Background: an optimization exercise with open tools, aiming at small area and a short achievable clock period. Do not read the settings as production practice. RTL that was checked went through simulation tests only; none was proved equivalent to the original. Some runs may be left out. An edit can pass the tests and still lose a function that they never use. Only the layout flow was run in runs 3, 4 and 7; the RTL was not checked for function there.

==> design/flow/design.v <==
module video_uut (
    input  wire         clk_i           , 
    input  wire         cen_i           , 
    input  wire         rst_i           , 
    input  wire         vid_sel_i       , 
    input  wire [23:0]  vid_rgb_i       , 
    input  wire [1:0]   vh_blank_i      , 
    input  wire [2:0]   dvh_sync_i      , 
    output wire [2:0]   dvh_sync_o      , 
    output wire [23:0]  vid_rgb_o         
); 
reg HD, VD;   
wire HR, HF, VR, VF;   
reg [11:0] HCNT;   
reg [10:0] VCNT;   
assign HR = ~HD && vh_blank_i[0];   
assign HF = HD && ~vh_blank_i[0];   
assign VR = ~VD && vh_blank_i[1];   
assign VF = VD && ~vh_blank_i[1];   
reg [25:0] frame_counter;
localparam NUM_SNOWFLAKES = 12;
localparam SNOWFLAKE_SIZE = 16;   
reg [10:0] snowflake_x [0:NUM_SNOWFLAKES-1];   
reg [10:0] snowflake_y [0:NUM_SNOWFLAKES-1];   
reg [7:0]  snowflake_rot [0:NUM_SNOWFLAKES-1];   
reg [3:0]  snowflake_speed [0:NUM_SNOWFLAKES-1];   
localparam [23:0] COLOR_SNOWFLAKE = 24'hFF_FF_FF;   
localparam [23:0] COLOR_BG_DARK  = 24'h00_00_20;   
localparam [23:0] COLOR_BG       = 24'h00_00_40;   
localparam [23:0] COLOR_MAZE      = 24'h00_40_80;   
localparam [23:0] COLOR_LETTER_R      = 24'h00_00_FF;   
localparam [23:0] COLOR_LETTER_O      = 24'hFF_A5_00;   
localparam [23:0] COLOR_LETTER_S1     = 24'hFF_00_00;   
localparam [23:0] COLOR_LETTER_S2     = 24'h00_FF_00;   
localparam [23:0] COLOR_GHOST_BLUE   = 24'h00_80_FF;   
localparam [23:0] COLOR_GHOST_RED    = 24'hFF_00_00;   
localparam [23:0] COLOR_GHOST_PINK   = 24'hFF_B0_FF;   
localparam [23:0] COLOR_GHOST_GREEN  = 24'h00_FF_00;   
localparam [23:0] COLOR_GHOST_PURPLE = 24'h80_00_FF;   
localparam [23:0] COLOR_PACMAN    = 24'hFF_FF_00;   
reg [10:0] pixel_x, pixel_y;
reg [10:0] box_x, box_y;
reg        box_dir_x, box_dir_y;   
reg [23:0]  vid_rgb_d1;
reg [2:0]   dvh_sync_d1;
function [23:0] draw_snowflake;
    input [10:0] px, py;   
    input [10:0] sx, sy;   
    input [7:0]  rot;      
    reg [10:0] rel_x, rel_y;
    reg [10:0] abs_x, abs_y;
    begin
        if (px >= sx) begin
            rel_x = px - sx;
            abs_x = px - sx;
        end else begin
            rel_x = sx - px;
            abs_x = sx - px;
        end
        if (py >= sy) begin
            rel_y = py - sy;
            abs_y = py - sy;
        end else begin
            rel_y = sy - py;
            abs_y = sy - py;
        end
        if (abs_x > SNOWFLAKE_SIZE/2 || abs_y > SNOWFLAKE_SIZE/2) begin
            draw_snowflake = 24'h0;   
        end else begin
            if (abs_x < 2 && abs_y < 2) begin
                draw_snowflake = COLOR_SNOWFLAKE;
            end
            else if (abs_y < 2 && abs_x < SNOWFLAKE_SIZE/2) begin
                draw_snowflake = COLOR_SNOWFLAKE;
            end
            else if (abs_x < 2 && abs_y < SNOWFLAKE_SIZE/2) begin
                draw_snowflake = COLOR_SNOWFLAKE;
            end
            else if (abs_x == abs_y && abs_x < SNOWFLAKE_SIZE/2) begin
                draw_snowflake = COLOR_SNOWFLAKE;
            end
            else if ((abs_x + abs_y < 3) && (abs_x > 1 || abs_y > 1)) begin
                draw_snowflake = COLOR_SNOWFLAKE;
            end
            else begin
                draw_snowflake = 24'h0;   
            end
        end
    end
endfunction
wire [23:0] snowflake_color [0:NUM_SNOWFLAKES-1];
genvar i;
generate
    for (i = 0; i < NUM_SNOWFLAKES; i = i + 1) begin : gen_snowflakes
        assign snowflake_color[i] = draw_snowflake(HCNT, VCNT, snowflake_x[i], snowflake_y[i], snowflake_rot[i]);
    end
endgenerate
function [23:0] draw_maze;
    input [10:0] px, py;   
    input signed [10:0] offset_y;   
    reg [10:0] center_x, center_y;
    reg [10:0] letter_start_x;
    reg [10:0] letter_width, letter_height;
    reg [10:0] thickness_outer, thickness_inner, thickness_gap;
    reg [10:0] border_thickness;
    reg [10:0] corner_size;
    begin
        center_x = 960;   
        center_y = 540;   
        draw_maze = 24'h0;   
        border_thickness = 15;   
        corner_size = 30;   
        if (py < border_thickness && px >= corner_size && px < 1920 - corner_size) begin
            draw_maze = COLOR_MAZE;
        end
        if (py >= 1080 - border_thickness && px >= corner_size && px < 1920 - corner_size) begin
            draw_maze = COLOR_MAZE;
        end
        if (px < border_thickness && py >= corner_size && py < 1080 - corner_size) begin
            draw_maze = COLOR_MAZE;
        end
        if (px >= 1920 - border_thickness && py >= corner_size && py < 1080 - corner_size) begin
            draw_maze = COLOR_MAZE;
        end
        if (py >= border_thickness + 10 && py < border_thickness + 15 && px >= corner_size + 10 && px < 1920 - corner_size - 10) begin
            draw_maze = COLOR_MAZE;
        end
        if (py >= 1080 - border_thickness - 15 && py < 1080 - border_thickness - 10 && px >= corner_size + 10 && px < 1920 - corner_size - 10) begin
            draw_maze = COLOR_MAZE;
        end
        if (px >= border_thickness + 10 && px < border_thickness + 15 && py >= corner_size + 10 && py < 1080 - corner_size - 10) begin
            draw_maze = COLOR_MAZE;
        end
        if (px >= 1920 - border_thickness - 15 && px < 1920 - border_thickness - 10 && py >= corner_size + 10 && py < 1080 - corner_size - 10) begin
            draw_maze = COLOR_MAZE;
        end
        if ((px < corner_size && py < border_thickness) || (px < border_thickness && py < corner_size)) begin
            draw_maze = COLOR_MAZE;
        end
        if ((px >= border_thickness + 10 && px < corner_size + 10 && py >= border_thickness + 10 && py < border_thickness + 15) ||
            (px >= border_thickness + 10 && px < border_thickness + 15 && py >= border_thickness + 10 && py < corner_size + 10)) begin
            draw_maze = COLOR_MAZE;
        end
        if ((px >= 1920 - corner_size && py < border_thickness) || (px >= 1920 - border_thickness && py < corner_size)) begin
            draw_maze = COLOR_MAZE;
        end
        if ((px >= 1920 - corner_size - 10 && px < 1920 - border_thickness - 10 && py >= border_thickness + 10 && py < border_thickness + 15) ||
            (px >= 1920 - border_thickness - 15 && px < 1920 - border_thickness - 10 && py >= border_thickness + 10 && py < corner_size + 10)) begin
            draw_maze = COLOR_MAZE;
        end
        if ((px < corner_size && py >= 1080 - border_thickness) || (px < border_thickness && py >= 1080 - corner_size)) begin
            draw_maze = COLOR_MAZE;
        end
        if ((px >= border_thickness + 10 && px < corner_size + 10 && py >= 1080 - border_thickness - 15 && py < 1080 - border_thickness - 10) ||
            (px >= border_thickness + 10 && px < border_thickness + 15 && py >= 1080 - corner_size - 10 && py < 1080 - border_thickness - 10)) begin
            draw_maze = COLOR_MAZE;
        end
        if ((px >= 1920 - corner_size && py >= 1080 - border_thickness) || (px >= 1920 - border_thickness && py >= 1080 - corner_size)) begin
            draw_maze = COLOR_MAZE;
        end
        if ((px >= 1920 - corner_size - 10 && px < 1920 - border_thickness - 10 && py >= 1080 - border_thickness - 15 && py < 1080 - border_thickness - 10) ||
            (px >= 1920 - border_thickness - 15 && px < 1920 - border_thickness - 10 && py >= 1080 - corner_size - 10 && py < 1080 - border_thickness - 10)) begin
            draw_maze = COLOR_MAZE;
        end
        letter_start_x = 200;   
        letter_width = 350;   
        letter_height = 450;   
        thickness_outer = 16;   
        thickness_inner = 16;    
        thickness_gap = 20;      
        if (px >= letter_start_x && px < letter_start_x + letter_width && py >= center_y - letter_height/2 && py < center_y + letter_height/2) begin
            if (((px >= letter_start_x && px < letter_start_x + thickness_outer) ||  
                 (px >= letter_start_x + thickness_outer + thickness_gap && px < letter_start_x + thickness_outer + thickness_gap + thickness_inner)) &&
                (py >= center_y - letter_height/2 && py < center_y + letter_height/2)) begin
                draw_maze = COLOR_LETTER_R;
            end
            if (((py >= center_y - letter_height/2 && py < center_y - letter_height/2 + thickness_outer) ||  
                 (py >= center_y - letter_height/2 + thickness_outer + thickness_gap && py < center_y - letter_height/2 + thickness_outer + thickness_gap + thickness_inner)) &&
                (px >= letter_start_x && px < letter_start_x + letter_width)) begin
                draw_maze = COLOR_LETTER_R;
            end
            if (((px >= letter_start_x + letter_width - thickness_outer && px < letter_start_x + letter_width) ||  
                 (px >= letter_start_x + letter_width - thickness_outer - thickness_gap - thickness_inner && px < letter_start_x + letter_width - thickness_outer - thickness_gap)) &&
                (py >= center_y - letter_height/2 + thickness_outer && py < center_y)) begin
                draw_maze = COLOR_LETTER_R;
            end
            if (((py >= center_y && py < center_y + thickness_outer) ||  
                 (py >= center_y + thickness_outer + thickness_gap && py < center_y + thickness_outer + thickness_gap + thickness_inner)) &&
                (px >= letter_start_x && px < letter_start_x + letter_width)) begin
                draw_maze = COLOR_LETTER_R;
            end
            if (((px >= letter_start_x + letter_width - thickness_outer && px < letter_start_x + letter_width) ||  
                 (px >= letter_start_x + letter_width - thickness_outer - thickness_gap - thickness_inner && px < letter_start_x + letter_width - thickness_outer - thickness_gap)) &&
                (py >= center_y + thickness_outer && py < center_y + letter_height/2)) begin
                draw_maze = COLOR_LETTER_R;
            end
        end
        if (px >= letter_start_x + 430 && px < letter_start_x + 430 + letter_width && py >= center_y - letter_height/2 && py < center_y + letter_height/2) begin
            if (((px >= letter_start_x + 430 && px < letter_start_x + 430 + thickness_outer) ||  
                 (px >= letter_start_x + 430 + thickness_outer + thickness_gap && px < letter_start_x + 430 + thickness_outer + thickness_gap + thickness_inner)) &&
                (py >= center_y - letter_height/2 && py < center_y + letter_height/2)) begin
                draw_maze = COLOR_LETTER_O;
            end
            if (((px >= letter_start_x + 430 + letter_width - thickness_outer && px < letter_start_x + 430 + letter_width) ||  
                 (px >= letter_start_x + 430 + letter_width - thickness_outer - thickness_gap - thickness_inner && px < letter_start_x + 430 + letter_width - thickness_outer - thickness_gap)) &&
                (py >= center_y - letter_height/2 && py < center_y + letter_height/2)) begin
                draw_maze = COLOR_LETTER_O;
            end
            if (((py >= center_y - letter_height/2 && py < center_y - letter_height/2 + thickness_outer) ||  
                 (py >= center_y - letter_height/2 + thickness_outer + thickness_gap && py < center_y - letter_height/2 + thickness_outer + thickness_gap + thickness_inner)) &&
                (px >= letter_start_x + 430 + thickness_outer && px < letter_start_x + 430 + letter_width - thickness_outer)) begin
                draw_maze = COLOR_LETTER_O;
            end
            if (((py >= center_y + letter_height/2 - thickness_outer && py < center_y + letter_height/2) ||  
                 (py >= center_y + letter_height/2 - thickness_outer - thickness_gap - thickness_inner && py < center_y + letter_height/2 - thickness_outer - thickness_gap)) &&
                (px >= letter_start_x + 430 + thickness_outer && px < letter_start_x + 430 + letter_width - thickness_outer)) begin
                draw_maze = COLOR_LETTER_O;
            end
        end
        if (px >= letter_start_x + 860 && px < letter_start_x + 860 + letter_width && py >= center_y - letter_height/2 && py < center_y + letter_height/2) begin
            if (((px >= letter_start_x + 860 && px < letter_start_x + 860 + thickness_outer) ||  
                 (px >= letter_start_x + 860 + thickness_outer + thickness_gap && px < letter_start_x + 860 + thickness_outer + thickness_gap + thickness_inner)) &&
                (py >= center_y - letter_height/2 + thickness_outer && py < center_y)) begin
                draw_maze = COLOR_LETTER_S1;
            end
            if (((py >= center_y - letter_height/2 && py < center_y - letter_height/2 + thickness_outer) ||  
                 (py >= center_y - letter_height/2 + thickness_outer + thickness_gap && py < center_y - letter_height/2 + thickness_outer + thickness_gap + thickness_inner)) &&
                (px >= letter_start_x + 860 + thickness_outer && px < letter_start_x + 860 + letter_width - thickness_outer)) begin
                draw_maze = COLOR_LETTER_S1;
            end
            if (((px >= letter_start_x + 860 + letter_width - thickness_outer && px < letter_start_x + 860 + letter_width) ||  
                 (px >= letter_start_x + 860 + letter_width - thickness_outer - thickness_gap - thickness_inner && px < letter_start_x + 860 + letter_width - thickness_outer - thickness_gap)) &&
                (py >= center_y - letter_height/2 + thickness_outer && py < center_y - letter_height/2 + 60)) begin
                draw_maze = COLOR_LETTER_S1;
            end
            if (((py >= center_y && py < center_y + thickness_outer) ||  
                 (py >= center_y + thickness_outer + thickness_gap && py < center_y + thickness_outer + thickness_gap + thickness_inner)) &&
                (px >= letter_start_x + 860 && px < letter_start_x + 860 + letter_width)) begin
                draw_maze = COLOR_LETTER_S1;
            end
            if (((px >= letter_start_x + 860 + letter_width - thickness_outer && px < letter_start_x + 860 + letter_width) ||  
                 (px >= letter_start_x + 860 + letter_width - thickness_outer - thickness_gap - thickness_inner && px < letter_start_x + 860 + letter_width - thickness_outer - thickness_gap)) &&
                (py >= center_y + thickness_outer && py < center_y + letter_height/2)) begin
                draw_maze = COLOR_LETTER_S1;
            end
            if (((py >= center_y + letter_height/2 - thickness_outer && py < center_y + letter_height/2) ||  
                 (py >= center_y + letter_height/2 - thickness_outer - thickness_gap - thickness_inner && py < center_y + letter_height/2 - thickness_outer - thickness_gap)) &&
                (px >= letter_start_x + 860 && px < letter_start_x + 860 + letter_width - thickness_outer)) begin
                draw_maze = COLOR_LETTER_S1;
            end
        end
        if (px >= letter_start_x + 1290 && px < letter_start_x + 1290 + letter_width && py >= center_y - letter_height/2 && py < center_y + letter_height/2) begin
            if (((px >= letter_start_x + 1290 && px < letter_start_x + 1290 + thickness_outer) ||  
                 (px >= letter_start_x + 1290 + thickness_outer + thickness_gap && px < letter_start_x + 1290 + thickness_outer + thickness_gap + thickness_inner)) &&
                (py >= center_y - letter_height/2 + thickness_outer && py < center_y)) begin
                draw_maze = COLOR_LETTER_S2;
            end
            if (((py >= center_y - letter_height/2 && py < center_y - letter_height/2 + thickness_outer) ||  
                 (py >= center_y - letter_height/2 + thickness_outer + thickness_gap && py < center_y - letter_height/2 + thickness_outer + thickness_gap + thickness_inner)) &&
                (px >= letter_start_x + 1290 + thickness_outer && px < letter_start_x + 1290 + letter_width - thickness_outer)) begin
                draw_maze = COLOR_LETTER_S2;
            end
            if (((px >= letter_start_x + 1290 + letter_width - thickness_outer && px < letter_start_x + 1290 + letter_width) ||  
                 (px >= letter_start_x + 1290 + letter_width - thickness_outer - thickness_gap - thickness_inner && px < letter_start_x + 1290 + letter_width - thickness_outer - thickness_gap)) &&
                (py >= center_y - letter_height/2 + thickness_outer && py < center_y - letter_height/2 + 60)) begin
                draw_maze = COLOR_LETTER_S2;
            end
            if (((py >= center_y && py < center_y + thickness_outer) ||  
                 (py >= center_y + thickness_outer + thickness_gap && py < center_y + thickness_outer + thickness_gap + thickness_inner)) &&
                (px >= letter_start_x + 1290 && px < letter_start_x + 1290 + letter_width)) begin
                draw_maze = COLOR_LETTER_S2;
            end
            if (((px >= letter_start_x + 1290 + letter_width - thickness_outer && px < letter_start_x + 1290 + letter_width) ||  
                 (px >= letter_start_x + 1290 + letter_width - thickness_outer - thickness_gap - thickness_inner && px < letter_start_x + 1290 + letter_width - thickness_outer - thickness_gap)) &&
                (py >= center_y + thickness_outer && py < center_y + letter_height/2)) begin
                draw_maze = COLOR_LETTER_S2;
            end
            if (((py >= center_y + letter_height/2 - thickness_outer && py < center_y + letter_height/2) ||  
                 (py >= center_y + letter_height/2 - thickness_outer - thickness_gap - thickness_inner && py < center_y + letter_height/2 - thickness_outer - thickness_gap)) &&
                (px >= letter_start_x + 1290 && px < letter_start_x + 1290 + letter_width - thickness_outer)) begin
                draw_maze = COLOR_LETTER_S2;
            end
        end
    end
endfunction
function [23:0] draw_pacman;
    input [10:0] px, py;   
    input [10:0] pac_x, pac_y;   
    input [7:0]  mouth_angle;   
    reg signed [11:0] rel_x, rel_y;
    reg [10:0] abs_x, abs_y;
    reg [31:0] dist_sq;   
    reg signed [11:0] mouth_slope;   
    reg [31:0] mouth_check;   
    begin
        rel_x = px - pac_x;
        rel_y = py - pac_y;
        if (rel_x >= 0) begin
            abs_x = rel_x;
        end else begin
            abs_x = -rel_x;
        end
        if (rel_y >= 0) begin
            abs_y = rel_y;
        end else begin
            abs_y = -rel_y;
        end
        dist_sq = rel_x * rel_x + rel_y * rel_y;
        if (dist_sq < 900) begin   
            if (rel_x > 0) begin
                mouth_check = $signed(rel_x) * $signed({1'b0, mouth_angle});
                if ((abs_y << 6) < mouth_check) begin   
                    draw_pacman = 24'h0;   
                end else begin
                    draw_pacman = COLOR_PACMAN;
                end
            end else begin
                draw_pacman = COLOR_PACMAN;
            end
        end else begin
            draw_pacman = 24'h0;   
        end
    end
endfunction
function [23:0] draw_ghost;
    input [10:0] px, py;   
    input [10:0] gx, gy;   
    input [23:0] ghost_color;   
    reg [10:0] rel_x, rel_y;
    reg [10:0] abs_x, abs_y;
    reg signed [10:0] signed_rel_x, signed_rel_y;
    reg [11:0] dist_sq;
    begin
        if (px >= gx) begin
            rel_x = px - gx;
            abs_x = px - gx;
            signed_rel_x = px - gx;
        end else begin
            rel_x = gx - px;
            abs_x = gx - px;
            signed_rel_x = -(gx - px);
        end
        if (py >= gy) begin
            rel_y = py - gy;
            abs_y = py - gy;
            signed_rel_y = py - gy;
        end else begin
            rel_y = gy - py;
            abs_y = gy - py;
            signed_rel_y = -(gy - py);
        end
        draw_ghost = 24'h0;   
        if (abs_x <= 20 && abs_y <= 25) begin
            if (signed_rel_y < -5) begin
                dist_sq = abs_x * abs_x + (signed_rel_y + 5) * (signed_rel_y + 5);
                if (dist_sq < 400) begin   
                    draw_ghost = ghost_color;
                end
            end
            else if (signed_rel_y >= -5 && signed_rel_y < 20) begin
                if (abs_x <= 20) begin
                    draw_ghost = ghost_color;
                end
            end
            else if (signed_rel_y >= 20 && signed_rel_y <= 25) begin
                if ((signed_rel_x >= -20 && signed_rel_x < -12 && signed_rel_y >= 20 && signed_rel_y < 22) ||
                    (signed_rel_x >= -12 && signed_rel_x < -4 && signed_rel_y >= 20 && signed_rel_y < 24) ||
                    (signed_rel_x >= -4 && signed_rel_x < 4 && signed_rel_y >= 20 && signed_rel_y < 25) ||
                    (signed_rel_x >= 4 && signed_rel_x < 12 && signed_rel_y >= 20 && signed_rel_y < 24) ||
                    (signed_rel_x >= 12 && signed_rel_x < 20 && signed_rel_y >= 20 && signed_rel_y < 22)) begin
                    draw_ghost = ghost_color;
                end
            end
            if (((signed_rel_x >= -12 && signed_rel_x <= -6) && (signed_rel_y >= -10 && signed_rel_y <= -4)) ||
                ((signed_rel_x >= 6 && signed_rel_x <= 12) && (signed_rel_y >= -10 && signed_rel_y <= -4))) begin
                draw_ghost = 24'hFF_FF_FF;   
            end
            if (((signed_rel_x >= -10 && signed_rel_x <= -8) && (signed_rel_y >= -8 && signed_rel_y <= -6)) ||
                ((signed_rel_x >= 8 && signed_rel_x <= 10) && (signed_rel_y >= -8 && signed_rel_y <= -6))) begin
                draw_ghost = 24'h00_00_00;   
            end
        end
    end
endfunction
wire [10:0] ghost_x [0:4];
wire [10:0] ghost_y_static;
wire [23:0] maze_color;
wire [23:0] ghost_color [0:4];
assign ghost_x[0] = 150;    
assign ghost_x[1] = 550;    
assign ghost_x[2] = 960;    
assign ghost_x[3] = 1180;   
assign ghost_x[4] = 1650;   
assign ghost_y_static = 150;   
assign maze_color = draw_maze(HCNT, VCNT, 0);   
assign ghost_color[0] = draw_ghost(HCNT, VCNT, ghost_x[0], ghost_y_static, COLOR_GHOST_PINK);    
assign ghost_color[1] = draw_ghost(HCNT, VCNT, ghost_x[1], ghost_y_static, COLOR_GHOST_RED);     
assign ghost_color[2] = draw_ghost(HCNT, VCNT, ghost_x[2], ghost_y_static, COLOR_GHOST_BLUE);    
assign ghost_color[3] = draw_ghost(HCNT, VCNT, ghost_x[3], ghost_y_static, COLOR_GHOST_GREEN);   
assign ghost_color[4] = draw_ghost(HCNT, VCNT, ghost_x[4], ghost_y_static, COLOR_GHOST_PURPLE);  
wire [10:0] pacman_x_static;
wire [10:0] pacman_y_static;
wire [7:0]  pacman_mouth_static;
wire [23:0] pacman_color_static;
assign pacman_x_static = 960;         
assign pacman_y_static = 250;         
assign pacman_mouth_static = 8'd45;   
assign pacman_color_static = draw_pacman(HCNT, VCNT, pacman_x_static, pacman_y_static, pacman_mouth_static);
function [23:0] draw_dots;
    input [10:0] px, py;   
    input [23:0] maze_pixel;   
    begin
        if (maze_pixel == 24'h0 &&   
            px >= 80 && px < 1840 &&   
            py >= 80 && py < 1000 &&
            (px % 50 >= 22 && px % 50 < 28) &&   
            (py % 50 >= 22 && py % 50 < 28)) begin   
            draw_dots = 24'hFF_FF_FF;   
        end else begin
            draw_dots = 24'h0;   
        end
    end
endfunction
wire [23:0] dot_color;
assign dot_color = draw_dots(HCNT, VCNT, maze_color);
integer j;
always @(posedge clk_i) begin
    if (rst_i) begin
        HD <= 1'b0;
        VD <= 1'b0;
        HCNT <= 12'd0;
        VCNT <= 11'd0;
        frame_counter <= 26'd0;
        for (j = 0; j < NUM_SNOWFLAKES; j = j + 1) begin
            snowflake_x[j] <= (j * 160) % 1920;   
            snowflake_y[j] <= (j * 90) % 1080;    
            snowflake_rot[j] <= j * 21;            
            snowflake_speed[j] <= (j % 8) + 1;     
        end
        vid_rgb_d1 <= 24'h00_00_00;
        dvh_sync_d1 <= 3'b000;
    end else if(cen_i) begin
        HD <= vh_blank_i[0];   
        VD <= vh_blank_i[1];   
        if (HF) begin   
            HCNT <= 12'd0;
        end else if (!vh_blank_i[0]) begin   
            HCNT <= HCNT + 1;
        end
        if (VF) begin   
            VCNT <= 11'd0;
            frame_counter <= frame_counter + 1;
            for (j = 0; j < NUM_SNOWFLAKES; j = j + 1) begin
                if (snowflake_y[j] + snowflake_speed[j] >= 1080) begin
                    snowflake_y[j] <= 11'd0;
                    snowflake_x[j] <= (snowflake_x[j] + 137) % 1920;   
                end else begin
                    snowflake_y[j] <= snowflake_y[j] + snowflake_speed[j];
                end
                snowflake_rot[j] <= snowflake_rot[j] + (j % 4) + 1;   
            end
        end else if (HR) begin   
            VCNT <= VCNT + 1;
        end
        vid_rgb_d1 <= 24'h00_00_00;   
        if (dot_color != 24'h0) begin
            vid_rgb_d1 <= dot_color;
        end
        if (maze_color != 24'h0) begin
            vid_rgb_d1 <= maze_color;
        end
        for (j = 0; j < 5; j = j + 1) begin
            if (ghost_color[j] != 24'h0) begin
                vid_rgb_d1 <= ghost_color[j];
            end
        end
        if (pacman_color_static != 24'h0) begin
            vid_rgb_d1 <= pacman_color_static;
        end
        for (j = 0; j < NUM_SNOWFLAKES; j = j + 1) begin
            if (snowflake_color[j] != 24'h0) begin
                vid_rgb_d1 <= snowflake_color[j];
            end
        end
        dvh_sync_d1 <= dvh_sync_i;
    end
end
assign dvh_sync_o  = dvh_sync_d1;
assign vid_rgb_o   = vid_rgb_d1;
endmodule
==> design/flow/run.sh <==
#!/bin/bash
# synth_recipe.tcl (not shown) runs the flow's synth.tcl, then flattens the netlist and writes it again
# the make line also repeats each setting of config.mk as NAME=value (left out here)
make -C /OpenROAD-flow-scripts/flow DESIGN_CONFIG=/design/flow/config.mk WORK_HOME=/design/flow/orfs CLKGATE_MAP_FILE= SYNTH_SCRIPT=/design/flow/synth_recipe.tcl finish
==> design/flow/config.mk <==
export PLATFORM = sky130hd
export DESIGN_NAME = video_uut
export DESIGN_NICKNAME = video_uut
export VERILOG_FILES = /design/flow/design.v
export SDC_FILE = /design/flow/constraint.sdc
export NUM_CORES = 4
export LEC_CHECK = 0
export CAP_MARGIN = 20
export CORE_MARGIN = 2
export CORE_UTILIZATION = 40
export SLEW_MARGIN = 20
==> design/flow/constraint.sdc <==
create_clock -name core_clock -period 12.0 [get_ports {clk_i}]
set_input_delay 2.4000 -clock core_clock [delete_from_list [all_inputs] [get_ports {clk_i}]]
set_output_delay 2.4000 -clock core_clock [all_outputs]
set_load 0.01 [all_outputs]
==> run summary, run 1 <==
The flow ran to the end and the layout has no timing, DRC or antenna violations. Entering global routing, the biggest net connects 79 pins. TritonCTS built the clock tree. In this run the mean area of a mapped cell was 7.72 um^2. The number of enable-type register cells in the synthesized netlist came out at 0. The tightest min-delay check is of the reg2reg type. Of the total synthesized cell area, the portion taken by XOR and XNOR cells is 0.0831. The maximum net fanout on the critical path is 8.

The via count of the first global-routing pass is 67767. The synthesized flop and latch total is 294.

In this run the critical register-to-register path is launched from VCNT[1]. The endpoint of the worst register-to-register path is vid_rgb_d1[7]. The clock period could shrink to 11.38 ns. In the layout the commonest cells are sky130_fd_sc_hd__inv_1 (1267), sky130_fd_sc_hd__ha_1 (1027), sky130_fd_sc_hd__nand2_1 (770). The number of warning messages in the yosys log is 5.

The cts-stage hold buffer count came out at 0. Max-cap violations in this run came to 0. The number of sinks driven by the clock tree is 294. The critical path contains buffers and inverters numbering 9 combined.

Once layout is complete, the utilization of the core stands at 0.431. The number of nets still failing antenna checks after routing is 0. The clock skew after layout is 0.0285 ns. In this run the number of H-tree levels came out at 2.

The initial standard-cell utilization of the core is 0.403. The per-cell via count in the routed design is 5.79. The kind of cell adding the most delay to the critical path is adder cells. The kind of launch point of the worst setup path is a register. The ratio of final minimum period to clock period came out at 0.948. The layout net count is 11280.

The number of antenna violations at the first check in global routing is 11. The standard cell with the maximum stage delay on the critical path is sky130_fd_sc_hd__fa_1. Derived from the worst setup path, the maximum achievable clock frequency is 87.9 MHz. The number of gates resized after CTS is 1.

Setup repair after global routing left no endpoint under its margin. Compared with the post-synthesis result, the final layout area differs by 6.86%. The fraction of the mapped netlist area in compound gates came to 0.225. At the pin with the least slew margin, the transition time is 1.07 ns. The count of input and output buffers came out at 34. The detailed-route via count is 70242.

The final max-slew violation count came out at 0. TritonCTS created 43 clock buffers. The cell count along the critical path is 47.

The end point of the critical path is vid_rgb_d1[7]. The slack of the worst reg-to-reg path is 0.62 ns. The leading cell type in the layout, fill and taps excluded is sky130_fd_sc_hd__inv_1. The worst hold endpoint is snowflake_y[6][3]. The worst setup path is of the reg2reg kind. The startpoint of the tightest hold check path is snowflake_y[6][3].

The number of setup violations in the final report came out at 0.
## run 1: cells in the mapped netlist, types with 164 or more instances
library cell / number / area [um^2]
sky130_fd_sc_hd__nor3_1: 192 / 961
sky130_fd_sc_hd__a21o_1: 321 / 2410
sky130_fd_sc_hd__dfxtp_1: 294 / 5890
sky130_fd_sc_hd__fa_1: 607 / 12200
sky130_fd_sc_hd__nor2_1: 720 / 2700
sky130_fd_sc_hd__nand2_1: 772 / 2900
sky130_fd_sc_hd__nand3_1: 226 / 1130
sky130_fd_sc_hd__a21oi_1: 716 / 3580
sky130_fd_sc_hd__ha_1: 1028 / 12900
sky130_fd_sc_hd__o21ai_0: 548 / 2740
sky130_fd_sc_hd__xnor2_1: 549 / 4810
sky130_fd_sc_hd__inv_1: 1283 / 4820
sky130_fd_sc_hd__mux2i_1: 164 / 1640
sky130_fd_sc_hd__clkbuf_1: 275 / 1030
## run 1: registers in the layout (all words and copies together) (netlist names)
signal       flops
snowflake_x    132
snowflake_y    125
HCNT            11
VCNT            11
vid_rgb_d1      10
dvh_sync_d1      3
HD               1
VD               1
## run 1: metal layers
metal | share of wire | global-route usage | up-vias
li1 | - | - | 33266
met1 | 0.43 | 0.345 | 33905
met2 | 0.45 | 0.421 | 2558
met3 | 0.074 | 0.0365 | 513
met4 | 0.046 | 0.0995 | 0
met5 | 0 | 0 | -
## run 1: worst min-delay path, cell delays in order, from the launching register on
cell,delay [ns]
sky130_fd_sc_hd__dfxtp_1,0.34
sky130_fd_sc_hd__nand2_1,0.06
sky130_fd_sc_hd__nand2_1,0.04
## run 1: final cells by class
class	instances	area, um^2	share of cell area
multi-input combinational	7748	62800	0.785
sequential	294	5940	0.0743
inverter	1300	4890	0.0611
tap	2480	3100	0.0388
timing repair buffer	225	1800	0.0225
clock buffer	63	1310	0.0164
clock inverter	12	134	0.00167
antenna	1	2.50	0.0000313
## run 1: through the flow
step	setup TNS, ns	instance area, um^2	worst slack [ns]
6_report	0	79900	0.620
5_1_grt	0	79900	0.0303
4_1_cts	0	79800	0.0721
3_5_place_dp	-0.0256	78400	-0.0256
3_3_place_gp	0	78400	0.0370
2_1_floorplan	0	74900	0.116
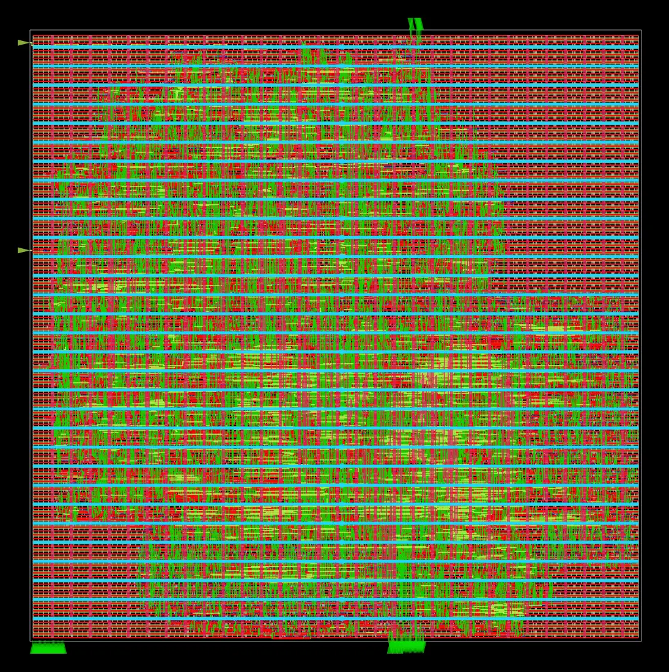
Figure 1: run 1, final layout.
Final Routed Wirelength: 254000 um
die outline height: 436 um
num ports: 60
cell row count: 158
Layout Cells excl Fill: 12123

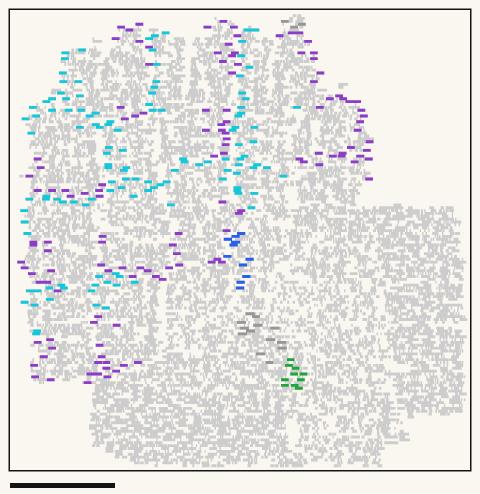
Figure 2: run 1, sequential cells colored by netlist name.
Scale bar: 100 um.
purple -> `snowflake_x`  # flops 132, where all over the die
blue -> `VCNT`  # flops 11, where middle
green -> `vid_rgb_d1`  # flops 10
cyan -> `snowflake_y`  # flops 125

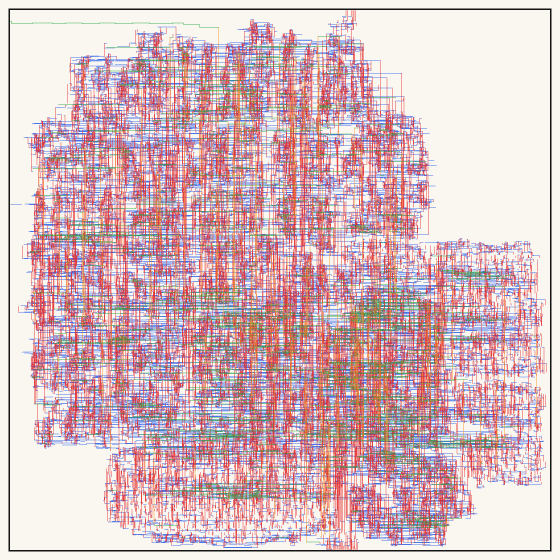
Figure 3: run 1, metal layers overlaid.
red -> met2  # wire length 115 mm
orange -> met4  # wire length 11600 um
green -> met3  # wire length 18900 um
blue -> met1  # wire length 109 mm

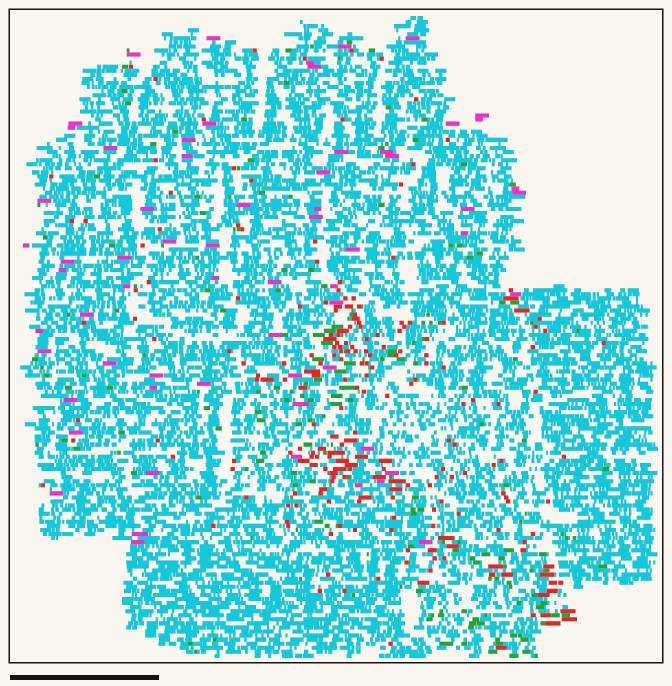
Figure 4: run 1, cell sizes after repair.
Scale bar: 100 um.
cyan -> drive 1 or less  # cells 9139
red -> drive 3 to 4  # cells 233
green -> drive 2  # cells 206
magenta -> drive 6 and up  # cells 64

--- run 2 (changed files replaced; the others as in run 1) ---
==> design/flow/design.v <==
module video_uut (
    input  wire         clk_i,
    input  wire         cen_i,
    input  wire         rst_i,
    input  wire         vid_sel_i,
    input  wire [23:0]  vid_rgb_i,
    input  wire [1:0]   vh_blank_i,
    input  wire [2:0]   dvh_sync_i,
    output wire [2:0]   dvh_sync_o,
    output wire [23:0]  vid_rgb_o
);
localparam NF = 12;
reg         HD, VD;
reg  [10:0] x, y;
reg  [10:0] sx [0:NF-1];
reg  [10:0] sy [0:NF-1];
reg  [2:0]  sync_q;
reg r7, r6, g7, g6, g5, g4, g31, g20, b7, b6;
wire HR = ~HD &  vh_blank_i[0];
wire HF =  HD & ~vh_blank_i[0];
wire VF =  VD & ~vh_blank_i[1];
wire [11:0] xp7 = {1'b0, x} + 12'd7;
wire [11:0] yp7 = {1'b0, y} + 12'd7;
reg  snow;
integer k;
reg [11:0] ex, ey;
always @* begin
    snow = 1'b0;
    for (k = 0; k < NF; k = k + 1) begin
        ex = xp7 - {1'b0, sx[k]};
        ey = yp7 - {1'b0, sy[k]};
        if (ex[11:4] == 8'd0 && ex[3:0] != 4'd15 && ey[11:4] == 8'd0 && ey[3:0] != 4'd15 &&
            (ex[3:0] == 4'd6 || ex[3:0] == 4'd7 || ex[3:0] == 4'd8 ||
             ey[3:0] == 4'd6 || ey[3:0] == 4'd7 || ey[3:0] == 4'd8 ||
             ex[3:0] == ey[3:0] || ex[3:0] + ey[3:0] == 5'd14))
            snow = 1'b1;
    end
end
wire border = (y < 15) || (y >= 1065) || (x < 15) || (x >= 1905) ||
              ((x >= 25) && (x < 1895) && (y >= 25) && (y < 1055) &&
               !((x >= 30) && (x < 1890) && (y >= 30) && (y < 1050)));
function wall2;    
    input [10:0] v; input [10:0] a;
    wall2 = (v >= a && v < a + 16) || (v >= a + 36 && v < a + 52);
endfunction
function wall2r;   
    input [10:0] v; input [10:0] b;
    wall2r = (v >= b - 16 && v < b) || (v >= b - 52 && v < b - 36);
endfunction
wire ly   = (y >= 315) && (y < 765);
wire yt   = wall2(y, 315);       
wire ym   = wall2(y, 540);       
wire yb   = wall2r(y, 765);      
wire yup  = (y >= 331) && (y < 540);
wire ydn  = (y >= 556) && (y < 765);
wire ystb = (y >= 331) && (y < 375);
wire letR  = ly && ( wall2(x, 200) || ((yt || ym) && x >= 200 && x < 550) ||
                     (wall2r(x, 550) && (yup || ydn)) );
wire letO  = ly && ( wall2(x, 630) || wall2r(x, 980) ||
                     ((yt || yb) && x >= 646 && x < 964) );
wire letS1 = ly && ( (wall2(x, 1060) && yup) || (yt && x >= 1076 && x < 1394) ||
                     (wall2r(x, 1410) && (ystb || ydn)) || (ym && x >= 1060 && x < 1410) ||
                     (yb && x >= 1060 && x < 1394) );
wire letS2 = ly && ( (wall2(x, 1490) && yup) || (yt && x >= 1506 && x < 1824) ||
                     (wall2r(x, 1840) && (ystb || ydn)) || (ym && x >= 1490 && x < 1840) ||
                     (yb && x >= 1490 && x < 1824) );
wire maze = border | letR | letO | letS1 | letS2;
wire [10:0] xm = x % 50;
wire [10:0] ym50 = y % 50;
wire dot = x >= 80 && x < 1840 && y >= 80 && y < 1000 && xm >= 22 && xm < 28 && ym50 >= 22 && ym50 < 28;
reg [2:0] gid;    
reg [10:0] gx;
always @* begin
    gid = 3'd0; gx = 11'd0;
    if (x >= 130 && x <= 170)   begin gid = 3'd1; gx = 11'd150;  end
    if (x >= 530 && x <= 570)   begin gid = 3'd2; gx = 11'd550;  end
    if (x >= 940 && x <= 980)   begin gid = 3'd3; gx = 11'd960;  end
    if (x >= 1160 && x <= 1200) begin gid = 3'd4; gx = 11'd1180; end
    if (x >= 1630 && x <= 1670) begin gid = 3'd5; gx = 11'd1650; end
end
wire gyin = (y >= 125) && (y <= 175);
wire [6:0] gdx_u = x[6:0] - gx[6:0];
wire signed [6:0] gdx = gdx_u;
wire [6:0] gdy_u = y[6:0] - 7'd22;
wire signed [6:0] gdy = gdy_u;
wire [5:0] gax = gdx[6] ? -gdx_u : gdx_u;
wire [6:0] gty_u = 7'd0 - (gdy_u + 7'd5);
wire [4:0] gty = gty_u[4:0];
reg gbody, geye, gpup;
always @* begin
    if (gdy < -5) gbody = ({5'd0, gax} * gax + {5'd0, gty} * gty) < 400;
    else if (gdy < 20) gbody = 1'b1;
    else if (gdx >= -4 && gdx < 4) gbody = gdy < 25;
    else if (gdx >= -12 && gdx < 12) gbody = gdy < 24;
    else if (gdx >= -20 && gdx < 20) gbody = gdy < 22;
    else gbody = 1'b0;
    geye = (gax >= 6 && gax <= 12) && gdy >= -10 && gdy <= -4;
    gpup = (gax >= 8 && gax <= 10) && gdy >= -8 && gdy <= -6;
end
wire gon = (gid != 0) && gyin;
wire [6:0] pdx_u = x[6:0] - 7'd64;
wire signed [6:0] pdx = pdx_u;
wire [6:0] pdy_u = y[6:0] - 7'd122;
wire signed [6:0] pdy = pdy_u;
wire pbox = (x >= 931) && (x <= 989) && (y >= 221) && (y <= 279);
wire [5:0] pay = pdy[6] ? -pdy_u : pdy_u;
wire pin  = (pdx * pdx + pdy * pdy) < 900;
wire pmouth = (pdx > 0) && ({pay, 6'd0} < pdx * 45);
wire pac = pbox && pin && !pmouth;
localparam C_BLK=0, C_WHT=1, C_MAZ=2, C_BLU=3, C_ORG=4, C_RED=5, C_GRN=6, C_PNK=7, C_GBL=9, C_PUR=11, C_YEL=12;
reg [3:0] col;
always @* begin
    col = C_BLK;
    if (dot && !maze) col = C_WHT;
    if (border) col = C_MAZ;
    if (letR)  col = C_BLU;
    if (letO)  col = C_ORG;
    if (letS1) col = C_RED;
    if (letS2) col = C_GRN;
    if (gon && (gbody || geye) && !gpup) begin
        if (geye) col = C_WHT;
        else case (gid)
            3'd1: col = C_PNK;
            3'd2: col = C_RED;
            3'd3: col = C_GBL;
            3'd4: col = C_GRN;
            default: col = C_PUR;
        endcase
    end
    if (pac)  col = C_YEL;
    if (snow) col = C_WHT;
end
wire [23:0] rgb =
    col == C_WHT ? 24'hFFFFFF : col == C_MAZ ? 24'h004080 : col == C_BLU ? 24'h0000FF :
    col == C_ORG ? 24'hFFA500 : col == C_RED ? 24'hFF0000 : col == C_GRN ? 24'h00FF00 :
    col == C_PNK ? 24'hFFB0FF : col == C_GBL ? 24'h0080FF : col == C_PUR ? 24'h8000FF :
    col == C_YEL ? 24'hFFFF00 : 24'h000000;
integer j;
always @(posedge clk_i) begin
    if (rst_i) begin
        HD <= 1'b0; VD <= 1'b0; x <= 11'd0; y <= 11'd0;
        for (j = 0; j < NF; j = j + 1) begin
            sx[j] <= (j * 160) % 1920;
            sy[j] <= (j * 90) % 1080;
        end
        {r7, r6, g7, g6, g5, g4, g31, g20, b7, b6} <= 10'd0;
        sync_q <= 3'd0;
    end else if (cen_i) begin
        HD <= vh_blank_i[0];
        VD <= vh_blank_i[1];
        if (HF) x <= 11'd0;
        else if (!vh_blank_i[0]) x <= x + 11'd1;
        if (VF) begin
            y <= 11'd0;
            for (j = 0; j < NF; j = j + 1) begin
                if ({1'b0, sy[j]} + ((j % 8) + 1) >= 1080) begin
                    sy[j] <= 11'd0;
                    sx[j] <= (sx[j] >= 1783) ? sx[j] - 11'd1783 : sx[j] + 11'd137;
                end else
                    sy[j] <= sy[j] + ((j % 8) + 1);
            end
        end else if (HR) y <= y + 11'd1;
        r7 <= rgb[23]; r6 <= rgb[22]; g7 <= rgb[15]; g6 <= rgb[14]; g5 <= rgb[13];
        g4 <= rgb[12]; g31 <= rgb[11]; g20 <= rgb[10]; b7 <= rgb[7]; b6 <= rgb[6];
        sync_q <= dvh_sync_i;
    end
end
assign dvh_sync_o = sync_q;
assign vid_rgb_o  = {r7, {7{r6}}, g7, g6, g5, g4, g31, g20, g31, g20, b7, {7{b6}}};
endmodule
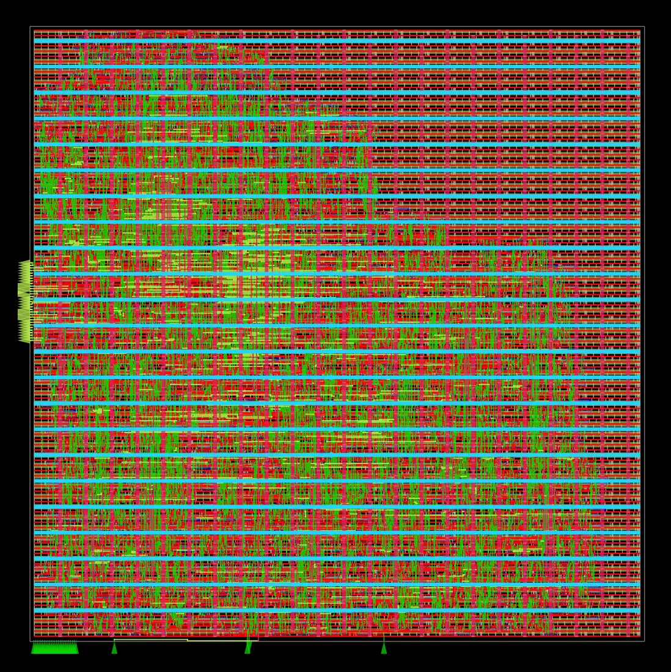
Figure 5: run 2, final layout.
Final Routed Wirelength: 122000 um
Non-Filler Cell Area, Final: 44200 um^2
cell row count: 117
overall die width: 323 um

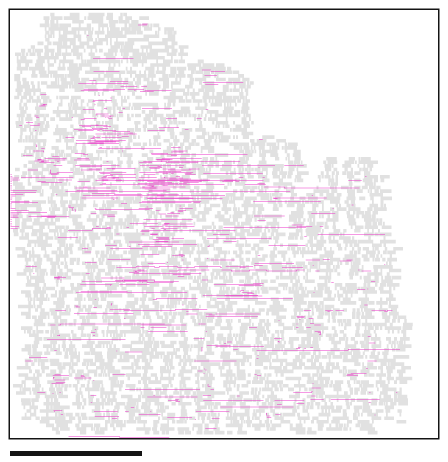
Figure 6: run 2, the metal 3 layer.
Scale bar: 100 um. Cells faint in the background.
longest straight run = 169 um
wire length on this layer = 6810 um
main direction = horizontal
nets with wire on the layer = 331
share of all routed wire = 5.6%

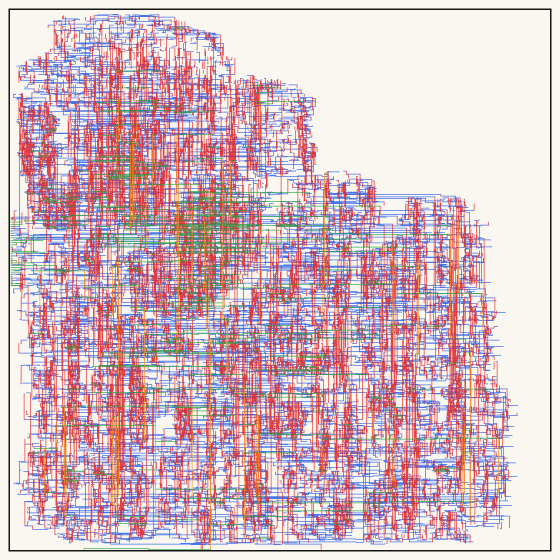
Figure 7: run 2, metal layers overlaid.
red -> met2  # wire length 54.3 mm
blue -> met1  # wire length 56.9 mm
orange -> met4  # wire length 3680 um
green -> met3  # wire length 6810 um

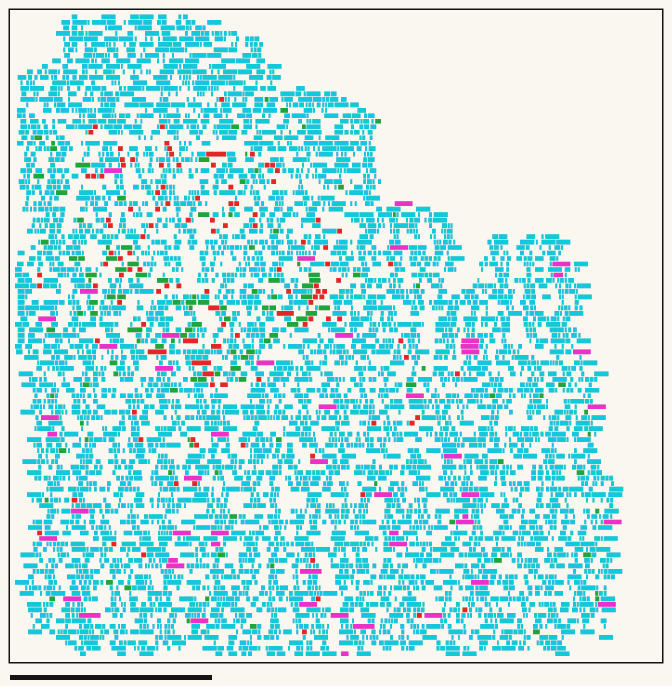
Figure 8: run 2, cell sizes after repair.
Scale bar: 100 um.
red -> drive 3 to 4  # cells 114
cyan -> drive 1 or less  # cells 5218
green -> drive 2  # cells 121
magenta -> drive 6 and up  # cells 51

==> run summary, run 2 <==
The run finished with no timing, DRC or antenna violations. The register with the most flip-flops in the final layout is sx. In the final layout, the registers with the most flip-flops are sx: 132 flops, sy: 125 flops. Setup repair after global routing left no endpoint under its margin. Among all cell types in the netlist, the one instantiated most often is sky130_fd_sc_hd__inv_1. The slowest stage of the critical path belongs to the cell sky130_fd_sc_hd__dfxtp_1.

The number of maximum-capacitance violations came out at 0 (unchanged). TritonCTS built the clock tree. The number of top-level pins came out at 60 (unchanged).

Sorting the synthesized cells by area gives the leading types as sky130_fd_sc_hd__ha_1 (15%), sky130_fd_sc_hd__dfxtp_1 (14%), sky130_fd_sc_hd__fa_1 (7.7%), sky130_fd_sc_hd__inv_1 (5.6%), sky130_fd_sc_hd__xnor2_1 (5.4%). The number of flip-flops in the largest register is 132 (unchanged). The time the worst path needs with I/O delays and setup is 11.19 ns (-0.187 ns). The worst reg-to-reg path cell count is 43. STA classifies the critical path startpoint as a register. The ratio of final minimum period to clock period is 0.933 (-0.0156).

The via count of the first global-routing pass is 36430 (-46%). Counting instances in the post-synthesis netlist gives the leading cell types as sky130_fd_sc_hd__inv_1 (612), sky130_fd_sc_hd__ha_1 (479), sky130_fd_sc_hd__nor2_1 (474). The actual slew at the worst max-slew pin came out at 0.987 ns (-0.0841 ns). In this run the critical register-to-register path is launched from x[3].

The number of antenna repair diodes came out at 0 (-1). The slack of the worst reg-to-reg path is 0.81 ns (+0.19 ns). The number of enable-type register cells in the synthesized netlist was 0 (unchanged). The maximum level of the CTS H-tree came out at 2 (unchanged). The largest net degree at the start of global routing was 80 (+1.3%). Of all cell types, the one taking the most synthesized area is sky130_fd_sc_hd__ha_1. The final design utilization came out at 0.436 (+0.00522). The initial standard-cell utilization of the core came out at 0.402 (-0.00108). The detailed-route via count came to 38805 (-45%). The number of setup violations in the final report was 0 (unchanged). The per-cell via count in the routed design came out at 5.65 (-2.5%). The maximum buffer depth of the clock tree is 3. The end point of the critical path is g5. The source-to-sink clock delay at the later pin of the worst-skew pair came out at 0.58 ns. The number of violations reported at the end of detailed-routing iteration 0 is 2750. The CTS buffer count is 39 (-9.3%). The mean instance size in the synthesized netlist came out at 7.41 um^2 (-4.0%). The final max-slew violation count was 0 (unchanged). The count of input and output buffers is 34 (unchanged). In this run the critical register-to-register path is captured at g5. The classification of the worst-slack hold path is reg2reg. The leading cell type in the layout, fill and taps excluded is sky130_fd_sc_hd__inv_1. The summed negative setup slack over all endpoints was 0 ns (unchanged). The post-route non-filler standard cell count came out at 6872 (-43%).

The maximum net fanout on the critical path came to 13 (+5). The synthesized flop and latch total came out at 294 (unchanged). The fraction of synthesized cell area taken by the top area cell type is 0.147 (-0.0247). The number of warning messages in the yosys log is 3 (-2). In the layout the commonest cells are sky130_fd_sc_hd__inv_1 (612), sky130_fd_sc_hd__ha_1 (478), sky130_fd_sc_hd__nor2_1 (473). The synthesis-to-finish area growth came out at 8.44%. The peak clock frequency supported by timing is 89.3 MHz (+1.7%).

The number of sinks driven by the clock tree came to 294 (unchanged). The number of antenna violations at the first check in global routing was 2 (-9). The layout net count was 6146 (-46%).
run 2: cell count changes after synthesis, sizes merged, moves of 119 or more:
cell,change
inv,-669
ha,-549
fa,-451
a21oi,-411
nand2,-316
xnor2,-300
nor2,-248
a21o,-244
clkbuf,-150
o21ai,-143
mux2i,-128
o21bai,-119
run 2: through the flow:
step,worst slack (ns),cell area (um^2)
global placement,0.799,42800
CTS,0.598,44100
detailed placement,0.607,42800
global route,0.0737,44200
finish,0.807,44200
floorplan,1.83,40700
run 2: layout make-up:
cell class              instances  area, um^2
flip-flops and latches        294        5890
clock inverters                18         188
well taps                    1368        1710
repair buffers                132        1080
clock buffers                  49        1110
fillers                     10438       57100
multi-input cells            4393       31900
inverters                     618        2320
run 2: cell families after synthesis:
logic type	count (synthesis)	synth area share
AO/OA/AOI/OAI	1488	0.240
XOR/XNOR	347	0.0752
adder cells (fa/ha/maj)	637	0.224
flip-flops	294	0.145
AND/OR/NAND/NOR	1866	0.225
multiplexers	55	0.0141
buffers and inverters	808	0.0775
run 2: critical path: cells and delay by family (launching register included):
kind / cells / cell delay, ns
simple gates: 9 / 1.67
xor+xnor: 2 / 0.59
flops: 1 / 0.75
compound gates: 18 / 3.59
fa+ha+maj: 7 / 3.36
mux: 1 / 0.34
buf+inv: 6 / 0.81
run 2: worst min-delay path by stage:
stage	start	to
floorplan	sy[6][3]	sy[6][3]
global placement	sy[6][3]	sy[6][3]
detailed placement	sy[6][3]	sy[6][3]
CTS	sy[6][3]	sy[6][3]
global route	sy[6][4]	sy[6][4]
finish	sy[6][3]	sy[6][3]
run 2: layer usage:
layer	vias to the layer above	part of all wire	routed length (um)	GRT usage
met1	18117	0.47	56900	0.314
met5	-	0	0	0
li1	19530	-	-	-
met3	185	0.056	6810	0.0284
met2	973	0.45	54300	0.377
met4	0	0.030	3680	0.0712
run 2: repair_timing:
action,4_1_cts,5_1_grt
resized for setup,0,3
setup endpoints to repair,0,10
endpoints found under the hold margin,0,0
setup buffers,0,0
hold buffers,0,0
## Run 3: files that changed since run 2, shown whole
removed: design/flow/run.sh
==> design/flow/design.v <==
module video_uut (
    input  wire         clk_i           , 
    input  wire         cen_i           , 
    input  wire         rst_i           , 
    input  wire         vid_sel_i       , 
    input  wire [23:0]  vid_rgb_i       , 
    input  wire [1:0]   vh_blank_i      , 
    input  wire [2:0]   dvh_sync_i      , 
    output wire [2:0]   dvh_sync_o      , 
    output wire [23:0]  vid_rgb_o         
);
localparam NF = 12;
localparam O  = 7;           
reg         HD, VD;
reg  [11:0] X, Y;            
reg  [5:0]  xm, ym;          
reg  [10:0] sxr [0:NF-1];
reg  [10:0] syr [0:NF-1];
reg  [2:0]  sync_q;
reg r7, r6, g7, g6, g5, g4, g31, g20, b7, b6;    
wire HR = ~HD &  vh_blank_i[0];
wire HF =  HD & ~vh_blank_i[0];
wire VF =  VD & ~vh_blank_i[1];
function ge;                 
    input [11:0] a, b;
    integer i;
    reg r;
    begin
        r = 1'b1;
        for (i = 0; i < 12; i = i + 1) r = (a[i] & ~b[i]) | ((a[i] | ~b[i]) & r);
        ge = r;
    end
endfunction
function [11:0] add;         
    input [11:0] a, b;
    input ci;
    integer i;
    reg c;
    begin
        c = ci;
        for (i = 0; i < 12; i = i + 1) begin
            add[i] = a[i] ^ b[i] ^ c;
            c = (a[i] & b[i]) | (a[i] & c) | (b[i] & c);
        end
    end
endfunction
function [11:0] sub;         
    input [11:0] a, b;
    sub = add(a, ~b, 1'b1);
endfunction
function [11:0] inc;         
    input [11:0] a;
    integer i;
    reg c;
    begin
        c = 1'b1;
        for (i = 0; i < 12; i = i + 1) begin
            inc[i] = a[i] ^ c;
            c = a[i] & c;
        end
    end
endfunction
function slt7;               
    input [6:0] a, b;
    slt7 = ~ge({5'd0, ~a[6], a[5:0]}, {5'd0, ~b[6], b[5:0]});
endfunction
function stored;             
    input integer j;
    stored = (j < 8) || (j == 11);
endfunction
reg [10:0] sx [0:NF-1];
reg [10:0] sy [0:NF-1];
integer k;
reg dk, db;
always @* begin
    for (k = 0; k < NF; k = k + 1) begin
        sx[k] = sxr[k];
        sy[k] = syr[k];
    end
    sy[1]  = {syr[1][10:1], 1'b0};
    sy[3]  = {syr[3][10:1], 1'b0};
    sy[5]  = {syr[5][10:1], 1'b0};
    sy[7]  = {syr[7][10:3], syr[7][1], syr[7][1], 1'b0};
    sy[11] = {syr[11][10:1], 1'b0};
    for (k = 0; k < 3; k = k + 1) begin
        db = ge(sy[k], 360);
        dk = db ? ge(sx[k], 503) : ge(sx[k], 640);
        sx[k+8] = add(sx[k], db ? (dk ? 12'd1545 : 12'd1417) : (dk ? 12'd1408 : 12'd1280), 1'b0);
        sy[k+8] = add(sy[k], db ? 12'd1688 : 12'd720, 1'b0);
    end
end
function [4:0] wtest;
    input [11:0] v;
    input [7:0]  vm1;        
    input [10:0] s;
    reg [4:0] t;
    begin
        t = sub({8'd0, v[3:0]}, {8'd0, s[3:0]});
        wtest = {(t[3:0] != 4'd15) && (t[4] ? (vm1 == {1'b0, s[10:4]}) : (v[11:4] == {1'b0, s[10:4]})), t[3:0]};
    end
endfunction
wire [11:0] Xm1f = sub({4'd0, X[11:4]}, 12'd1);
wire [11:0] Ym1f = sub({4'd0, Y[11:4]}, 12'd1);
wire [7:0] Xm1 = Xm1f[7:0];
wire [7:0] Ym1 = Ym1f[7:0];
reg  snow;
reg [4:0] wx, wy;
always @* begin
    snow = 1'b0;
    for (k = 0; k < NF; k = k + 1) begin
        wx = wtest(X, Xm1, sx[k]);
        wy = wtest(Y, Ym1, sy[k]);
        if (wx[4] && wy[4] &&
            (wx[3:0] == 4'd6 || wx[3:0] == 4'd7 || wx[3:0] == 4'd8 ||
             wy[3:0] == 4'd6 || wy[3:0] == 4'd7 || wy[3:0] == 4'd8 ||
             wx[3:0] == wy[3:0] || add({8'd0, wx[3:0]}, {8'd0, wy[3:0]}, 1'b0) == 12'd14))
            snow = 1'b1;
    end
end
wire border = (~ge(Y, 15+O)) || (ge(Y, 1065+O)) || (~ge(X, 15+O)) || (ge(X, 1905+O)) ||
              ((ge(X, 25+O)) && (~ge(X, 1895+O)) && (ge(Y, 25+O)) && (~ge(Y, 1055+O)) &&
               !((ge(X, 30+O)) && (~ge(X, 1890+O)) && (ge(Y, 30+O)) && (~ge(Y, 1050+O))));
function wall2;    
    input [11:0] v; input [11:0] a;
    wall2 = (ge(v, a) && ~ge(v, a + 16)) || (ge(v, a + 36) && ~ge(v, a + 52));
endfunction
function wall2r;   
    input [11:0] v; input [11:0] b;
    wall2r = (ge(v, b - 16) && ~ge(v, b)) || (ge(v, b - 52) && ~ge(v, b - 36));
endfunction
wire ly   = (ge(Y, 315+O)) && (~ge(Y, 765+O));
wire yt   = wall2(Y, 315+O);
wire ym2  = wall2(Y, 540+O);
wire yb   = wall2r(Y, 765+O);
wire yup  = (ge(Y, 331+O)) && (~ge(Y, 540+O));
wire ydn  = (ge(Y, 556+O)) && (~ge(Y, 765+O));
wire ystb = (ge(Y, 331+O)) && (~ge(Y, 375+O));
wire letR  = ly && ( wall2(X, 200+O) || ((yt || ym2) && ge(X, 200+O) && ~ge(X, 550+O)) ||
                     (wall2r(X, 550+O) && (yup || ydn)) );
wire letO  = ly && ( wall2(X, 630+O) || wall2r(X, 980+O) ||
                     ((yt || yb) && ge(X, 646+O) && ~ge(X, 964+O)) );
wire letS1 = ly && ( (wall2(X, 1060+O) && yup) || (yt && ge(X, 1076+O) && ~ge(X, 1394+O)) ||
                     (wall2r(X, 1410+O) && (ystb || ydn)) || (ym2 && ge(X, 1060+O) && ~ge(X, 1410+O)) ||
                     (yb && ge(X, 1060+O) && ~ge(X, 1394+O)) );
wire letS2 = ly && ( (wall2(X, 1490+O) && yup) || (yt && ge(X, 1506+O) && ~ge(X, 1824+O)) ||
                     (wall2r(X, 1840+O) && (ystb || ydn)) || (ym2 && ge(X, 1490+O) && ~ge(X, 1840+O)) ||
                     (yb && ge(X, 1490+O) && ~ge(X, 1824+O)) );
wire maze = border | letR | letO | letS1 | letS2;
wire dot = ge(X, 80+O) && ~ge(X, 1840+O) && ge(Y, 80+O) && ~ge(Y, 1000+O) &&
           ge(xm, 22) && ~ge(xm, 28) && ge(ym, 22) && ~ge(ym, 28);
reg [2:0] gid;               
reg [6:0] gx7;               
always @* begin
    gid = 3'd0; gx7 = 7'd0;
    if (ge(X, 130+O)  && ge(170+O, X))  begin gid = 3'd1; gx7 = (150+O)  % 128; end
    if (ge(X, 530+O)  && ge(570+O, X))  begin gid = 3'd2; gx7 = (550+O)  % 128; end
    if (ge(X, 940+O)  && ge(980+O, X))  begin gid = 3'd3; gx7 = (960+O)  % 128; end
    if (ge(X, 1160+O) && ge(1200+O, X)) begin gid = 3'd4; gx7 = (1180+O) % 128; end
    if (ge(X, 1630+O) && ge(1670+O, X)) begin gid = 3'd5; gx7 = (1650+O) % 128; end
end
wire gyin = ge(Y, 125+O) && ge(175+O, Y);
wire [11:0] gdx_f = sub({5'd0, X[6:0]}, {5'd0, gx7});
wire [6:0] gdx = gdx_f[6:0];             
wire [11:0] gdy_f = sub({5'd0, Y[6:0]}, 12'd29);    
wire [6:0] gdy = gdy_f[6:0];             
wire [11:0] gdxn = sub(12'd0, {5'd0, gdx});
wire [5:0] gax = gdx[6] ? gdxn[5:0] : gdx[5:0];
reg [4:0] glim;
reg gbody, geye, gpup;
always @* begin
    case (gdy)
        7'd122: glim = 5'd19;
        7'd121: glim = 5'd19;
        7'd120: glim = 5'd19;
        7'd119: glim = 5'd19;
        7'd118: glim = 5'd19;
        7'd117: glim = 5'd19;
        7'd116: glim = 5'd18;
        7'd115: glim = 5'd18;
        7'd114: glim = 5'd17;
        7'd113: glim = 5'd17;
        7'd112: glim = 5'd16;
        7'd111: glim = 5'd15;
        7'd110: glim = 5'd15;
        7'd109: glim = 5'd14;
        7'd108: glim = 5'd13;
        7'd107: glim = 5'd11;
        7'd106: glim = 5'd10;
        7'd105: glim = 5'd8;
        7'd104: glim = 5'd6;
        default: glim = 5'd0;
    endcase
    if (slt7(gdy, -7'sd24)) gbody = 1'b0;
    else if (slt7(gdy, -7'sd5)) gbody = ge({7'd0, glim}, {6'd0, gax});
    else if (slt7(gdy, 7'sd20)) gbody = 1'b1;
    else if (!slt7(gdx, -7'sd4) && slt7(gdx, 7'sd4)) gbody = slt7(gdy, 7'sd25);
    else if (!slt7(gdx, -7'sd12) && slt7(gdx, 7'sd12)) gbody = slt7(gdy, 7'sd24);
    else if (!slt7(gdx, -7'sd20) && slt7(gdx, 7'sd20)) gbody = slt7(gdy, 7'sd22);
    else gbody = 1'b0;
    geye = ge({6'd0, gax}, 6) && ge(12, {6'd0, gax}) && !slt7(gdy, -7'sd10) && !slt7(-7'sd4, gdy);
    gpup = ge({6'd0, gax}, 8) && ge(10, {6'd0, gax}) && !slt7(gdy, -7'sd8) && !slt7(-7'sd6, gdy);
end
wire gon = (gid != 0) && gyin;
wire [11:0] pdx_f = sub({5'd0, X[6:0]}, 12'd71);    
wire [6:0] pdx = pdx_f[6:0];             
wire [11:0] pdy_f = sub({5'd0, Y[6:0]}, 12'd1);     
wire [6:0] pdy = pdy_f[6:0];             
wire pbox = ge(X, 931+O) && ge(989+O, X) && ge(Y, 221+O) && ge(279+O, Y);
wire [11:0] pdxn = sub(12'd0, {5'd0, pdx});
wire [11:0] pdyn = sub(12'd0, {5'd0, pdy});
wire [5:0] pay = pdy[6] ? pdyn[5:0] : pdy[5:0];
wire [5:0] pax = pdx[6] ? pdxn[5:0] : pdx[5:0];
reg [4:0] pl, pr;
always @* begin
    case (pay)
        6'd0: begin pl = 5'd29; pr = 5'd0; end
        6'd1: begin pl = 5'd29; pr = 5'd1; end
        6'd2: begin pl = 5'd29; pr = 5'd2; end
        6'd3: begin pl = 5'd29; pr = 5'd4; end
        6'd4: begin pl = 5'd29; pr = 5'd5; end
        6'd5: begin pl = 5'd29; pr = 5'd7; end
        6'd6: begin pl = 5'd29; pr = 5'd8; end
        6'd7: begin pl = 5'd29; pr = 5'd9; end
        6'd8: begin pl = 5'd28; pr = 5'd11; end
        6'd9: begin pl = 5'd28; pr = 5'd12; end
        6'd10: begin pl = 5'd28; pr = 5'd14; end
        6'd11: begin pl = 5'd27; pr = 5'd15; end
        6'd12: begin pl = 5'd27; pr = 5'd17; end
        6'd13: begin pl = 5'd27; pr = 5'd18; end
        6'd14: begin pl = 5'd26; pr = 5'd19; end
        6'd15: begin pl = 5'd25; pr = 5'd21; end
        6'd16: begin pl = 5'd25; pr = 5'd22; end
        6'd17: begin pl = 5'd24; pr = 5'd24; end
        6'd18: begin pl = 5'd23; pr = 5'd23; end
        6'd19: begin pl = 5'd23; pr = 5'd23; end
        6'd20: begin pl = 5'd22; pr = 5'd22; end
        6'd21: begin pl = 5'd21; pr = 5'd21; end
        6'd22: begin pl = 5'd20; pr = 5'd20; end
        6'd23: begin pl = 5'd19; pr = 5'd19; end
        6'd24: begin pl = 5'd17; pr = 5'd17; end
        6'd25: begin pl = 5'd16; pr = 5'd16; end
        6'd26: begin pl = 5'd14; pr = 5'd14; end
        6'd27: begin pl = 5'd13; pr = 5'd13; end
        6'd28: begin pl = 5'd10; pr = 5'd10; end
        6'd29: begin pl = 5'd7; pr = 5'd7; end
        default: begin pl = 5'd0; pr = 5'd0; end
    endcase
end
wire pac = pbox && (pdx[6] ? ge({7'd0, pl}, {6'd0, pax}) : ge({7'd0, pr}, {6'd0, pax}));
localparam C_BLK=0, C_WHT=1, C_MAZ=2, C_BLU=3, C_ORG=4, C_RED=5, C_GRN=6, C_PNK=7, C_GBL=9, C_PUR=11, C_YEL=12;
reg [3:0] col;
always @* begin
    col = C_BLK;
    if (dot && !maze) col = C_WHT;
    if (border) col = C_MAZ;
    if (letR)  col = C_BLU;
    if (letO)  col = C_ORG;
    if (letS1) col = C_RED;
    if (letS2) col = C_GRN;
    if (gon && (gbody || geye) && !gpup) begin
        if (geye) col = C_WHT;
        else case (gid)
            3'd1: col = C_PNK;
            3'd2: col = C_RED;
            3'd3: col = C_GBL;
            3'd4: col = C_GRN;
            default: col = C_PUR;
        endcase
    end
    if (pac)  col = C_YEL;
    if (snow) col = C_WHT;
end
wire [23:0] rgb =
    col == C_WHT ? 24'hFFFFFF : col == C_MAZ ? 24'h004080 : col == C_BLU ? 24'h0000FF :
    col == C_ORG ? 24'hFFA500 : col == C_RED ? 24'hFF0000 : col == C_GRN ? 24'h00FF00 :
    col == C_PNK ? 24'hFFB0FF : col == C_GBL ? 24'h0080FF : col == C_PUR ? 24'h8000FF :
    col == C_YEL ? 24'hFFFF00 : 24'h000000;
wire [11:0] Xi = inc(X), Yi = inc(Y);
wire [11:0] xmi = inc({6'd0, xm}), ymi = inc({6'd0, ym});
wire Xend = X == 2047+O, Yend = Y == 2047+O;
reg  [11:0] syn [0:NF-1];
reg  [11:0] sxn [0:NF-1];
reg         wrap [0:NF-1];
integer j;
always @* begin
    for (j = 0; j < NF; j = j + 1) begin
        wrap[j] = ge(sy[j], 1080 - ((j % 8) + 1));
        syn[j]  = add(sy[j], (j % 8) + 1, 1'b0);
        sxn[j]  = ge(sx[j], 1783) ? add(sx[j], 265, 1'b0) : add(sx[j], 137, 1'b0);
    end
end
always @(posedge clk_i) begin
    if (rst_i) begin
        HD <= 1'b0; VD <= 1'b0;
        X <= O; Y <= O; xm <= 6'd0; ym <= 6'd0;
        for (j = 0; j < NF; j = j + 1) if (stored(j)) begin
            sxr[j] <= (j * 160) % 1920;
            syr[j] <= (j * 90) % 1080;
        end
        {r7, r6, g7, g6, g5, g4, g31, g20, b7, b6} <= 10'd0;
        sync_q <= 3'd0;
    end else if (cen_i) begin
        HD <= vh_blank_i[0];
        VD <= vh_blank_i[1];
        if (HF) begin
            X <= O; xm <= 6'd0;
        end else if (!vh_blank_i[0]) begin
            X  <= Xend ? O : Xi;
            xm <= (xm == 6'd49 || Xend) ? 6'd0 : xmi[5:0];
        end
        if (VF) begin
            Y <= O; ym <= 6'd0;
            for (j = 0; j < NF; j = j + 1) if (stored(j)) begin
                if (wrap[j]) begin
                    syr[j] <= 11'd0;
                    sxr[j] <= sxn[j][10:0];
                end else
                    syr[j] <= syn[j][10:0];
            end
        end else if (HR) begin
            Y  <= Yend ? O : Yi;
            ym <= (ym == 6'd49 || Yend) ? 6'd0 : ymi[5:0];
        end
        r7 <= rgb[23]; r6 <= rgb[22]; g7 <= rgb[15]; g6 <= rgb[14]; g5 <= rgb[13];
        g4 <= rgb[12]; g31 <= rgb[11]; g20 <= rgb[10]; b7 <= rgb[7]; b6 <= rgb[6];
        sync_q <= dvh_sync_i;
    end
end
assign dvh_sync_o = sync_q;
assign vid_rgb_o  = {r7, {7{r6}}, g7, g6, g5, g4, g31, g20, g31, g20, b7, {7{b6}}};
endmodule
==> design/flow/flow/run.sh <==
#!/bin/bash
# Standard ORFS layout, except that synthesis skips the adder-extraction step
# (ADDER_MAP_FILE empty), so that ABC maps the whole datapath itself.
# Registers, their names and cell types are those of the standard synthesis.
set -euo pipefail
bash standard.sh ADDER_MAP_FILE= synth > synth.log 2>&1
bash standard.sh > layout.log 2>&1
==> design/flow/standard.sh <==
#!/bin/bash
# synth_recipe.tcl (not shown) runs the flow's synth.tcl, then flattens the netlist and writes it again
# the make line also repeats each setting of config.mk as NAME=value (left out here)
make -C /OpenROAD-flow-scripts/flow DESIGN_CONFIG=/design/flow/config.mk WORK_HOME=/design/flow/orfs CLKGATE_MAP_FILE= SYNTH_SCRIPT=/design/flow/synth_recipe.tcl "${@:-finish}"
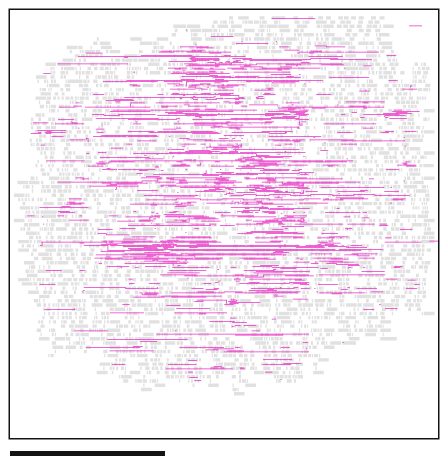
Figure 9: run 3, the metal 3 layer.
Scale bar: 100 um. Cells faint in the background.
main direction = horizontal
nets with wire on the layer = 406
share of all routed wire = 10%
longest straight run = 137 um
wire length on this layer = 11500 um

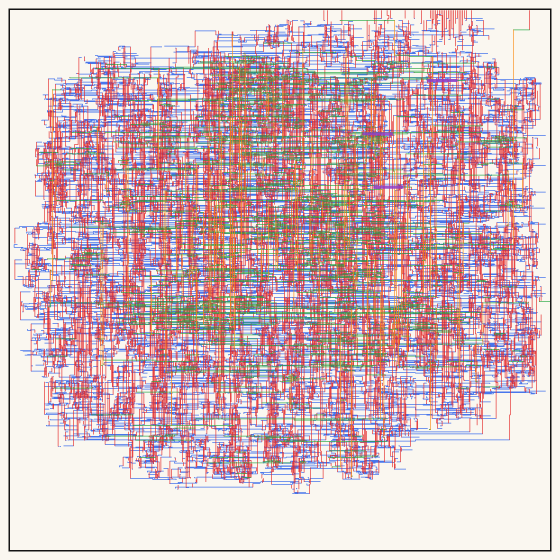
Figure 10: run 3, metal layers overlaid.
blue -> met1  # wire length 49.7 mm
green -> met3  # wire length 11500 um
red -> met2  # wire length 48.6 mm
orange -> met4  # wire length 4720 um
purple -> met5  # wire length 41.4 um

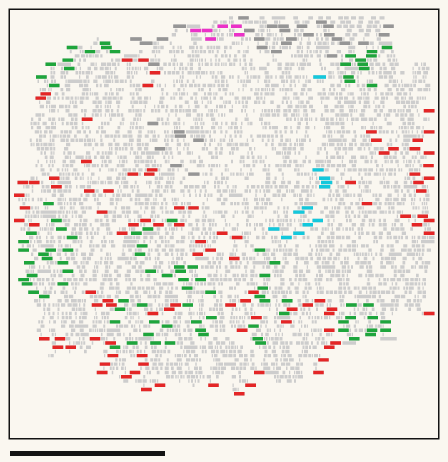
Figure 11: run 3, sequential cells colored by netlist name.
Scale bar: 100 um.
magenta -> `ym`  # flops 6, where top middle
green -> `syr`  # flops 93, where all over the die
cyan -> `X`  # flops 12
red -> `sxr`  # flops 99
not colored = 33

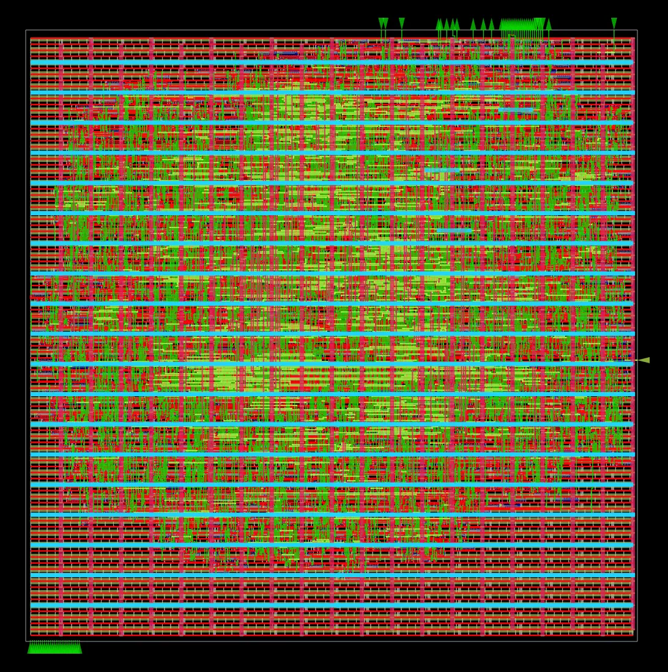
Figure 12: run 3, final layout.
die outline height: 276 um
Layout Cells excl Fill: 5070
Final Routed Wirelength: 115000 um

==> run summary, run 3 <==
The run finished with no timing, DRC or antenna violations. The detailed route wirelength on metal2 is 48600 um (-10%). The synthesized flop and latch total came to 243 (-17%). The routed length on met1 came out at 49700 um (-13%). Relative to the synthesized area, the layout overhead comes to 5.36%. The filler cell count came to 7701 (-26%).

The library cell used most frequently in the layout, excluding fill and tap cells, is sky130_fd_sc_hd__nor2_1. The worst hold endpoint is g5. After synthesis, the most frequently instantiated cells are sky130_fd_sc_hd__nor2_1 (469), sky130_fd_sc_hd__nand2_1 (409), sky130_fd_sc_hd__xnor2_1 (333). The ratio of final minimum period to clock period is 0.545 (-0.387). The time the worst path needs with I/O delays and setup was 6.54 ns (-4.65 ns). The peak clock frequency supported by timing came out at 153 MHz (+71%). The number of buffers inserted by post-CTS setup repair is 0 (unchanged).

The per-cell via count in the routed design came out at 6.45 (+14%). The most used routing layer is met2. TritonCTS built the clock tree. The count of input and output buffers came out at 34 (unchanged). The number of antenna violations at the first check in global routing came out at 4 (+2). The final max-slew violation count came out at 0 (unchanged). The number of maximum-capacitance violations is 0 (unchanged).

The worst reg-to-reg path cell count is 16 (-63%). The met1 layer usage reported by global route is 0.403 (+0.0896). The maximum buffer depth of the clock tree came out at 3 (unchanged). The number of top-level pins was 60 (unchanged). The number of enable-type register cells in the synthesized netlist came out at 0 (unchanged). The number of sinks driven by the clock tree came out at 243 (-17%). The register with the most flip-flops in the final layout is sxr.
run 3: worst max-delay path by stage:
stage / startpoint / to / slack, ns
5_1_grt: X[8] / r7 / 4.99
4_1_cts: X[8] / r7 / 5.65
6_report: X[8] / r7 / 5.46
2_1_floorplan: syr[0][1] / g7 / 7.58
3_3_place_gp: X[8] / r7 / 5.72
3_5_place_dp: X[8] / r7 / 5.71
run 3: worst max-delay path, cell delays in order (launching register included):
cell and delay [ns]:
sky130_fd_sc_hd__dfxtp_2 0.40, sky130_fd_sc_hd__buf_4 0.30, sky130_fd_sc_hd__nor4_1 0.92, sky130_fd_sc_hd__o2111ai_1 0.71, sky130_fd_sc_hd__o21a_1 0.31, sky130_fd_sc_hd__a21oi_1 0.45
sky130_fd_sc_hd__nor3_1 0.19, sky130_fd_sc_hd__o22ai_1 0.72, sky130_fd_sc_hd__a21boi_0 0.25, sky130_fd_sc_hd__a211oi_1 0.10, sky130_fd_sc_hd__o32a_1 0.38, sky130_fd_sc_hd__a221oi_2 0.38
sky130_fd_sc_hd__nand3_1 0.22, sky130_fd_sc_hd__nor3_1 0.44, sky130_fd_sc_hd__and3_1 0.28, sky130_fd_sc_hd__o21ai_0 0.10, sky130_fd_sc_hd__a311oi_1 0.26
run 3: through the flow:
step	hold slack, ns	setup WS [ns]	std cells	area, um^2	util
floorplan	0.452	7.58	4343	29500	-
global placement	0.467	5.72	5010	30000	0.411
detailed placement	0.474	5.71	5010	30000	0.411
CTS	0.487	5.65	5070	31100	0.426
global route	0.523	4.99	5070	31100	0.426
finish	0.485	5.46	5070	31100	0.426
run 3: cells by family (layout without fill, tap and decap cells):
kind of cell / Yosys count / after routing / synth area share
simple gates: 1720 / 1720 / 0.283
compound gates: 1296 / 1296 / 0.296
xor+xnor: 522 / 522 / 0.158
buf+inv: 471 / 239 / 0.0661
flops: 243 / 243 / 0.165
mux: 65 / 65 / 0.0224
fa+ha+maj: 26 / 26 / 0.00894
run 3: layout make-up:
class                   count  area (um^2)  area share
clock buffers              43          925      0.0297
clock inverters            17          174     0.00559
inverters                  76          285     0.00917
multi-input cells        3629        22800       0.732
flip-flops and latches    243         4890       0.157
well taps                 959         1200      0.0386
repair buffers            103          872      0.0280
--- run 4 (diff from run 3) ---
--- a/design/flow/config.mk
+++ b/design/flow/config.mk
@@ -8,4 +8,5 @@
 export CAP_MARGIN = 20
 export CORE_MARGIN = 2
-export CORE_UTILIZATION = 40
+export CORE_UTILIZATION = 60
+export SETUP_SLACK_MARGIN = 5
 export SLEW_MARGIN = 20
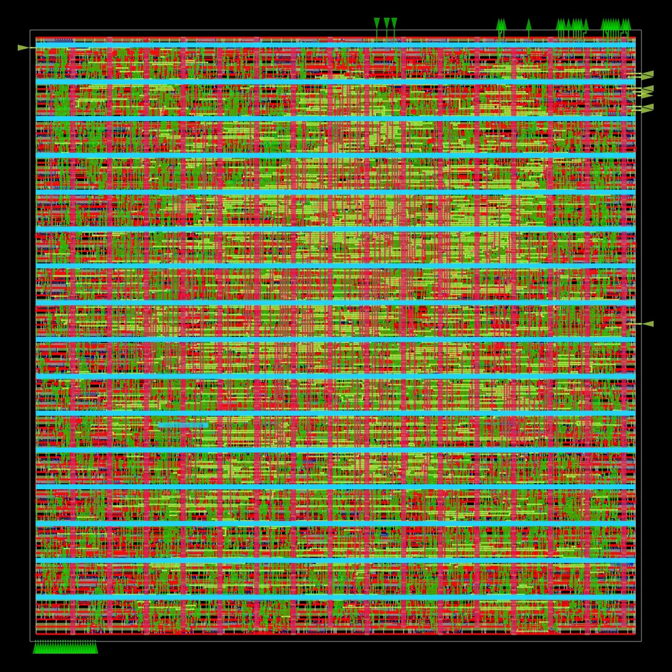
Figure 13: run 4, final layout.
Layout Cells excl Fill: 4775
die outline height: 226 um
DIE AREA: 51000 um^2
Final Routed Wirelength: 110000 um

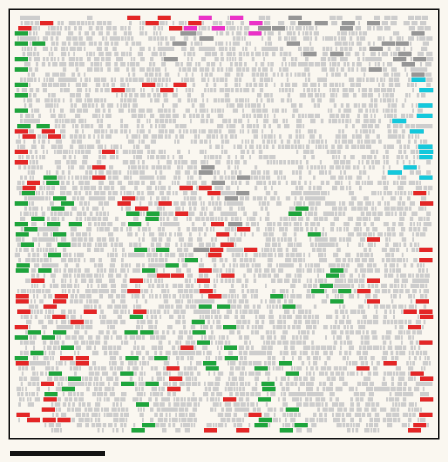
Figure 14: run 4, sequential cells colored by netlist name.
Scale bar: 50 um.
cyan -> `X`  # flops 12
magenta -> `ym`  # flops 6, where top middle
red -> `sxr`  # flops 99, where all over the die
green -> `syr`  # flops 93
not colored = 33

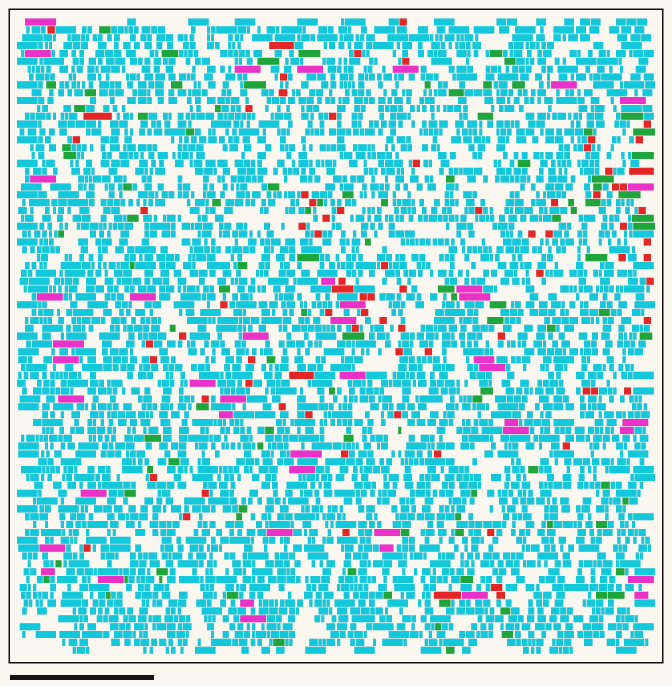
Figure 15: run 4, cell sizes after repair.
Scale bar: 50 um.
green -> drive 2  # cells 104
magenta -> drive 6 and up  # cells 44
red -> drive 3 to 4  # cells 80
cyan -> drive 1 or less  # cells 3881

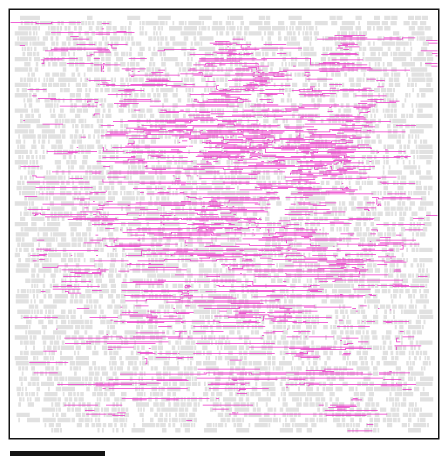
Figure 16: run 4, the metal 3 layer.
Scale bar: 50 um. Cells faint in the background.
longest straight run = 98.0 um
main direction = horizontal

==> run summary, run 4 <==
The cell area after placement came out at 29600 um^2 (-1.3%). Once detailed placement completed, the half-perimeter wirelength came to 74300 um. The number of hold buffers added after CTS was 0.

The per-cell via count in the routed design came to 6.90 (+7.0%). The required time at the endpoint of the critical path is 12.54 ns. The critical path goes through buf_4, buf_4, o21ai_1, a211o_1, a21oi_1, a311o_1, nor3_1, o22ai_1, a21boi_0, a211oi_1, o32a_1, a221oi_2, nand3_1, nor3_1, and3_1, o21ai_0, a311oi_1. The largest registers in the layout are sxr: 99 flops, syr: 93 flops.

The count of input and output buffers came to 34 (unchanged). After synthesis, the most frequently instantiated cells are sky130_fd_sc_hd__nor2_1 (469), sky130_fd_sc_hd__nand2_1 (409), sky130_fd_sc_hd__xnor2_1 (333). The count of endpoints failing hold in the final timing report is 0.

For this block, the initial DRC count from the detailed router was 4224. The peak clock frequency supported by timing came to 157 MHz (+2.5%). The number of top-level pins came out at 60 (unchanged). The post-route cell area came out at 30700 um^2 (-1.3%). Of the cells placed in the final design, the portion with a size suffix greater than 1 is 0.0555. The clock skew after layout is 0.0244 ns. The time the worst path needs with I/O delays and setup came out at 6.38 ns (-0.161 ns). Of all nets on the critical path, the largest fanout is 31. The maximum buffer depth of the clock tree came out at 3 (unchanged). The met2 usage came out at 0.613.

sxr holds more flip-flops than any other register. The placer's final routability congestion estimate came out at 1.01. The worst slack at placement is 5.57 ns (-0.148 ns). Compared with the post-synthesis result, the final layout area differs by 4.03%. The ratio of final minimum period to clock period is 0.532 (-0.0135). The library cell used most frequently in the layout, excluding fill and tap cells, is sky130_fd_sc_hd__nor2_1. On the critical path the largest part of the delay comes from compound AO/OA/AOI/OAI gates. The filler cell count is 4730 (-39%).

The delay contributed by the slowest stage of the critical path came to 0.74 ns (-0.18 ns). The number of sinks driven by the clock tree is 243 (unchanged). The synthesized flop and latch total is 243 (unchanged).

The summed negative setup slack over all endpoints came out at 0 ns. The number of antenna violations at the first check in global routing is 3 (-1). TritonCTS built the clock tree. The number of enable-type register cells in the synthesized netlist is 0 (unchanged). In this run the worst setup path begins at X[1]. The cell count along the critical path came out at 17 (+1). The final max-slew violation count came out at 0 (unchanged).

The most common cell in the netlist is sky130_fd_sc_hd__nor2_1. After global routing, the most crowded layer is met2. The worst-case hold slack was 0.486 ns (+0.000875 ns). In this run the worst setup path terminates at r7. In the layout the commonest cells are sky130_fd_sc_hd__nor2_1 (466), sky130_fd_sc_hd__nand2_1 (409), sky130_fd_sc_hd__xnor2_1 (332). The number of buffers inserted by post-CTS setup repair came out at 0 (unchanged). The number of buffer and inverter stages on the critical path is 2 (+1). The count of nets left with antenna violations once routing finished came out at 0.

The worst reg-to-reg path cell count is 17 (+1). The number of maximum-capacitance violations is 0 (unchanged). On the critical path, the stage with the largest delay is an instance of sky130_fd_sc_hd__a21oi_1.

The run finished with no timing, DRC or antenna violations. In this run the number of H-tree levels came out at 1. The post-layout worst setup margin came out at 5.62 ns (+0.161 ns). The met1 layer usage reported by global route is 0.560 (+0.157).
==> run 4: worst min-delay path by stage <==
stage	start	to	slack (ns)	cells after the start
3_3_place_gp	VD	VD	0.47	2
3_5_place_dp	r7	r7	0.48	2
2_1_floorplan	VD	VD	0.45	2
4_1_cts	r7	r7	0.49	2
6_report	r7	r7	0.49	2
5_1_grt	g6	g6	0.49	2
==> run 4: kinds of logic (layout without fill, tap and decap cells) <==
logic type,Yosys count,count (layout),synth area share
compound gates,1296,1296,0.296
flops,243,243,0.165
xor+xnor,522,522,0.158
mux,65,65,0.0224
buf+inv,471,237,0.0661
simple gates,1720,1720,0.283
other cells,0,2,0
fa+ha+maj,26,26,0.00894
==> run 4: cell type report <==
type                       count  area [um^2]  area share
tap                          664          831      0.0270
timing repair buffer         104          863      0.0281
inverter                      76          285     0.00929
sequential                   243         4890       0.159
antenna                        2         5.00    0.000163
clock inverter                 8          159     0.00517
clock buffer                  49          923      0.0301
multi-input combinational   3629        22800       0.741
==> run 4: per-stage QoR <==
stage	instances	utilization
6_report	4775	0.630
5_1_grt	4773	0.630
4_1_cts	4773	0.630
3_5_place_dp	4716	0.608
3_3_place_gp	4716	0.608
2_1_floorplan	4343	-
==> run 4: per-layer routing <==
layer  share of wire  vias up
li1                -    15306
met5         0.00015        -
met4           0.060        2
met3            0.12      419
met2            0.41     1964
met1            0.41    15273
## Run 5: files that changed since run 4, shown whole
==> design/flow/design.v <==
module video_uut (
    input  wire         clk_i           , 
    input  wire         cen_i           , 
    input  wire         rst_i           , 
    input  wire         vid_sel_i       , 
    input  wire [23:0]  vid_rgb_i       , 
    input  wire [1:0]   vh_blank_i      , 
    input  wire [2:0]   dvh_sync_i      , 
    output wire [2:0]   dvh_sync_o      , 
    output wire [23:0]  vid_rgb_o         
);
localparam NF = 12;
localparam O  = 7;           
reg         HD, VD;
reg  [11:0] X, Y;            
reg  [5:0]  xm, ym;          
reg         xin, yin;        
reg         xdot, ydot;      
reg  [2:0]  gid;  reg gneg; reg [4:0] gmag;
reg  [1:0]  yid;  reg yneg; reg [4:0] ymag;
reg  [10:0] sxr [0:NF-1];
reg  [10:0] syr [0:NF-1];
reg  [2:0]  sync_q;
reg r7, r6, g7, g6, g5, g4, g31, g20, b7, b6;    
wire HR = ~HD &  vh_blank_i[0];
wire HF =  HD & ~vh_blank_i[0];
wire VF =  VD & ~vh_blank_i[1];
function ge;                 
    input [11:0] a, b;
    integer i;
    reg r;
    begin
        r = 1'b1;
        for (i = 0; i < 12; i = i + 1) r = (a[i] & ~b[i]) | ((a[i] | ~b[i]) & r);
        ge = r;
    end
endfunction
function [11:0] add;         
    input [11:0] a, b;
    input ci;
    integer i;
    reg c;
    begin
        c = ci;
        for (i = 0; i < 12; i = i + 1) begin
            add[i] = a[i] ^ b[i] ^ c;
            c = (a[i] & b[i]) | (a[i] & c) | (b[i] & c);
        end
    end
endfunction
function [11:0] sub;         
    input [11:0] a, b;
    sub = add(a, ~b, 1'b1);
endfunction
function [11:0] inc;         
    input [11:0] a;
    integer i;
    reg c;
    begin
        c = 1'b1;
        for (i = 0; i < 12; i = i + 1) begin
            inc[i] = a[i] ^ c;
            c = a[i] & c;
        end
    end
endfunction
function slt7;               
    input [6:0] a, b;
    slt7 = ~ge({5'd0, ~a[6], a[5:0]}, {5'd0, ~b[6], b[5:0]});
endfunction
function stored;             
    input integer j;
    stored = (j < 8) || (j == 11);
endfunction
reg [10:0] sx [0:NF-1];
reg [10:0] sy [0:NF-1];
integer k;
reg dk, db;
always @* begin
    for (k = 0; k < NF; k = k + 1) begin
        sx[k] = sxr[k];
        sy[k] = syr[k];
    end
    sy[1]  = {syr[1][10:1], 1'b0};
    sy[3]  = {syr[3][10:1], 1'b0};
    sy[5]  = {syr[5][10:1], 1'b0};
    sy[7]  = {syr[7][10:3], syr[7][1], syr[7][1], 1'b0};
    sy[11] = {syr[11][10:1], 1'b0};
    for (k = 0; k < 3; k = k + 1) begin
        db = ge(sy[k], 360);
        dk = db ? ge(sx[k], 503) : ge(sx[k], 640);
        sx[k+8] = add(sx[k], db ? (dk ? 12'd1545 : 12'd1417) : (dk ? 12'd1408 : 12'd1280), 1'b0);
        sy[k+8] = add(sy[k], db ? 12'd1688 : 12'd720, 1'b0);
    end
end
function [4:0] wtest;
    input [11:0] v;
    input [7:0]  vm1;        
    input [10:0] s;
    reg [4:0] t;
    begin
        t = sub({8'd0, v[3:0]}, {8'd0, s[3:0]});
        wtest = {(t[3:0] != 4'd15) && (t[4] ? (vm1 == {1'b0, s[10:4]}) : (v[11:4] == {1'b0, s[10:4]})), t[3:0]};
    end
endfunction
wire [11:0] Xm1f = sub({4'd0, X[11:4]}, 12'd1);
wire [11:0] Ym1f = sub({4'd0, Y[11:4]}, 12'd1);
wire [7:0] Xm1 = Xm1f[7:0];
wire [7:0] Ym1 = Ym1f[7:0];
reg  snow;
reg [4:0] wx, wy;
always @* begin
    snow = 1'b0;
    for (k = 0; k < NF; k = k + 1) begin
        wx = wtest(X, Xm1, sx[k]);
        wy = wtest(Y, Ym1, sy[k]);
        if (wx[4] && wy[4] &&
            (wx[3:0] == 4'd6 || wx[3:0] == 4'd7 || wx[3:0] == 4'd8 ||
             wy[3:0] == 4'd6 || wy[3:0] == 4'd7 || wy[3:0] == 4'd8 ||
             wx[3:0] == wy[3:0] || add({8'd0, wx[3:0]}, {8'd0, wy[3:0]}, 1'b0) == 12'd14))
            snow = 1'b1;
    end
end
wire border = (~ge(Y, 15+O)) || (ge(Y, 1065+O)) || (~ge(X, 15+O)) || (ge(X, 1905+O)) ||
              ((ge(X, 25+O)) && (~ge(X, 1895+O)) && (ge(Y, 25+O)) && (~ge(Y, 1055+O)) &&
               !((ge(X, 30+O)) && (~ge(X, 1890+O)) && (ge(Y, 30+O)) && (~ge(Y, 1050+O))));
function wall2;    
    input [11:0] v; input [11:0] a;
    wall2 = (ge(v, a) && ~ge(v, a + 16)) || (ge(v, a + 36) && ~ge(v, a + 52));
endfunction
function wall2r;   
    input [11:0] v; input [11:0] b;
    wall2r = (ge(v, b - 16) && ~ge(v, b)) || (ge(v, b - 52) && ~ge(v, b - 36));
endfunction
wire ly   = (ge(Y, 315+O)) && (~ge(Y, 765+O));
wire yt   = wall2(Y, 315+O);
wire ym2  = wall2(Y, 540+O);
wire yb   = wall2r(Y, 765+O);
wire yup  = (ge(Y, 331+O)) && (~ge(Y, 540+O));
wire ydn  = (ge(Y, 556+O)) && (~ge(Y, 765+O));
wire ystb = (ge(Y, 331+O)) && (~ge(Y, 375+O));
wire letR  = ly && ( wall2(X, 200+O) || ((yt || ym2) && ge(X, 200+O) && ~ge(X, 550+O)) ||
                     (wall2r(X, 550+O) && (yup || ydn)) );
wire letO  = ly && ( wall2(X, 630+O) || wall2r(X, 980+O) ||
                     ((yt || yb) && ge(X, 646+O) && ~ge(X, 964+O)) );
wire letS1 = ly && ( (wall2(X, 1060+O) && yup) || (yt && ge(X, 1076+O) && ~ge(X, 1394+O)) ||
                     (wall2r(X, 1410+O) && (ystb || ydn)) || (ym2 && ge(X, 1060+O) && ~ge(X, 1410+O)) ||
                     (yb && ge(X, 1060+O) && ~ge(X, 1394+O)) );
wire letS2 = ly && ( (wall2(X, 1490+O) && yup) || (yt && ge(X, 1506+O) && ~ge(X, 1824+O)) ||
                     (wall2r(X, 1840+O) && (ystb || ydn)) || (ym2 && ge(X, 1490+O) && ~ge(X, 1840+O)) ||
                     (yb && ge(X, 1490+O) && ~ge(X, 1824+O)) );
wire maze = border | letR | letO | letS1 | letS2;
wire dot = xdot && ydot;
wire gon = ((gid != 3'd0) && (gid != 3'd3 || !ge({7'd0, gmag}, 21))) && (yid == 2'd1);
reg [4:0] glim;
reg gbody, geye, gpup;
always @* begin
    case (ymag)
        5'd6: glim = 5'd19;
        5'd7: glim = 5'd19;
        5'd8: glim = 5'd19;
        5'd9: glim = 5'd19;
        5'd10: glim = 5'd19;
        5'd11: glim = 5'd19;
        5'd12: glim = 5'd18;
        5'd13: glim = 5'd18;
        5'd14: glim = 5'd17;
        5'd15: glim = 5'd17;
        5'd16: glim = 5'd16;
        5'd17: glim = 5'd15;
        5'd18: glim = 5'd15;
        5'd19: glim = 5'd14;
        5'd20: glim = 5'd13;
        5'd21: glim = 5'd11;
        5'd22: glim = 5'd10;
        5'd23: glim = 5'd8;
        5'd24: glim = 5'd6;
        default: glim = 5'd0;
    endcase
    if (yneg && ge({7'd0, ymag}, 25)) gbody = 1'b0;
    else if (yneg && ge({7'd0, ymag}, 6)) gbody = ge({7'd0, glim}, {7'd0, gmag});
    else if (yneg || !ge({7'd0, ymag}, 20)) gbody = 1'b1;
    else if (gneg ? ge(4, {7'd0, gmag}) : ge(3, {7'd0, gmag})) gbody = !ge({7'd0, ymag}, 25);
    else if (gneg ? ge(12, {7'd0, gmag}) : ge(11, {7'd0, gmag})) gbody = !ge({7'd0, ymag}, 24);
    else if (gneg ? ge(20, {7'd0, gmag}) : ge(19, {7'd0, gmag})) gbody = !ge({7'd0, ymag}, 22);
    else gbody = 1'b0;
    geye = ge({7'd0, gmag}, 6) && ge(12, {7'd0, gmag}) && yneg && ge({7'd0, ymag}, 4) && ge(10, {7'd0, ymag});
    gpup = ge({7'd0, gmag}, 8) && ge(10, {7'd0, gmag}) && yneg && ge({7'd0, ymag}, 6) && ge(8, {7'd0, ymag});
end
reg [4:0] pl, pr;
always @* begin
    case (ymag)
        5'd0: begin pl = 5'd29; pr = 5'd0; end
        5'd1: begin pl = 5'd29; pr = 5'd1; end
        5'd2: begin pl = 5'd29; pr = 5'd2; end
        5'd3: begin pl = 5'd29; pr = 5'd4; end
        5'd4: begin pl = 5'd29; pr = 5'd5; end
        5'd5: begin pl = 5'd29; pr = 5'd7; end
        5'd6: begin pl = 5'd29; pr = 5'd8; end
        5'd7: begin pl = 5'd29; pr = 5'd9; end
        5'd8: begin pl = 5'd28; pr = 5'd11; end
        5'd9: begin pl = 5'd28; pr = 5'd12; end
        5'd10: begin pl = 5'd28; pr = 5'd14; end
        5'd11: begin pl = 5'd27; pr = 5'd15; end
        5'd12: begin pl = 5'd27; pr = 5'd17; end
        5'd13: begin pl = 5'd27; pr = 5'd18; end
        5'd14: begin pl = 5'd26; pr = 5'd19; end
        5'd15: begin pl = 5'd25; pr = 5'd21; end
        5'd16: begin pl = 5'd25; pr = 5'd22; end
        5'd17: begin pl = 5'd24; pr = 5'd24; end
        5'd18: begin pl = 5'd23; pr = 5'd23; end
        5'd19: begin pl = 5'd23; pr = 5'd23; end
        5'd20: begin pl = 5'd22; pr = 5'd22; end
        5'd21: begin pl = 5'd21; pr = 5'd21; end
        5'd22: begin pl = 5'd20; pr = 5'd20; end
        5'd23: begin pl = 5'd19; pr = 5'd19; end
        5'd24: begin pl = 5'd17; pr = 5'd17; end
        5'd25: begin pl = 5'd16; pr = 5'd16; end
        5'd26: begin pl = 5'd14; pr = 5'd14; end
        5'd27: begin pl = 5'd13; pr = 5'd13; end
        5'd28: begin pl = 5'd10; pr = 5'd10; end
        5'd29: begin pl = 5'd7; pr = 5'd7; end
        default: begin pl = 5'd0; pr = 5'd0; end
    endcase
end
wire pac = (gid == 3'd3) && (yid == 2'd2) && (gneg ? ge({7'd0, pl}, {7'd0, gmag}) : ge({7'd0, pr}, {7'd0, gmag}));
localparam C_BLK=0, C_WHT=1, C_MAZ=2, C_BLU=3, C_ORG=4, C_RED=5, C_GRN=6, C_PNK=7, C_GBL=9, C_PUR=11, C_YEL=12;
reg [3:0] col;
always @* begin
    col = C_BLK;
    if (dot && !maze) col = C_WHT;
    if (border) col = C_MAZ;
    if (letR)  col = C_BLU;
    if (letO)  col = C_ORG;
    if (letS1) col = C_RED;
    if (letS2) col = C_GRN;
    if (gon && (gbody || geye) && !gpup) begin
        if (geye) col = C_WHT;
        else case (gid)
            3'd1: col = C_PNK;
            3'd2: col = C_RED;
            3'd3: col = C_GBL;
            3'd4: col = C_GRN;
            default: col = C_PUR;
        endcase
    end
    if (pac)  col = C_YEL;
    if (snow) col = C_WHT;
end
wire [23:0] rgb =
    col == C_WHT ? 24'hFFFFFF : col == C_MAZ ? 24'h004080 : col == C_BLU ? 24'h0000FF :
    col == C_ORG ? 24'hFFA500 : col == C_RED ? 24'hFF0000 : col == C_GRN ? 24'h00FF00 :
    col == C_PNK ? 24'hFFB0FF : col == C_GBL ? 24'h0080FF : col == C_PUR ? 24'h8000FF :
    col == C_YEL ? 24'hFFFF00 : 24'h000000;
wire [11:0] Xi = inc(X), Yi = inc(Y);
wire [11:0] xmi = inc({6'd0, xm}), ymi = inc({6'd0, ym});
wire Xend = X == 2047+O, Yend = Y == 2047+O;
reg  [11:0] syn [0:NF-1];
reg  [11:0] sxn [0:NF-1];
reg         wrap [0:NF-1];
integer j;
always @* begin
    for (j = 0; j < NF; j = j + 1) begin
        wrap[j] = ge(sy[j], 1080 - ((j % 8) + 1));
        syn[j]  = add(sy[j], (j % 8) + 1, 1'b0);
        sxn[j]  = ge(sx[j], 1783) ? add(sx[j], 265, 1'b0) : add(sx[j], 137, 1'b0);
    end
end
reg [2:0] gid_n; reg gneg_n; reg [4:0] gmag_n;
reg [1:0] yid_n; reg yneg_n; reg [4:0] ymag_n;
reg xin_n, yin_n;
wire [11:0] gmag_i = inc({7'd0, gmag}), ymag_i = inc({7'd0, ymag});
wire [11:0] gmag_d = sub({7'd0, gmag}, 12'd1), ymag_d = sub({7'd0, ymag}, 12'd1);
always @* begin
    gid_n = gid; gneg_n = gneg; gmag_n = gmag;
    if (gid == 3'd0) begin
        gneg_n = 1'b1; gmag_n = 5'd20;
        if (X == 130+O-1) gid_n = 3'd1;
        if (X == 530+O-1) gid_n = 3'd2;
        if (X == 931+O-1) begin gid_n = 3'd3; gmag_n = 5'd29; end
        if (X == 1160+O-1) gid_n = 3'd4;
        if (X == 1630+O-1) gid_n = 3'd5;
    end else if (gneg) begin
        if (gmag == 5'd1) gneg_n = 1'b0;
        gmag_n = gmag_d[4:0];
    end else begin
        if (gmag == (gid == 3'd3 ? 5'd29 : 5'd20)) gid_n = 3'd0;
        gmag_n = gmag_i[4:0];
    end
    yid_n = yid; yneg_n = yneg; ymag_n = ymag;
    if (yid == 2'd0) begin
        yneg_n = 1'b1; ymag_n = 5'd25;
        if (Y == 125+O-1) yid_n = 2'd1;
        if (Y == 221+O-1) begin yid_n = 2'd2; ymag_n = 5'd29; end
    end else if (yneg) begin
        if (ymag == 5'd1) yneg_n = 1'b0;
        ymag_n = ymag_d[4:0];
    end else begin
        if (ymag == (yid == 2'd2 ? 5'd29 : 5'd25)) yid_n = 2'd0;
        ymag_n = ymag_i[4:0];
    end
    xin_n = (X == 80+O-1) ? 1'b1 : (X == 1840+O-1) ? 1'b0 : xin;
    yin_n = (Y == 80+O-1) ? 1'b1 : (Y == 1000+O-1) ? 1'b0 : yin;
end
wire [5:0] xm_n = (xm == 6'd49 || Xend) ? 6'd0 : xmi[5:0];
wire [5:0] ym_n = (ym == 6'd49 || Yend) ? 6'd0 : ymi[5:0];
always @(posedge clk_i) begin
    if (rst_i) begin
        HD <= 1'b0; VD <= 1'b0;
        X <= O; Y <= O; xm <= 6'd0; ym <= 6'd0;
        xin <= 1'b0; yin <= 1'b0; xdot <= 1'b0; ydot <= 1'b0;
        gid <= 3'd0; gneg <= 1'b0; gmag <= 5'd0;
        yid <= 2'd0; yneg <= 1'b0; ymag <= 5'd0;
        for (j = 0; j < NF; j = j + 1) if (stored(j)) begin
            sxr[j] <= (j * 160) % 1920;
            syr[j] <= (j * 90) % 1080;
        end
        {r7, r6, g7, g6, g5, g4, g31, g20, b7, b6} <= 10'd0;
        sync_q <= 3'd0;
    end else if (cen_i) begin
        HD <= vh_blank_i[0];
        VD <= vh_blank_i[1];
        if (HF || (!vh_blank_i[0] && Xend)) begin
            X <= O; xm <= 6'd0; xin <= 1'b0; xdot <= 1'b0; gid <= 3'd0;
        end else if (!vh_blank_i[0]) begin
            X <= Xi; xm <= xm_n; xin <= xin_n;
            xdot <= xin_n && ge({6'd0, xm_n}, 22) && !ge({6'd0, xm_n}, 28);
            gid <= gid_n; gneg <= gneg_n; gmag <= gmag_n;
        end
        if (VF) begin
            Y <= O; ym <= 6'd0; yin <= 1'b0; ydot <= 1'b0; yid <= 2'd0;
            for (j = 0; j < NF; j = j + 1) if (stored(j)) begin
                if (wrap[j]) begin
                    syr[j] <= 11'd0;
                    sxr[j] <= sxn[j][10:0];
                end else
                    syr[j] <= syn[j][10:0];
            end
        end else if (HR) begin
            if (Yend) begin
                Y <= O; ym <= 6'd0; yin <= 1'b0; ydot <= 1'b0; yid <= 2'd0;
            end else begin
                Y <= Yi; ym <= ym_n; yin <= yin_n;
                ydot <= yin_n && ge({6'd0, ym_n}, 22) && !ge({6'd0, ym_n}, 28);
                yid <= yid_n; yneg <= yneg_n; ymag <= ymag_n;
            end
        end
        r7 <= rgb[23]; r6 <= rgb[22]; g7 <= rgb[15]; g6 <= rgb[14]; g5 <= rgb[13];
        g4 <= rgb[12]; g31 <= rgb[11]; g20 <= rgb[10]; b7 <= rgb[7]; b6 <= rgb[6];
        sync_q <= dvh_sync_i;
    end
end
assign dvh_sync_o = sync_q;
assign vid_rgb_o  = {r7, {7{r6}}, g7, g6, g5, g4, g31, g20, g31, g20, b7, {7{b6}}};
endmodule
==> design/flow/flow/run.sh <==
#!/bin/bash
# Standard ORFS layout, except that synthesis skips the adder-extraction step
# (ADDER_MAP_FILE empty), so that ABC maps the whole datapath itself.
# Registers, their names and cell types are those of the standard synthesis.
set -euo pipefail
EXTRA="${EXTRA_MAKE_VARS:-}"
bash standard.sh ADDER_MAP_FILE= $EXTRA synth > synth.log 2>&1
bash standard.sh ADDER_MAP_FILE= $EXTRA > layout.log 2>&1
==> design/flow/config.mk <==
export PLATFORM = sky130hd
export DESIGN_NAME = video_uut
export DESIGN_NICKNAME = video_uut
export VERILOG_FILES = /design/flow/design.v
export SDC_FILE = /design/flow/constraint.sdc
export NUM_CORES = 4
export LEC_CHECK = 0
export ABC_AREA = 1
export CAP_MARGIN = 20
export CORE_MARGIN = 2
export CORE_UTILIZATION = 60
export SETUP_SLACK_MARGIN = 5
export SLEW_MARGIN = 20
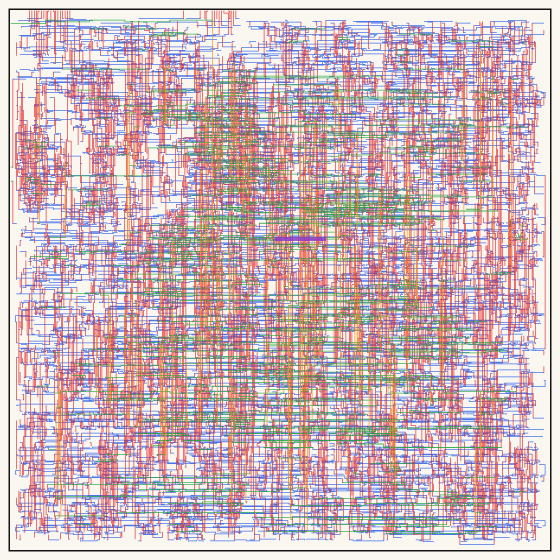
Figure 17: run 5, metal layers overlaid.
blue -> met1  # wire length 36.5 mm
green -> met3  # wire length 9620 um
red -> met2  # wire length 37.1 mm
orange -> met4  # wire length 4580 um
purple -> met5  # wire length 18.4 um

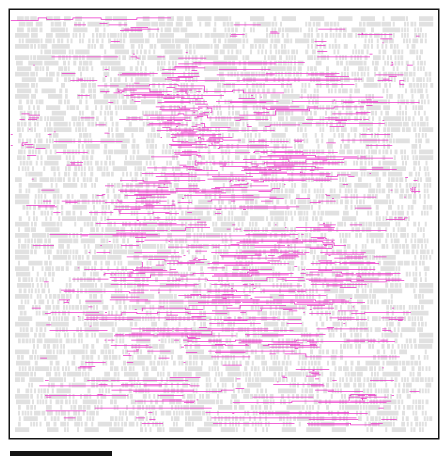
Figure 18: run 5, the metal 3 layer.
Scale bar: 50 um. Cells faint in the background.
share of all routed wire = 11%
longest straight run = 89.9 um
nets with wire on the layer = 333

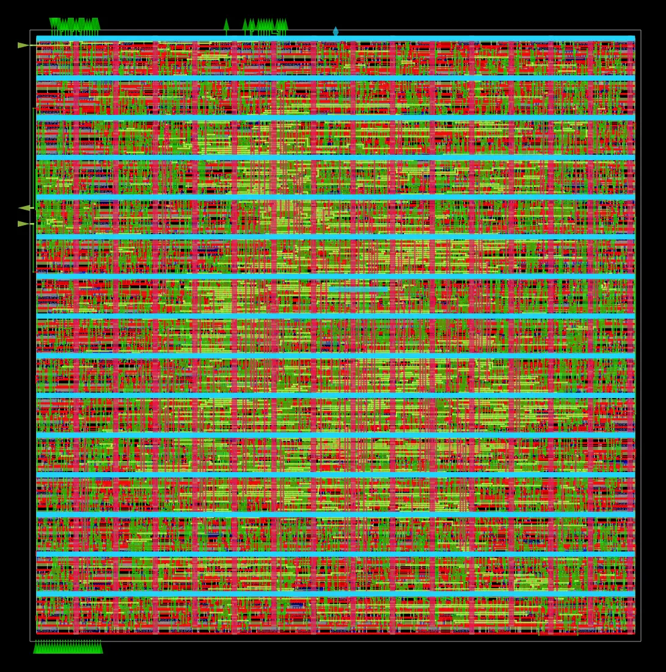
Figure 19: run 5, final layout.
overall die width: 210 um
Layout Cells excl Fill: 5001
cell row count: 75
die outline height: 210 um

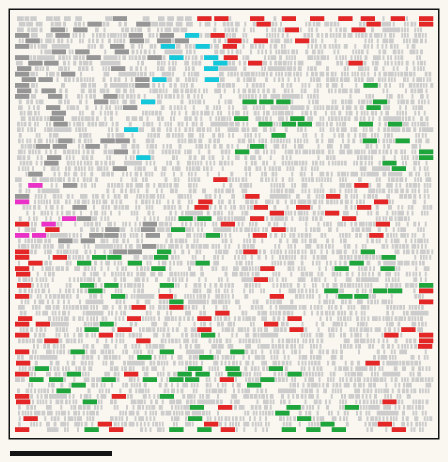
Figure 20: run 5, sequential cells colored by netlist name.
Scale bar: 50 um.
green -> `syr`  # flops 93, where all over the die
cyan -> `X`  # flops 12, where top middle
red -> `sxr`  # flops 99, where all over the die
magenta -> `ym`  # flops 6, where left middle
not colored = 69

==> run summary, run 5 <==
On the critical path the largest part of the delay comes from simple AND/OR/NAND/NOR gates. The time the worst path needs with I/O delays and setup came to 6.19 ns (-0.192 ns). The maximum net fanout on the critical path came out at 15 (-52%).

The required time at the endpoint of the critical path is 12.45 ns (-0.09 ns). The count of endpoints failing hold in the final timing report is 0 (unchanged). The worst hold endpoint is sxr[2][10]. The ratio of final minimum period to clock period was 0.516 (-0.0160).

The number of nets still failing antenna checks after routing is 0 (unchanged). The maximum buffer depth of the clock tree is 3 (unchanged). By instance count, the leading cell after synthesis is sky130_fd_sc_hd__nand2_1. The die outline area came out at 43900 um^2 (-14%). The number of antenna violations at the first check in global routing came out at 1 (-2). The number of violations reported at the end of detailed-routing iteration 0 came out at 2904 (-31%).

The post-route cell area came out at 27000 um^2 (-12%). The number of top-level pins came to 60 (unchanged). The post-DP HPWL is 60000 um (-19%). The number of buffers inserted by post-CTS setup repair came out at 0 (unchanged). The cell count along the critical path came out at 13 (-4). The number of buffer and inverter stages on the critical path is 4 (+2).

In this run the worst setup path begins at cen_i. In this run the worst setup path terminates at pr[1]. The count of input and output buffers was 34 (unchanged). The synthesized flop and latch total is 279 (+15%). The final max-slew violation count came out at 0 (unchanged). The peak clock frequency supported by timing was 162 MHz (+3.1%). The run finished with no timing, DRC or antenna violations. The number of enable-type register cells in the synthesized netlist is 0 (unchanged). The leading cell type in the layout, fill and taps excluded is sky130_fd_sc_hd__nand2_1. The number of sinks driven by the clock tree is 279 (+15%). TritonCTS built the clock tree. The startpoint of the tightest hold check path is sxr[2][10].
-- run 5: changes by cell type in the layout (fill, tap and decap cells not counted), moves of 56 or more --
cell                       change
sky130_fd_sc_hd__a31oi_1      -56
sky130_fd_sc_hd__nand3_1     +137
sky130_fd_sc_hd__a21oi_1      -80
sky130_fd_sc_hd__o21ai_0      +72
sky130_fd_sc_hd__nand2b_1     -83
sky130_fd_sc_hd__mux2i_1      -57
sky130_fd_sc_hd__nand2_1     +957
sky130_fd_sc_hd__inv_1       +455
sky130_fd_sc_hd__nor2b_1      -68
sky130_fd_sc_hd__xnor2_1     -289
sky130_fd_sc_hd__xor2_1       -57
-- run 5: cell type report --
| cell class | count | area [um^2] | area share |
|---|---|---|---|
| flip-flops and latches | 279 | 5590 | 0.207 |
| inverters | 570 | 2140 | 0.0795 |
| diodes | 2 | 5.00 | 0.000185 |
| multi-input cells | 3472 | 16800 | 0.622 |
| clock inverters | 10 | 86.3 | 0.00320 |
| well taps | 539 | 674 | 0.0250 |
| clock buffers | 54 | 1070 | 0.0396 |
| repair buffers | 75 | 646 | 0.0239 |
-- run 5: cells by family (layout without fill, tap and decap cells) --
kind of cell    Yosys count  count (layout)  share of synthesized area
flops                   279             279                      0.220
compound gates          788             788                      0.176
simple gates           2512            2512                      0.424
buf+inv                 728             709                      0.118
other cells               0               2                          0
xor+xnor                172             172                     0.0612
-- run 5: layer usage --
| layer | GRT usage | wire length [um] | vias to the layer above |
|---|---|---|---|
| li1 | - | - | 14465 |
| met1 | 0.521 | 36500 | 12785 |
| met2 | 0.610 | 37100 | 1381 |
| met3 | 0.0769 | 9620 | 293 |
| met4 | 0.181 | 4580 | 2 |
| met5 | 0 | 18 | - |
-- run 5: metrics by stage --
stage | instances | setup slack (ns) | utilization
5_1_grt | 4999 | 5.28 | 0.645
3_3_place_gp | 4935 | 5.35 | 0.617
3_5_place_dp | 4935 | 5.32 | 0.617
4_1_cts | 4999 | 5.88 | 0.645
6_report | 5001 | 5.81 | 0.645
2_1_floorplan | 4479 | 7.47 | -
--- run 6 (diff from run 5) ---
--- a/design/flow/flow/run.sh
+++ b/design/flow/flow/run.sh
@@ -4,5 +4,5 @@
 # Registers, their names and cell types are those of the standard synthesis.
 set -euo pipefail
-EXTRA="${EXTRA_MAKE_VARS:-}"
+EXTRA="SETUP_SLACK_MARGIN=8"
 bash standard.sh ADDER_MAP_FILE= $EXTRA synth > synth.log 2>&1
 bash standard.sh ADDER_MAP_FILE= $EXTRA > layout.log 2>&1
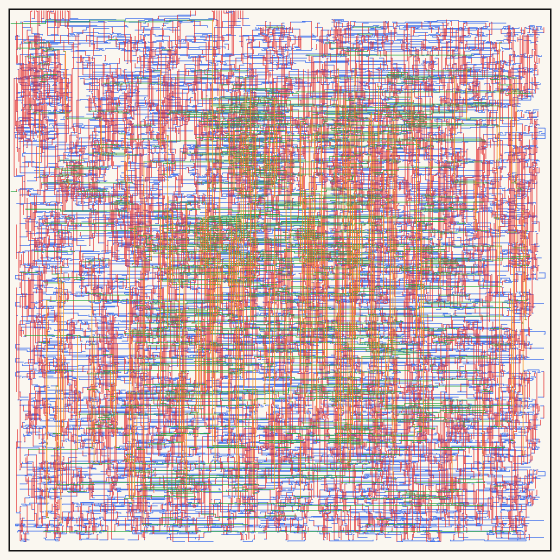
Figure 21: run 6, metal layers overlaid.
orange -> met4  # wire length 6670 um
blue -> met1  # wire length 36.6 mm
green -> met3  # wire length 10600 um
red -> met2  # wire length 37.8 mm

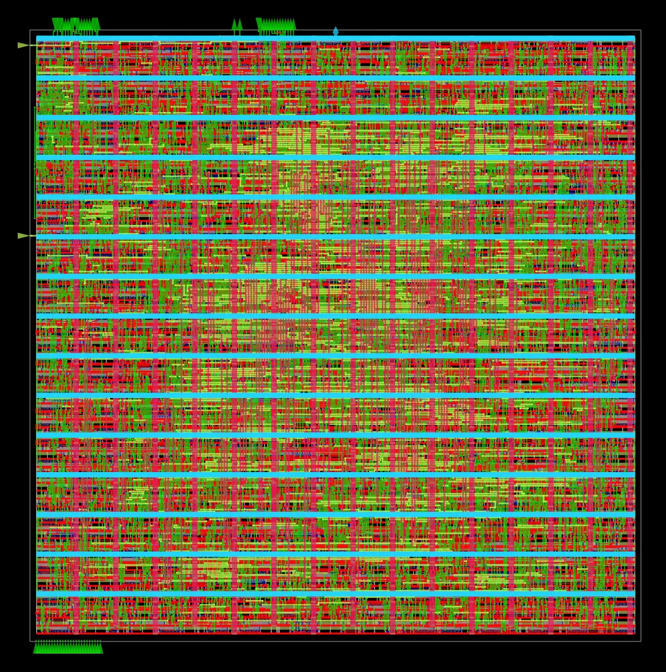
Figure 22: run 6, final layout.
Core Util, Final: 0.683
Final Routed Wirelength: 91700 um
Layout Cells excl Fill: 5084

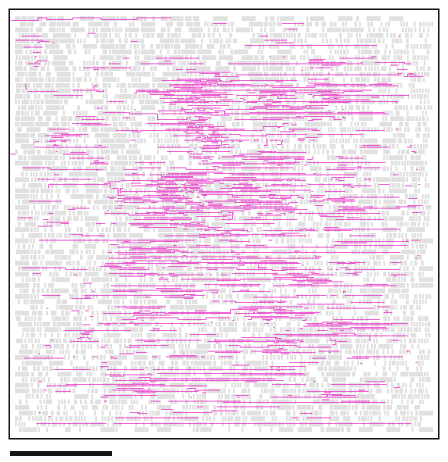
Figure 23: run 6, the metal 3 layer.
Scale bar: 50 um. Cells faint in the background.
wire length on this layer = 10600 um
share of all routed wire = 12%

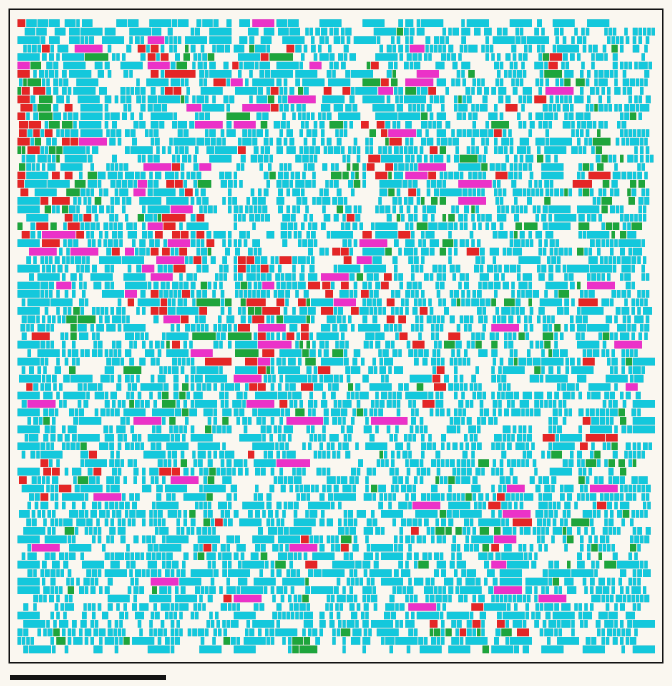
Figure 24: run 6, cell sizes after repair.
Scale bar: 50 um.
green -> drive 2  # cells 239
red -> drive 3 to 4  # cells 187
cyan -> drive 1 or less  # cells 4043
magenta -> drive 6 and up  # cells 75

==> run summary, run 6 <==
The run finished with no timing, DRC or antenna violations. The number of violations reported at the end of detailed-routing iteration 0 came to 3572 (+23%). The floorplan row count came to 75 (unchanged).

Among all cell types in the netlist, the one instantiated most often is sky130_fd_sc_hd__nand2_1. The post-DP HPWL came out at 60300 um (+0.55%). The number of nets still failing antenna checks after routing came out at 0 (unchanged). The final max-slew violation count is 0 (unchanged). The largest registers in the layout are sxr: 99 flops, syr: 93 flops. The peak clock frequency supported by timing came out at 243 MHz (+50%). At the pin with the least slew margin, the transition time is 1.24 ns.

The maximum net fanout on the critical path was 8 (-7). The synthesized flop and latch total came out at 279 (unchanged). The number of antenna violations at the first check in global routing came out at 2 (+1).

The number of buffer and inverter stages on the critical path came out at 12 (+8). The count of endpoints failing hold in the final timing report is 0 (unchanged).

TritonCTS built the clock tree. The start point of the critical path is cen_i. By instance count, the cell type seen most on the critical path is sky130_fd_sc_hd__nor2_4.

The storage element area is 5600 um^2 (+0.22%). The number of sinks driven by the clock tree is 279 (unchanged). The number of top-level pins is 60 (unchanged).

The number of enable-type register cells in the synthesized netlist is 0 (unchanged). The maximum buffer depth of the clock tree came out at 3 (unchanged). The end point of the critical path is syr[7][9].

The multi-input combinational cell area came to 17400 um^2 (+3.5%). The ratio of final minimum period to clock period came out at 0.343 (-0.173). In the post-synthesis netlist, the biggest area contributors are sky130_fd_sc_hd__dfxtp_1 (22%), sky130_fd_sc_hd__nand2_1 (20%), sky130_fd_sc_hd__inv_1 (7.7%), sky130_fd_sc_hd__nor2_1 (7.4%), sky130_fd_sc_hd__o21ai_0 (7.1%). A synthesized cell averages 5.66 um^2. The time the worst path needs with I/O delays and setup is 4.11 ns (-2.08 ns).

Among cell families on the critical path, the largest total delay comes from buffers and inverters. The required time at the endpoint of the critical path is 12.46 ns (about the same). The die height came out at 210 um (unchanged). The die outline area is 43900 um^2 (unchanged). The proportion of synthesized chip area in sequential cells is 0.220. The horizontal die dimension is 210 um (unchanged). The count of input and output buffers is 34 (unchanged). The cell count along the critical path was 21 (+8). The leading cell type in the layout, fill and taps excluded is sky130_fd_sc_hd__nand2_1. The number of distinct standard cells referenced by the synthesized netlist is 69.

For this run, the total global-route usage over all layers was measured as 0.402.
==> run 6: cell types whose count changed in the layout (fill, tap and decap cells not counted), moves of 10 or more <==
cell,before,now
sky130_fd_sc_hd__buf_4,42,105
sky130_fd_sc_hd__nor2_1,498,441
sky130_fd_sc_hd__inv_1,519,487
sky130_fd_sc_hd__nor2_2,11,43
sky130_fd_sc_hd__nor2_4,2,27
sky130_fd_sc_hd__nand2_1,1366,1344
sky130_fd_sc_hd__o21ai_0,362,344
sky130_fd_sc_hd__o21ai_1,42,58
sky130_fd_sc_hd__inv_2,32,47
sky130_fd_sc_hd__clkinvlp_4,0,13
sky130_fd_sc_hd__nand2_2,51,64
sky130_fd_sc_hd__nor3_1,89,79
==> run 6: cell type report <==
class                   count  share of cell area
multi-input cells        3472               0.608
flip-flops and latches    279               0.196
inverters                 570              0.0779
repair buffers            161              0.0531
clock buffers              48              0.0345
well taps                 539              0.0236
clock inverters            14             0.00688
diodes                      1           0.0000876
==> run 6: what timing repair did <==
| action | 4_1_cts | 5_1_grt |
|---|---|---|
| setup buffers | 40 | 49 |
| pin swaps | 16 | 37 |
| cloned | 2 | 1 |
| setup endpoints to repair | 280 | 103 |
| resized for setup | 90 | 158 |
==> run 6: worst min path at each step <==
stage	end	startpoint	slack, ns
after global routing	sxr[3][3]	sxr[3][3]	0.48
after floorplan	sxr[2][10]	sxr[2][10]	0.42
after detailed placement	sxr[1][6]	sxr[1][6]	0.44
after CTS	sxr[1][6]	sxr[1][6]	0.46
after global placement	sxr[2][10]	sxr[2][10]	0.44
final	sxr[1][6]	sxr[1][6]	0.46
==> run 6: cells by family after synthesis <==
| kind of cell | count (synthesis) | synth area share |
|---|---|---|
| AOI/OAI and AO/OA | 788 | 0.176 |
| xor gates and xnor gates | 172 | 0.0612 |
| buffers and inverters | 728 | 0.118 |
| DFF | 279 | 0.220 |
| and+or+nand+nor | 2512 | 0.424 |
==> run 6: stage by stage <==
stage                     std cells  cell area, um^2  worst slack, ns
after global routing           5083            28600             7.79
after detailed placement       4929            25900             5.86
after global placement         4929            25900             5.88
after CTS                      5033            27700             7.99
final                          5084            28600             7.89
after floorplan                4479            25400             7.95
==> run 6: metal layers <==
metal,track usage,part of all wire,wire (um)
met5,0,0,0
met3,0.0801,0.12,10600
met4,0.225,0.073,6670
met1,0.528,0.40,36600
met2,0.618,0.41,37800
--- run 7 (diff from run 6) ---
--- a/design/flow/design.v
+++ b/design/flow/design.v
@@ -71,5 +71,5 @@
 function stored;             
     input integer j;
-    stored = (j < 8) || (j == 11);
+    stored = (j < 8);
 endfunction
 reg [10:0] sx [0:NF-1];
@@ -86,10 +86,9 @@
     sy[5]  = {syr[5][10:1], 1'b0};
     sy[7]  = {syr[7][10:3], syr[7][1], syr[7][1], 1'b0};
-    sy[11] = {syr[11][10:1], 1'b0};
-    for (k = 0; k < 3; k = k + 1) begin
+    for (k = 0; k < 4; k = k + 1) begin
         db = ge(sy[k], 360);
         dk = db ? ge(sx[k], 503) : ge(sx[k], 640);
         sx[k+8] = add(sx[k], db ? (dk ? 12'd1545 : 12'd1417) : (dk ? 12'd1408 : 12'd1280), 1'b0);
-        sy[k+8] = add(sy[k], db ? 12'd1688 : 12'd720, 1'b0);
+        sy[k+8] = add(sy[k], db ? ((k == 3 && sy[3][1]) ? 12'd1686 : 12'd1688) : 12'd720, 1'b0);
     end
 end
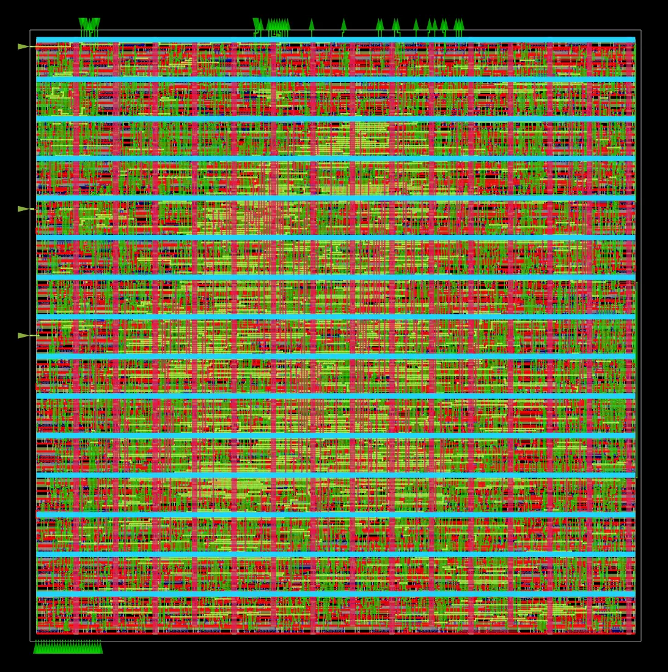
Figure 25: run 7, final layout.
Non-Filler Cell Area, Final: 28500 um^2
overall die width: 210 um
Final Routed Wirelength: 91900 um
die outline height: 210 um
Core Util, Final: 0.679

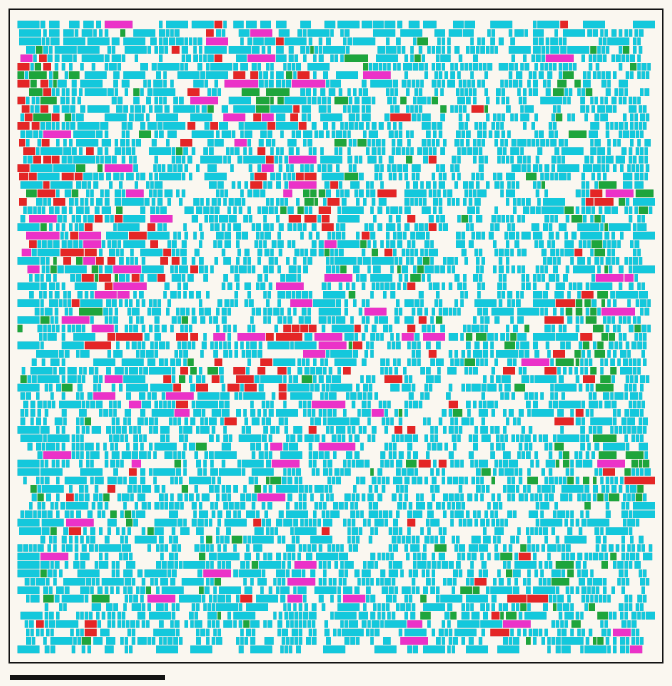
Figure 26: run 7, cell sizes after repair.
Scale bar: 50 um.
red -> drive 3 to 4  # cells 166
magenta -> drive 6 and up  # cells 78
cyan -> drive 1 or less  # cells 4192
green -> drive 2  # cells 210

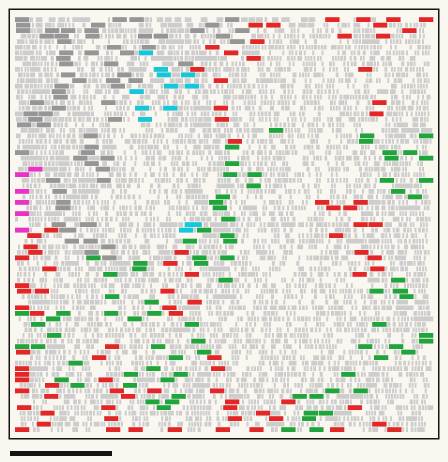
Figure 27: run 7, sequential cells colored by netlist name.
Scale bar: 50 um.
magenta -> `ym`  # flops 6, where left middle
green -> `syr`  # flops 83
cyan -> `X`  # flops 12
red -> `sxr`  # flops 88, where all over the die
not colored = 69

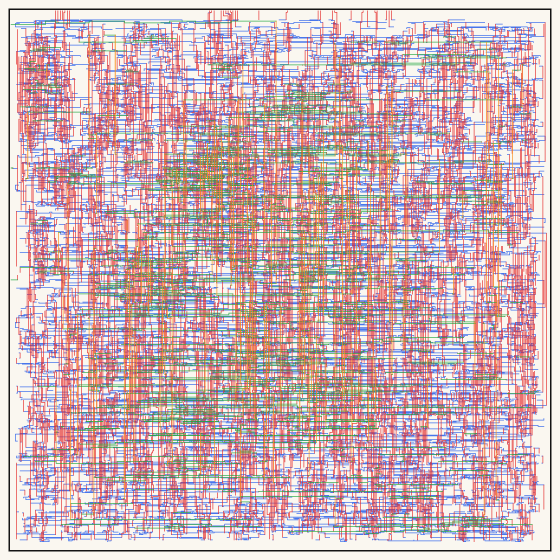
Figure 28: run 7, metal layers overlaid.
green -> met3  # wire length 10300 um
blue -> met1  # wire length 37.3 mm
red -> met2  # wire length 39.3 mm
orange -> met4  # wire length 4900 um

==> run summary, run 7 <==
The mean instance size in the synthesized netlist came out at 5.53 um^2 (-2.3%). The number of enable-type register cells in the synthesized netlist is 0 (unchanged). Along the worst hold path, the cell count comes to 1. The number of buffer and inverter stages on the critical path was 1 (-11). The number of buffers inserted by post-CTS setup repair is 26 (-35%).

The flow ran to the end and the layout has no timing, DRC or antenna violations. Among all cell types in the netlist, the one instantiated most often is sky130_fd_sc_hd__nand2_1. The worst slack at placement was 5.50 ns (-0.355 ns). The count of endpoints failing hold in the final timing report is 0 (unchanged).

The multi-input combinational cell area came to 17800 um^2 (+2.6%). The required time at the endpoint of the critical path was 9.60 ns (-2.86 ns). The startpoint identified for the worst hold timing path is sxr[0][6].

The number of gates resized after CTS is 72 (-20%). The ratio of final minimum period to clock period was 0.331 (-0.0116). The cell area after placement came out at 26000 um^2 (+0.63%). The floorplan row count came out at 75 (unchanged). The number of antenna violations at the first check in global routing came out at 1 (-1). For hold timing, the worst endpoint is sxr[0][6]. Broken down by cell family, the worst path's largest delay share belongs to buffers and inverters. The actual slew at the worst max-slew pin came to 1.24 ns (-0.00242 ns). The TritonCTS clock tree is done.

The synthesized flop and latch total came out at 258 (-7.5%). The post-DP HPWL came out at 62500 um (+3.7%). The largest registers in the layout are sxr: 88 flops, syr: 83 flops. The die outline area came out at 44100 um^2 (+0.42%). The post-layout worst setup margin was 8.03 ns (+0.140 ns). The number of sinks driven by the clock tree is 258 (-7.5%). The count of input and output buffers is 34 (unchanged). The combined global-route utilization of all metal layers came out at 0.397 (-0.00472). The number of top-level pins was 60 (unchanged). The number of nets still failing antenna checks after routing was 0 (unchanged). The maximum buffer depth of the clock tree came out at 3 (unchanged). The final max-slew violation count was 0 (unchanged). The proportion of synthesized chip area in sequential cells came out at 0.203 (-0.0175). The post-synthesis instance area came out at 25500 um^2. The number of distinct standard cells referenced by the synthesized netlist came out at 81 (+17%).
==> run 7: cell types whose count changed after synthesis, moves of 9 or more <==
cell	before	now
sky130_fd_sc_hd__nand2_1	1366	1551
sky130_fd_sc_hd__o21ai_0	362	312
sky130_fd_sc_hd__a21oi_1	182	141
sky130_fd_sc_hd__nand3_1	312	348
sky130_fd_sc_hd__inv_1	519	546
sky130_fd_sc_hd__nor2_1	499	522
sky130_fd_sc_hd__dfxtp_1	279	258
sky130_fd_sc_hd__nor3_1	89	70
sky130_fd_sc_hd__nand3_2	12	24
sky130_fd_sc_hd__a31oi_1	29	20
sky130_fd_sc_hd__clkinv_1	18	9
sky130_fd_sc_hd__o21ai_1	42	51
==> run 7: kinds of logic after synthesis <==
group                     Yosys count  synth area share
buffers and inverters             742             0.121
DFF                               258             0.203
xor gates and xnor gates          168            0.0589
and+or+nand+nor                  2732             0.457
AOI/OAI and AO/OA                 703             0.161
==> run 7: metrics by stage <==
stage	cells
5_1_grt	5185
3_3_place_gp	5053
2_1_floorplan	4603
6_report	5186
3_5_place_dp	5053
4_1_cts	5138
==> run 7: metal layers <==
layer | track usage | vias to the layer above | part of all wire
li1 | - | 14891 | -
met1 | 0.522 | 13329 | 0.41
met2 | 0.625 | 1372 | 0.43
met3 | 0.0781 | 328 | 0.11
met4 | 0.192 | 0 | 0.053
met5 | 0 | - | 0
==> run 7: cell type report <==
cell class                      count  share of cell area
Clock buffer                       37              0.0291
Sequential cell                   258               0.182
Inverter                          586              0.0822
Antenna cell                        1           0.0000879
Multi-Input combinational cell   3606               0.626
Timing Repair Buffer              138              0.0477
Clock inverter                     18             0.00901
Tap cell                          539              0.0237
Timing Repair inverter              3            0.000791
==> run 7: worst max-delay path by stage <==
stage | start | endpoint | slack, ns | cells past startpoint
6_report | r6 | vid_rgb_o[17] | 8.03 | 1
4_1_cts | cen_i | pl[0] | 7.96 | 16
5_1_grt | cen_i | pl[1] | 7.89 | 14
3_3_place_gp | cen_i | pl[0] | 5.50 | 13
3_5_place_dp | cen_i | pl[0] | 5.50 | 13
2_1_floorplan | vh_blank_i[1] | syr[7][9] | 7.98 | 16

-- static timing again, ports no longer ideal --
In the flow no input, the clock included, has a driving cell. The finished layouts below were timed again as built, in two steps. Step 1 (the two cells are an assumption about what drives the block):
set clk [get_ports {clk_i}]
set_driving_cell -lib_cell sky130_fd_sc_hd__clkbuf_16 $clk
set_driving_cell -lib_cell sky130_fd_sc_hd__buf_2 [delete_from_list [all_inputs] $clk]
Step 2, shift: input delay + t, output delay - t, t = (earliest + latest rising clock arrival at the registers) / 2. This alone moves slack from input paths to output paths. a / b / c = ideal ports / drivers / drivers and shift; a / b = the first two.
| run | shift t [ns] | slack for setup (ns) | worst slew at a driven data input, ns |
|---|---|---|---|
| run 1 | 0.705 | 0.620 / 0.620 / 0.620 | 0.04 |
| run 2 | 0.628 | 0.807 / 0.807 / 0.807 | 0.05 |
| run 3 | 0.617 | 5.456 / 5.456 / 5.456 | 0.04 |
| run 4 | 0.684 | 5.617 / 5.617 / 5.617 | 0.03 |
| run 5 | 0.616 | 5.809 / 5.843 / 5.227 | 0.04 |
| run 6 | 0.629 | 7.886 / 7.879 / 7.251 | 0.06 |
| run 7 | 0.671 | 8.025 / 7.963 / 7.402 | 0.06 |
After both steps every run listed still meets setup and hold. For run 6, which loses most, drivers alone change the setup slack by -0.007 ns; drivers and shift together by -0.635 ns.
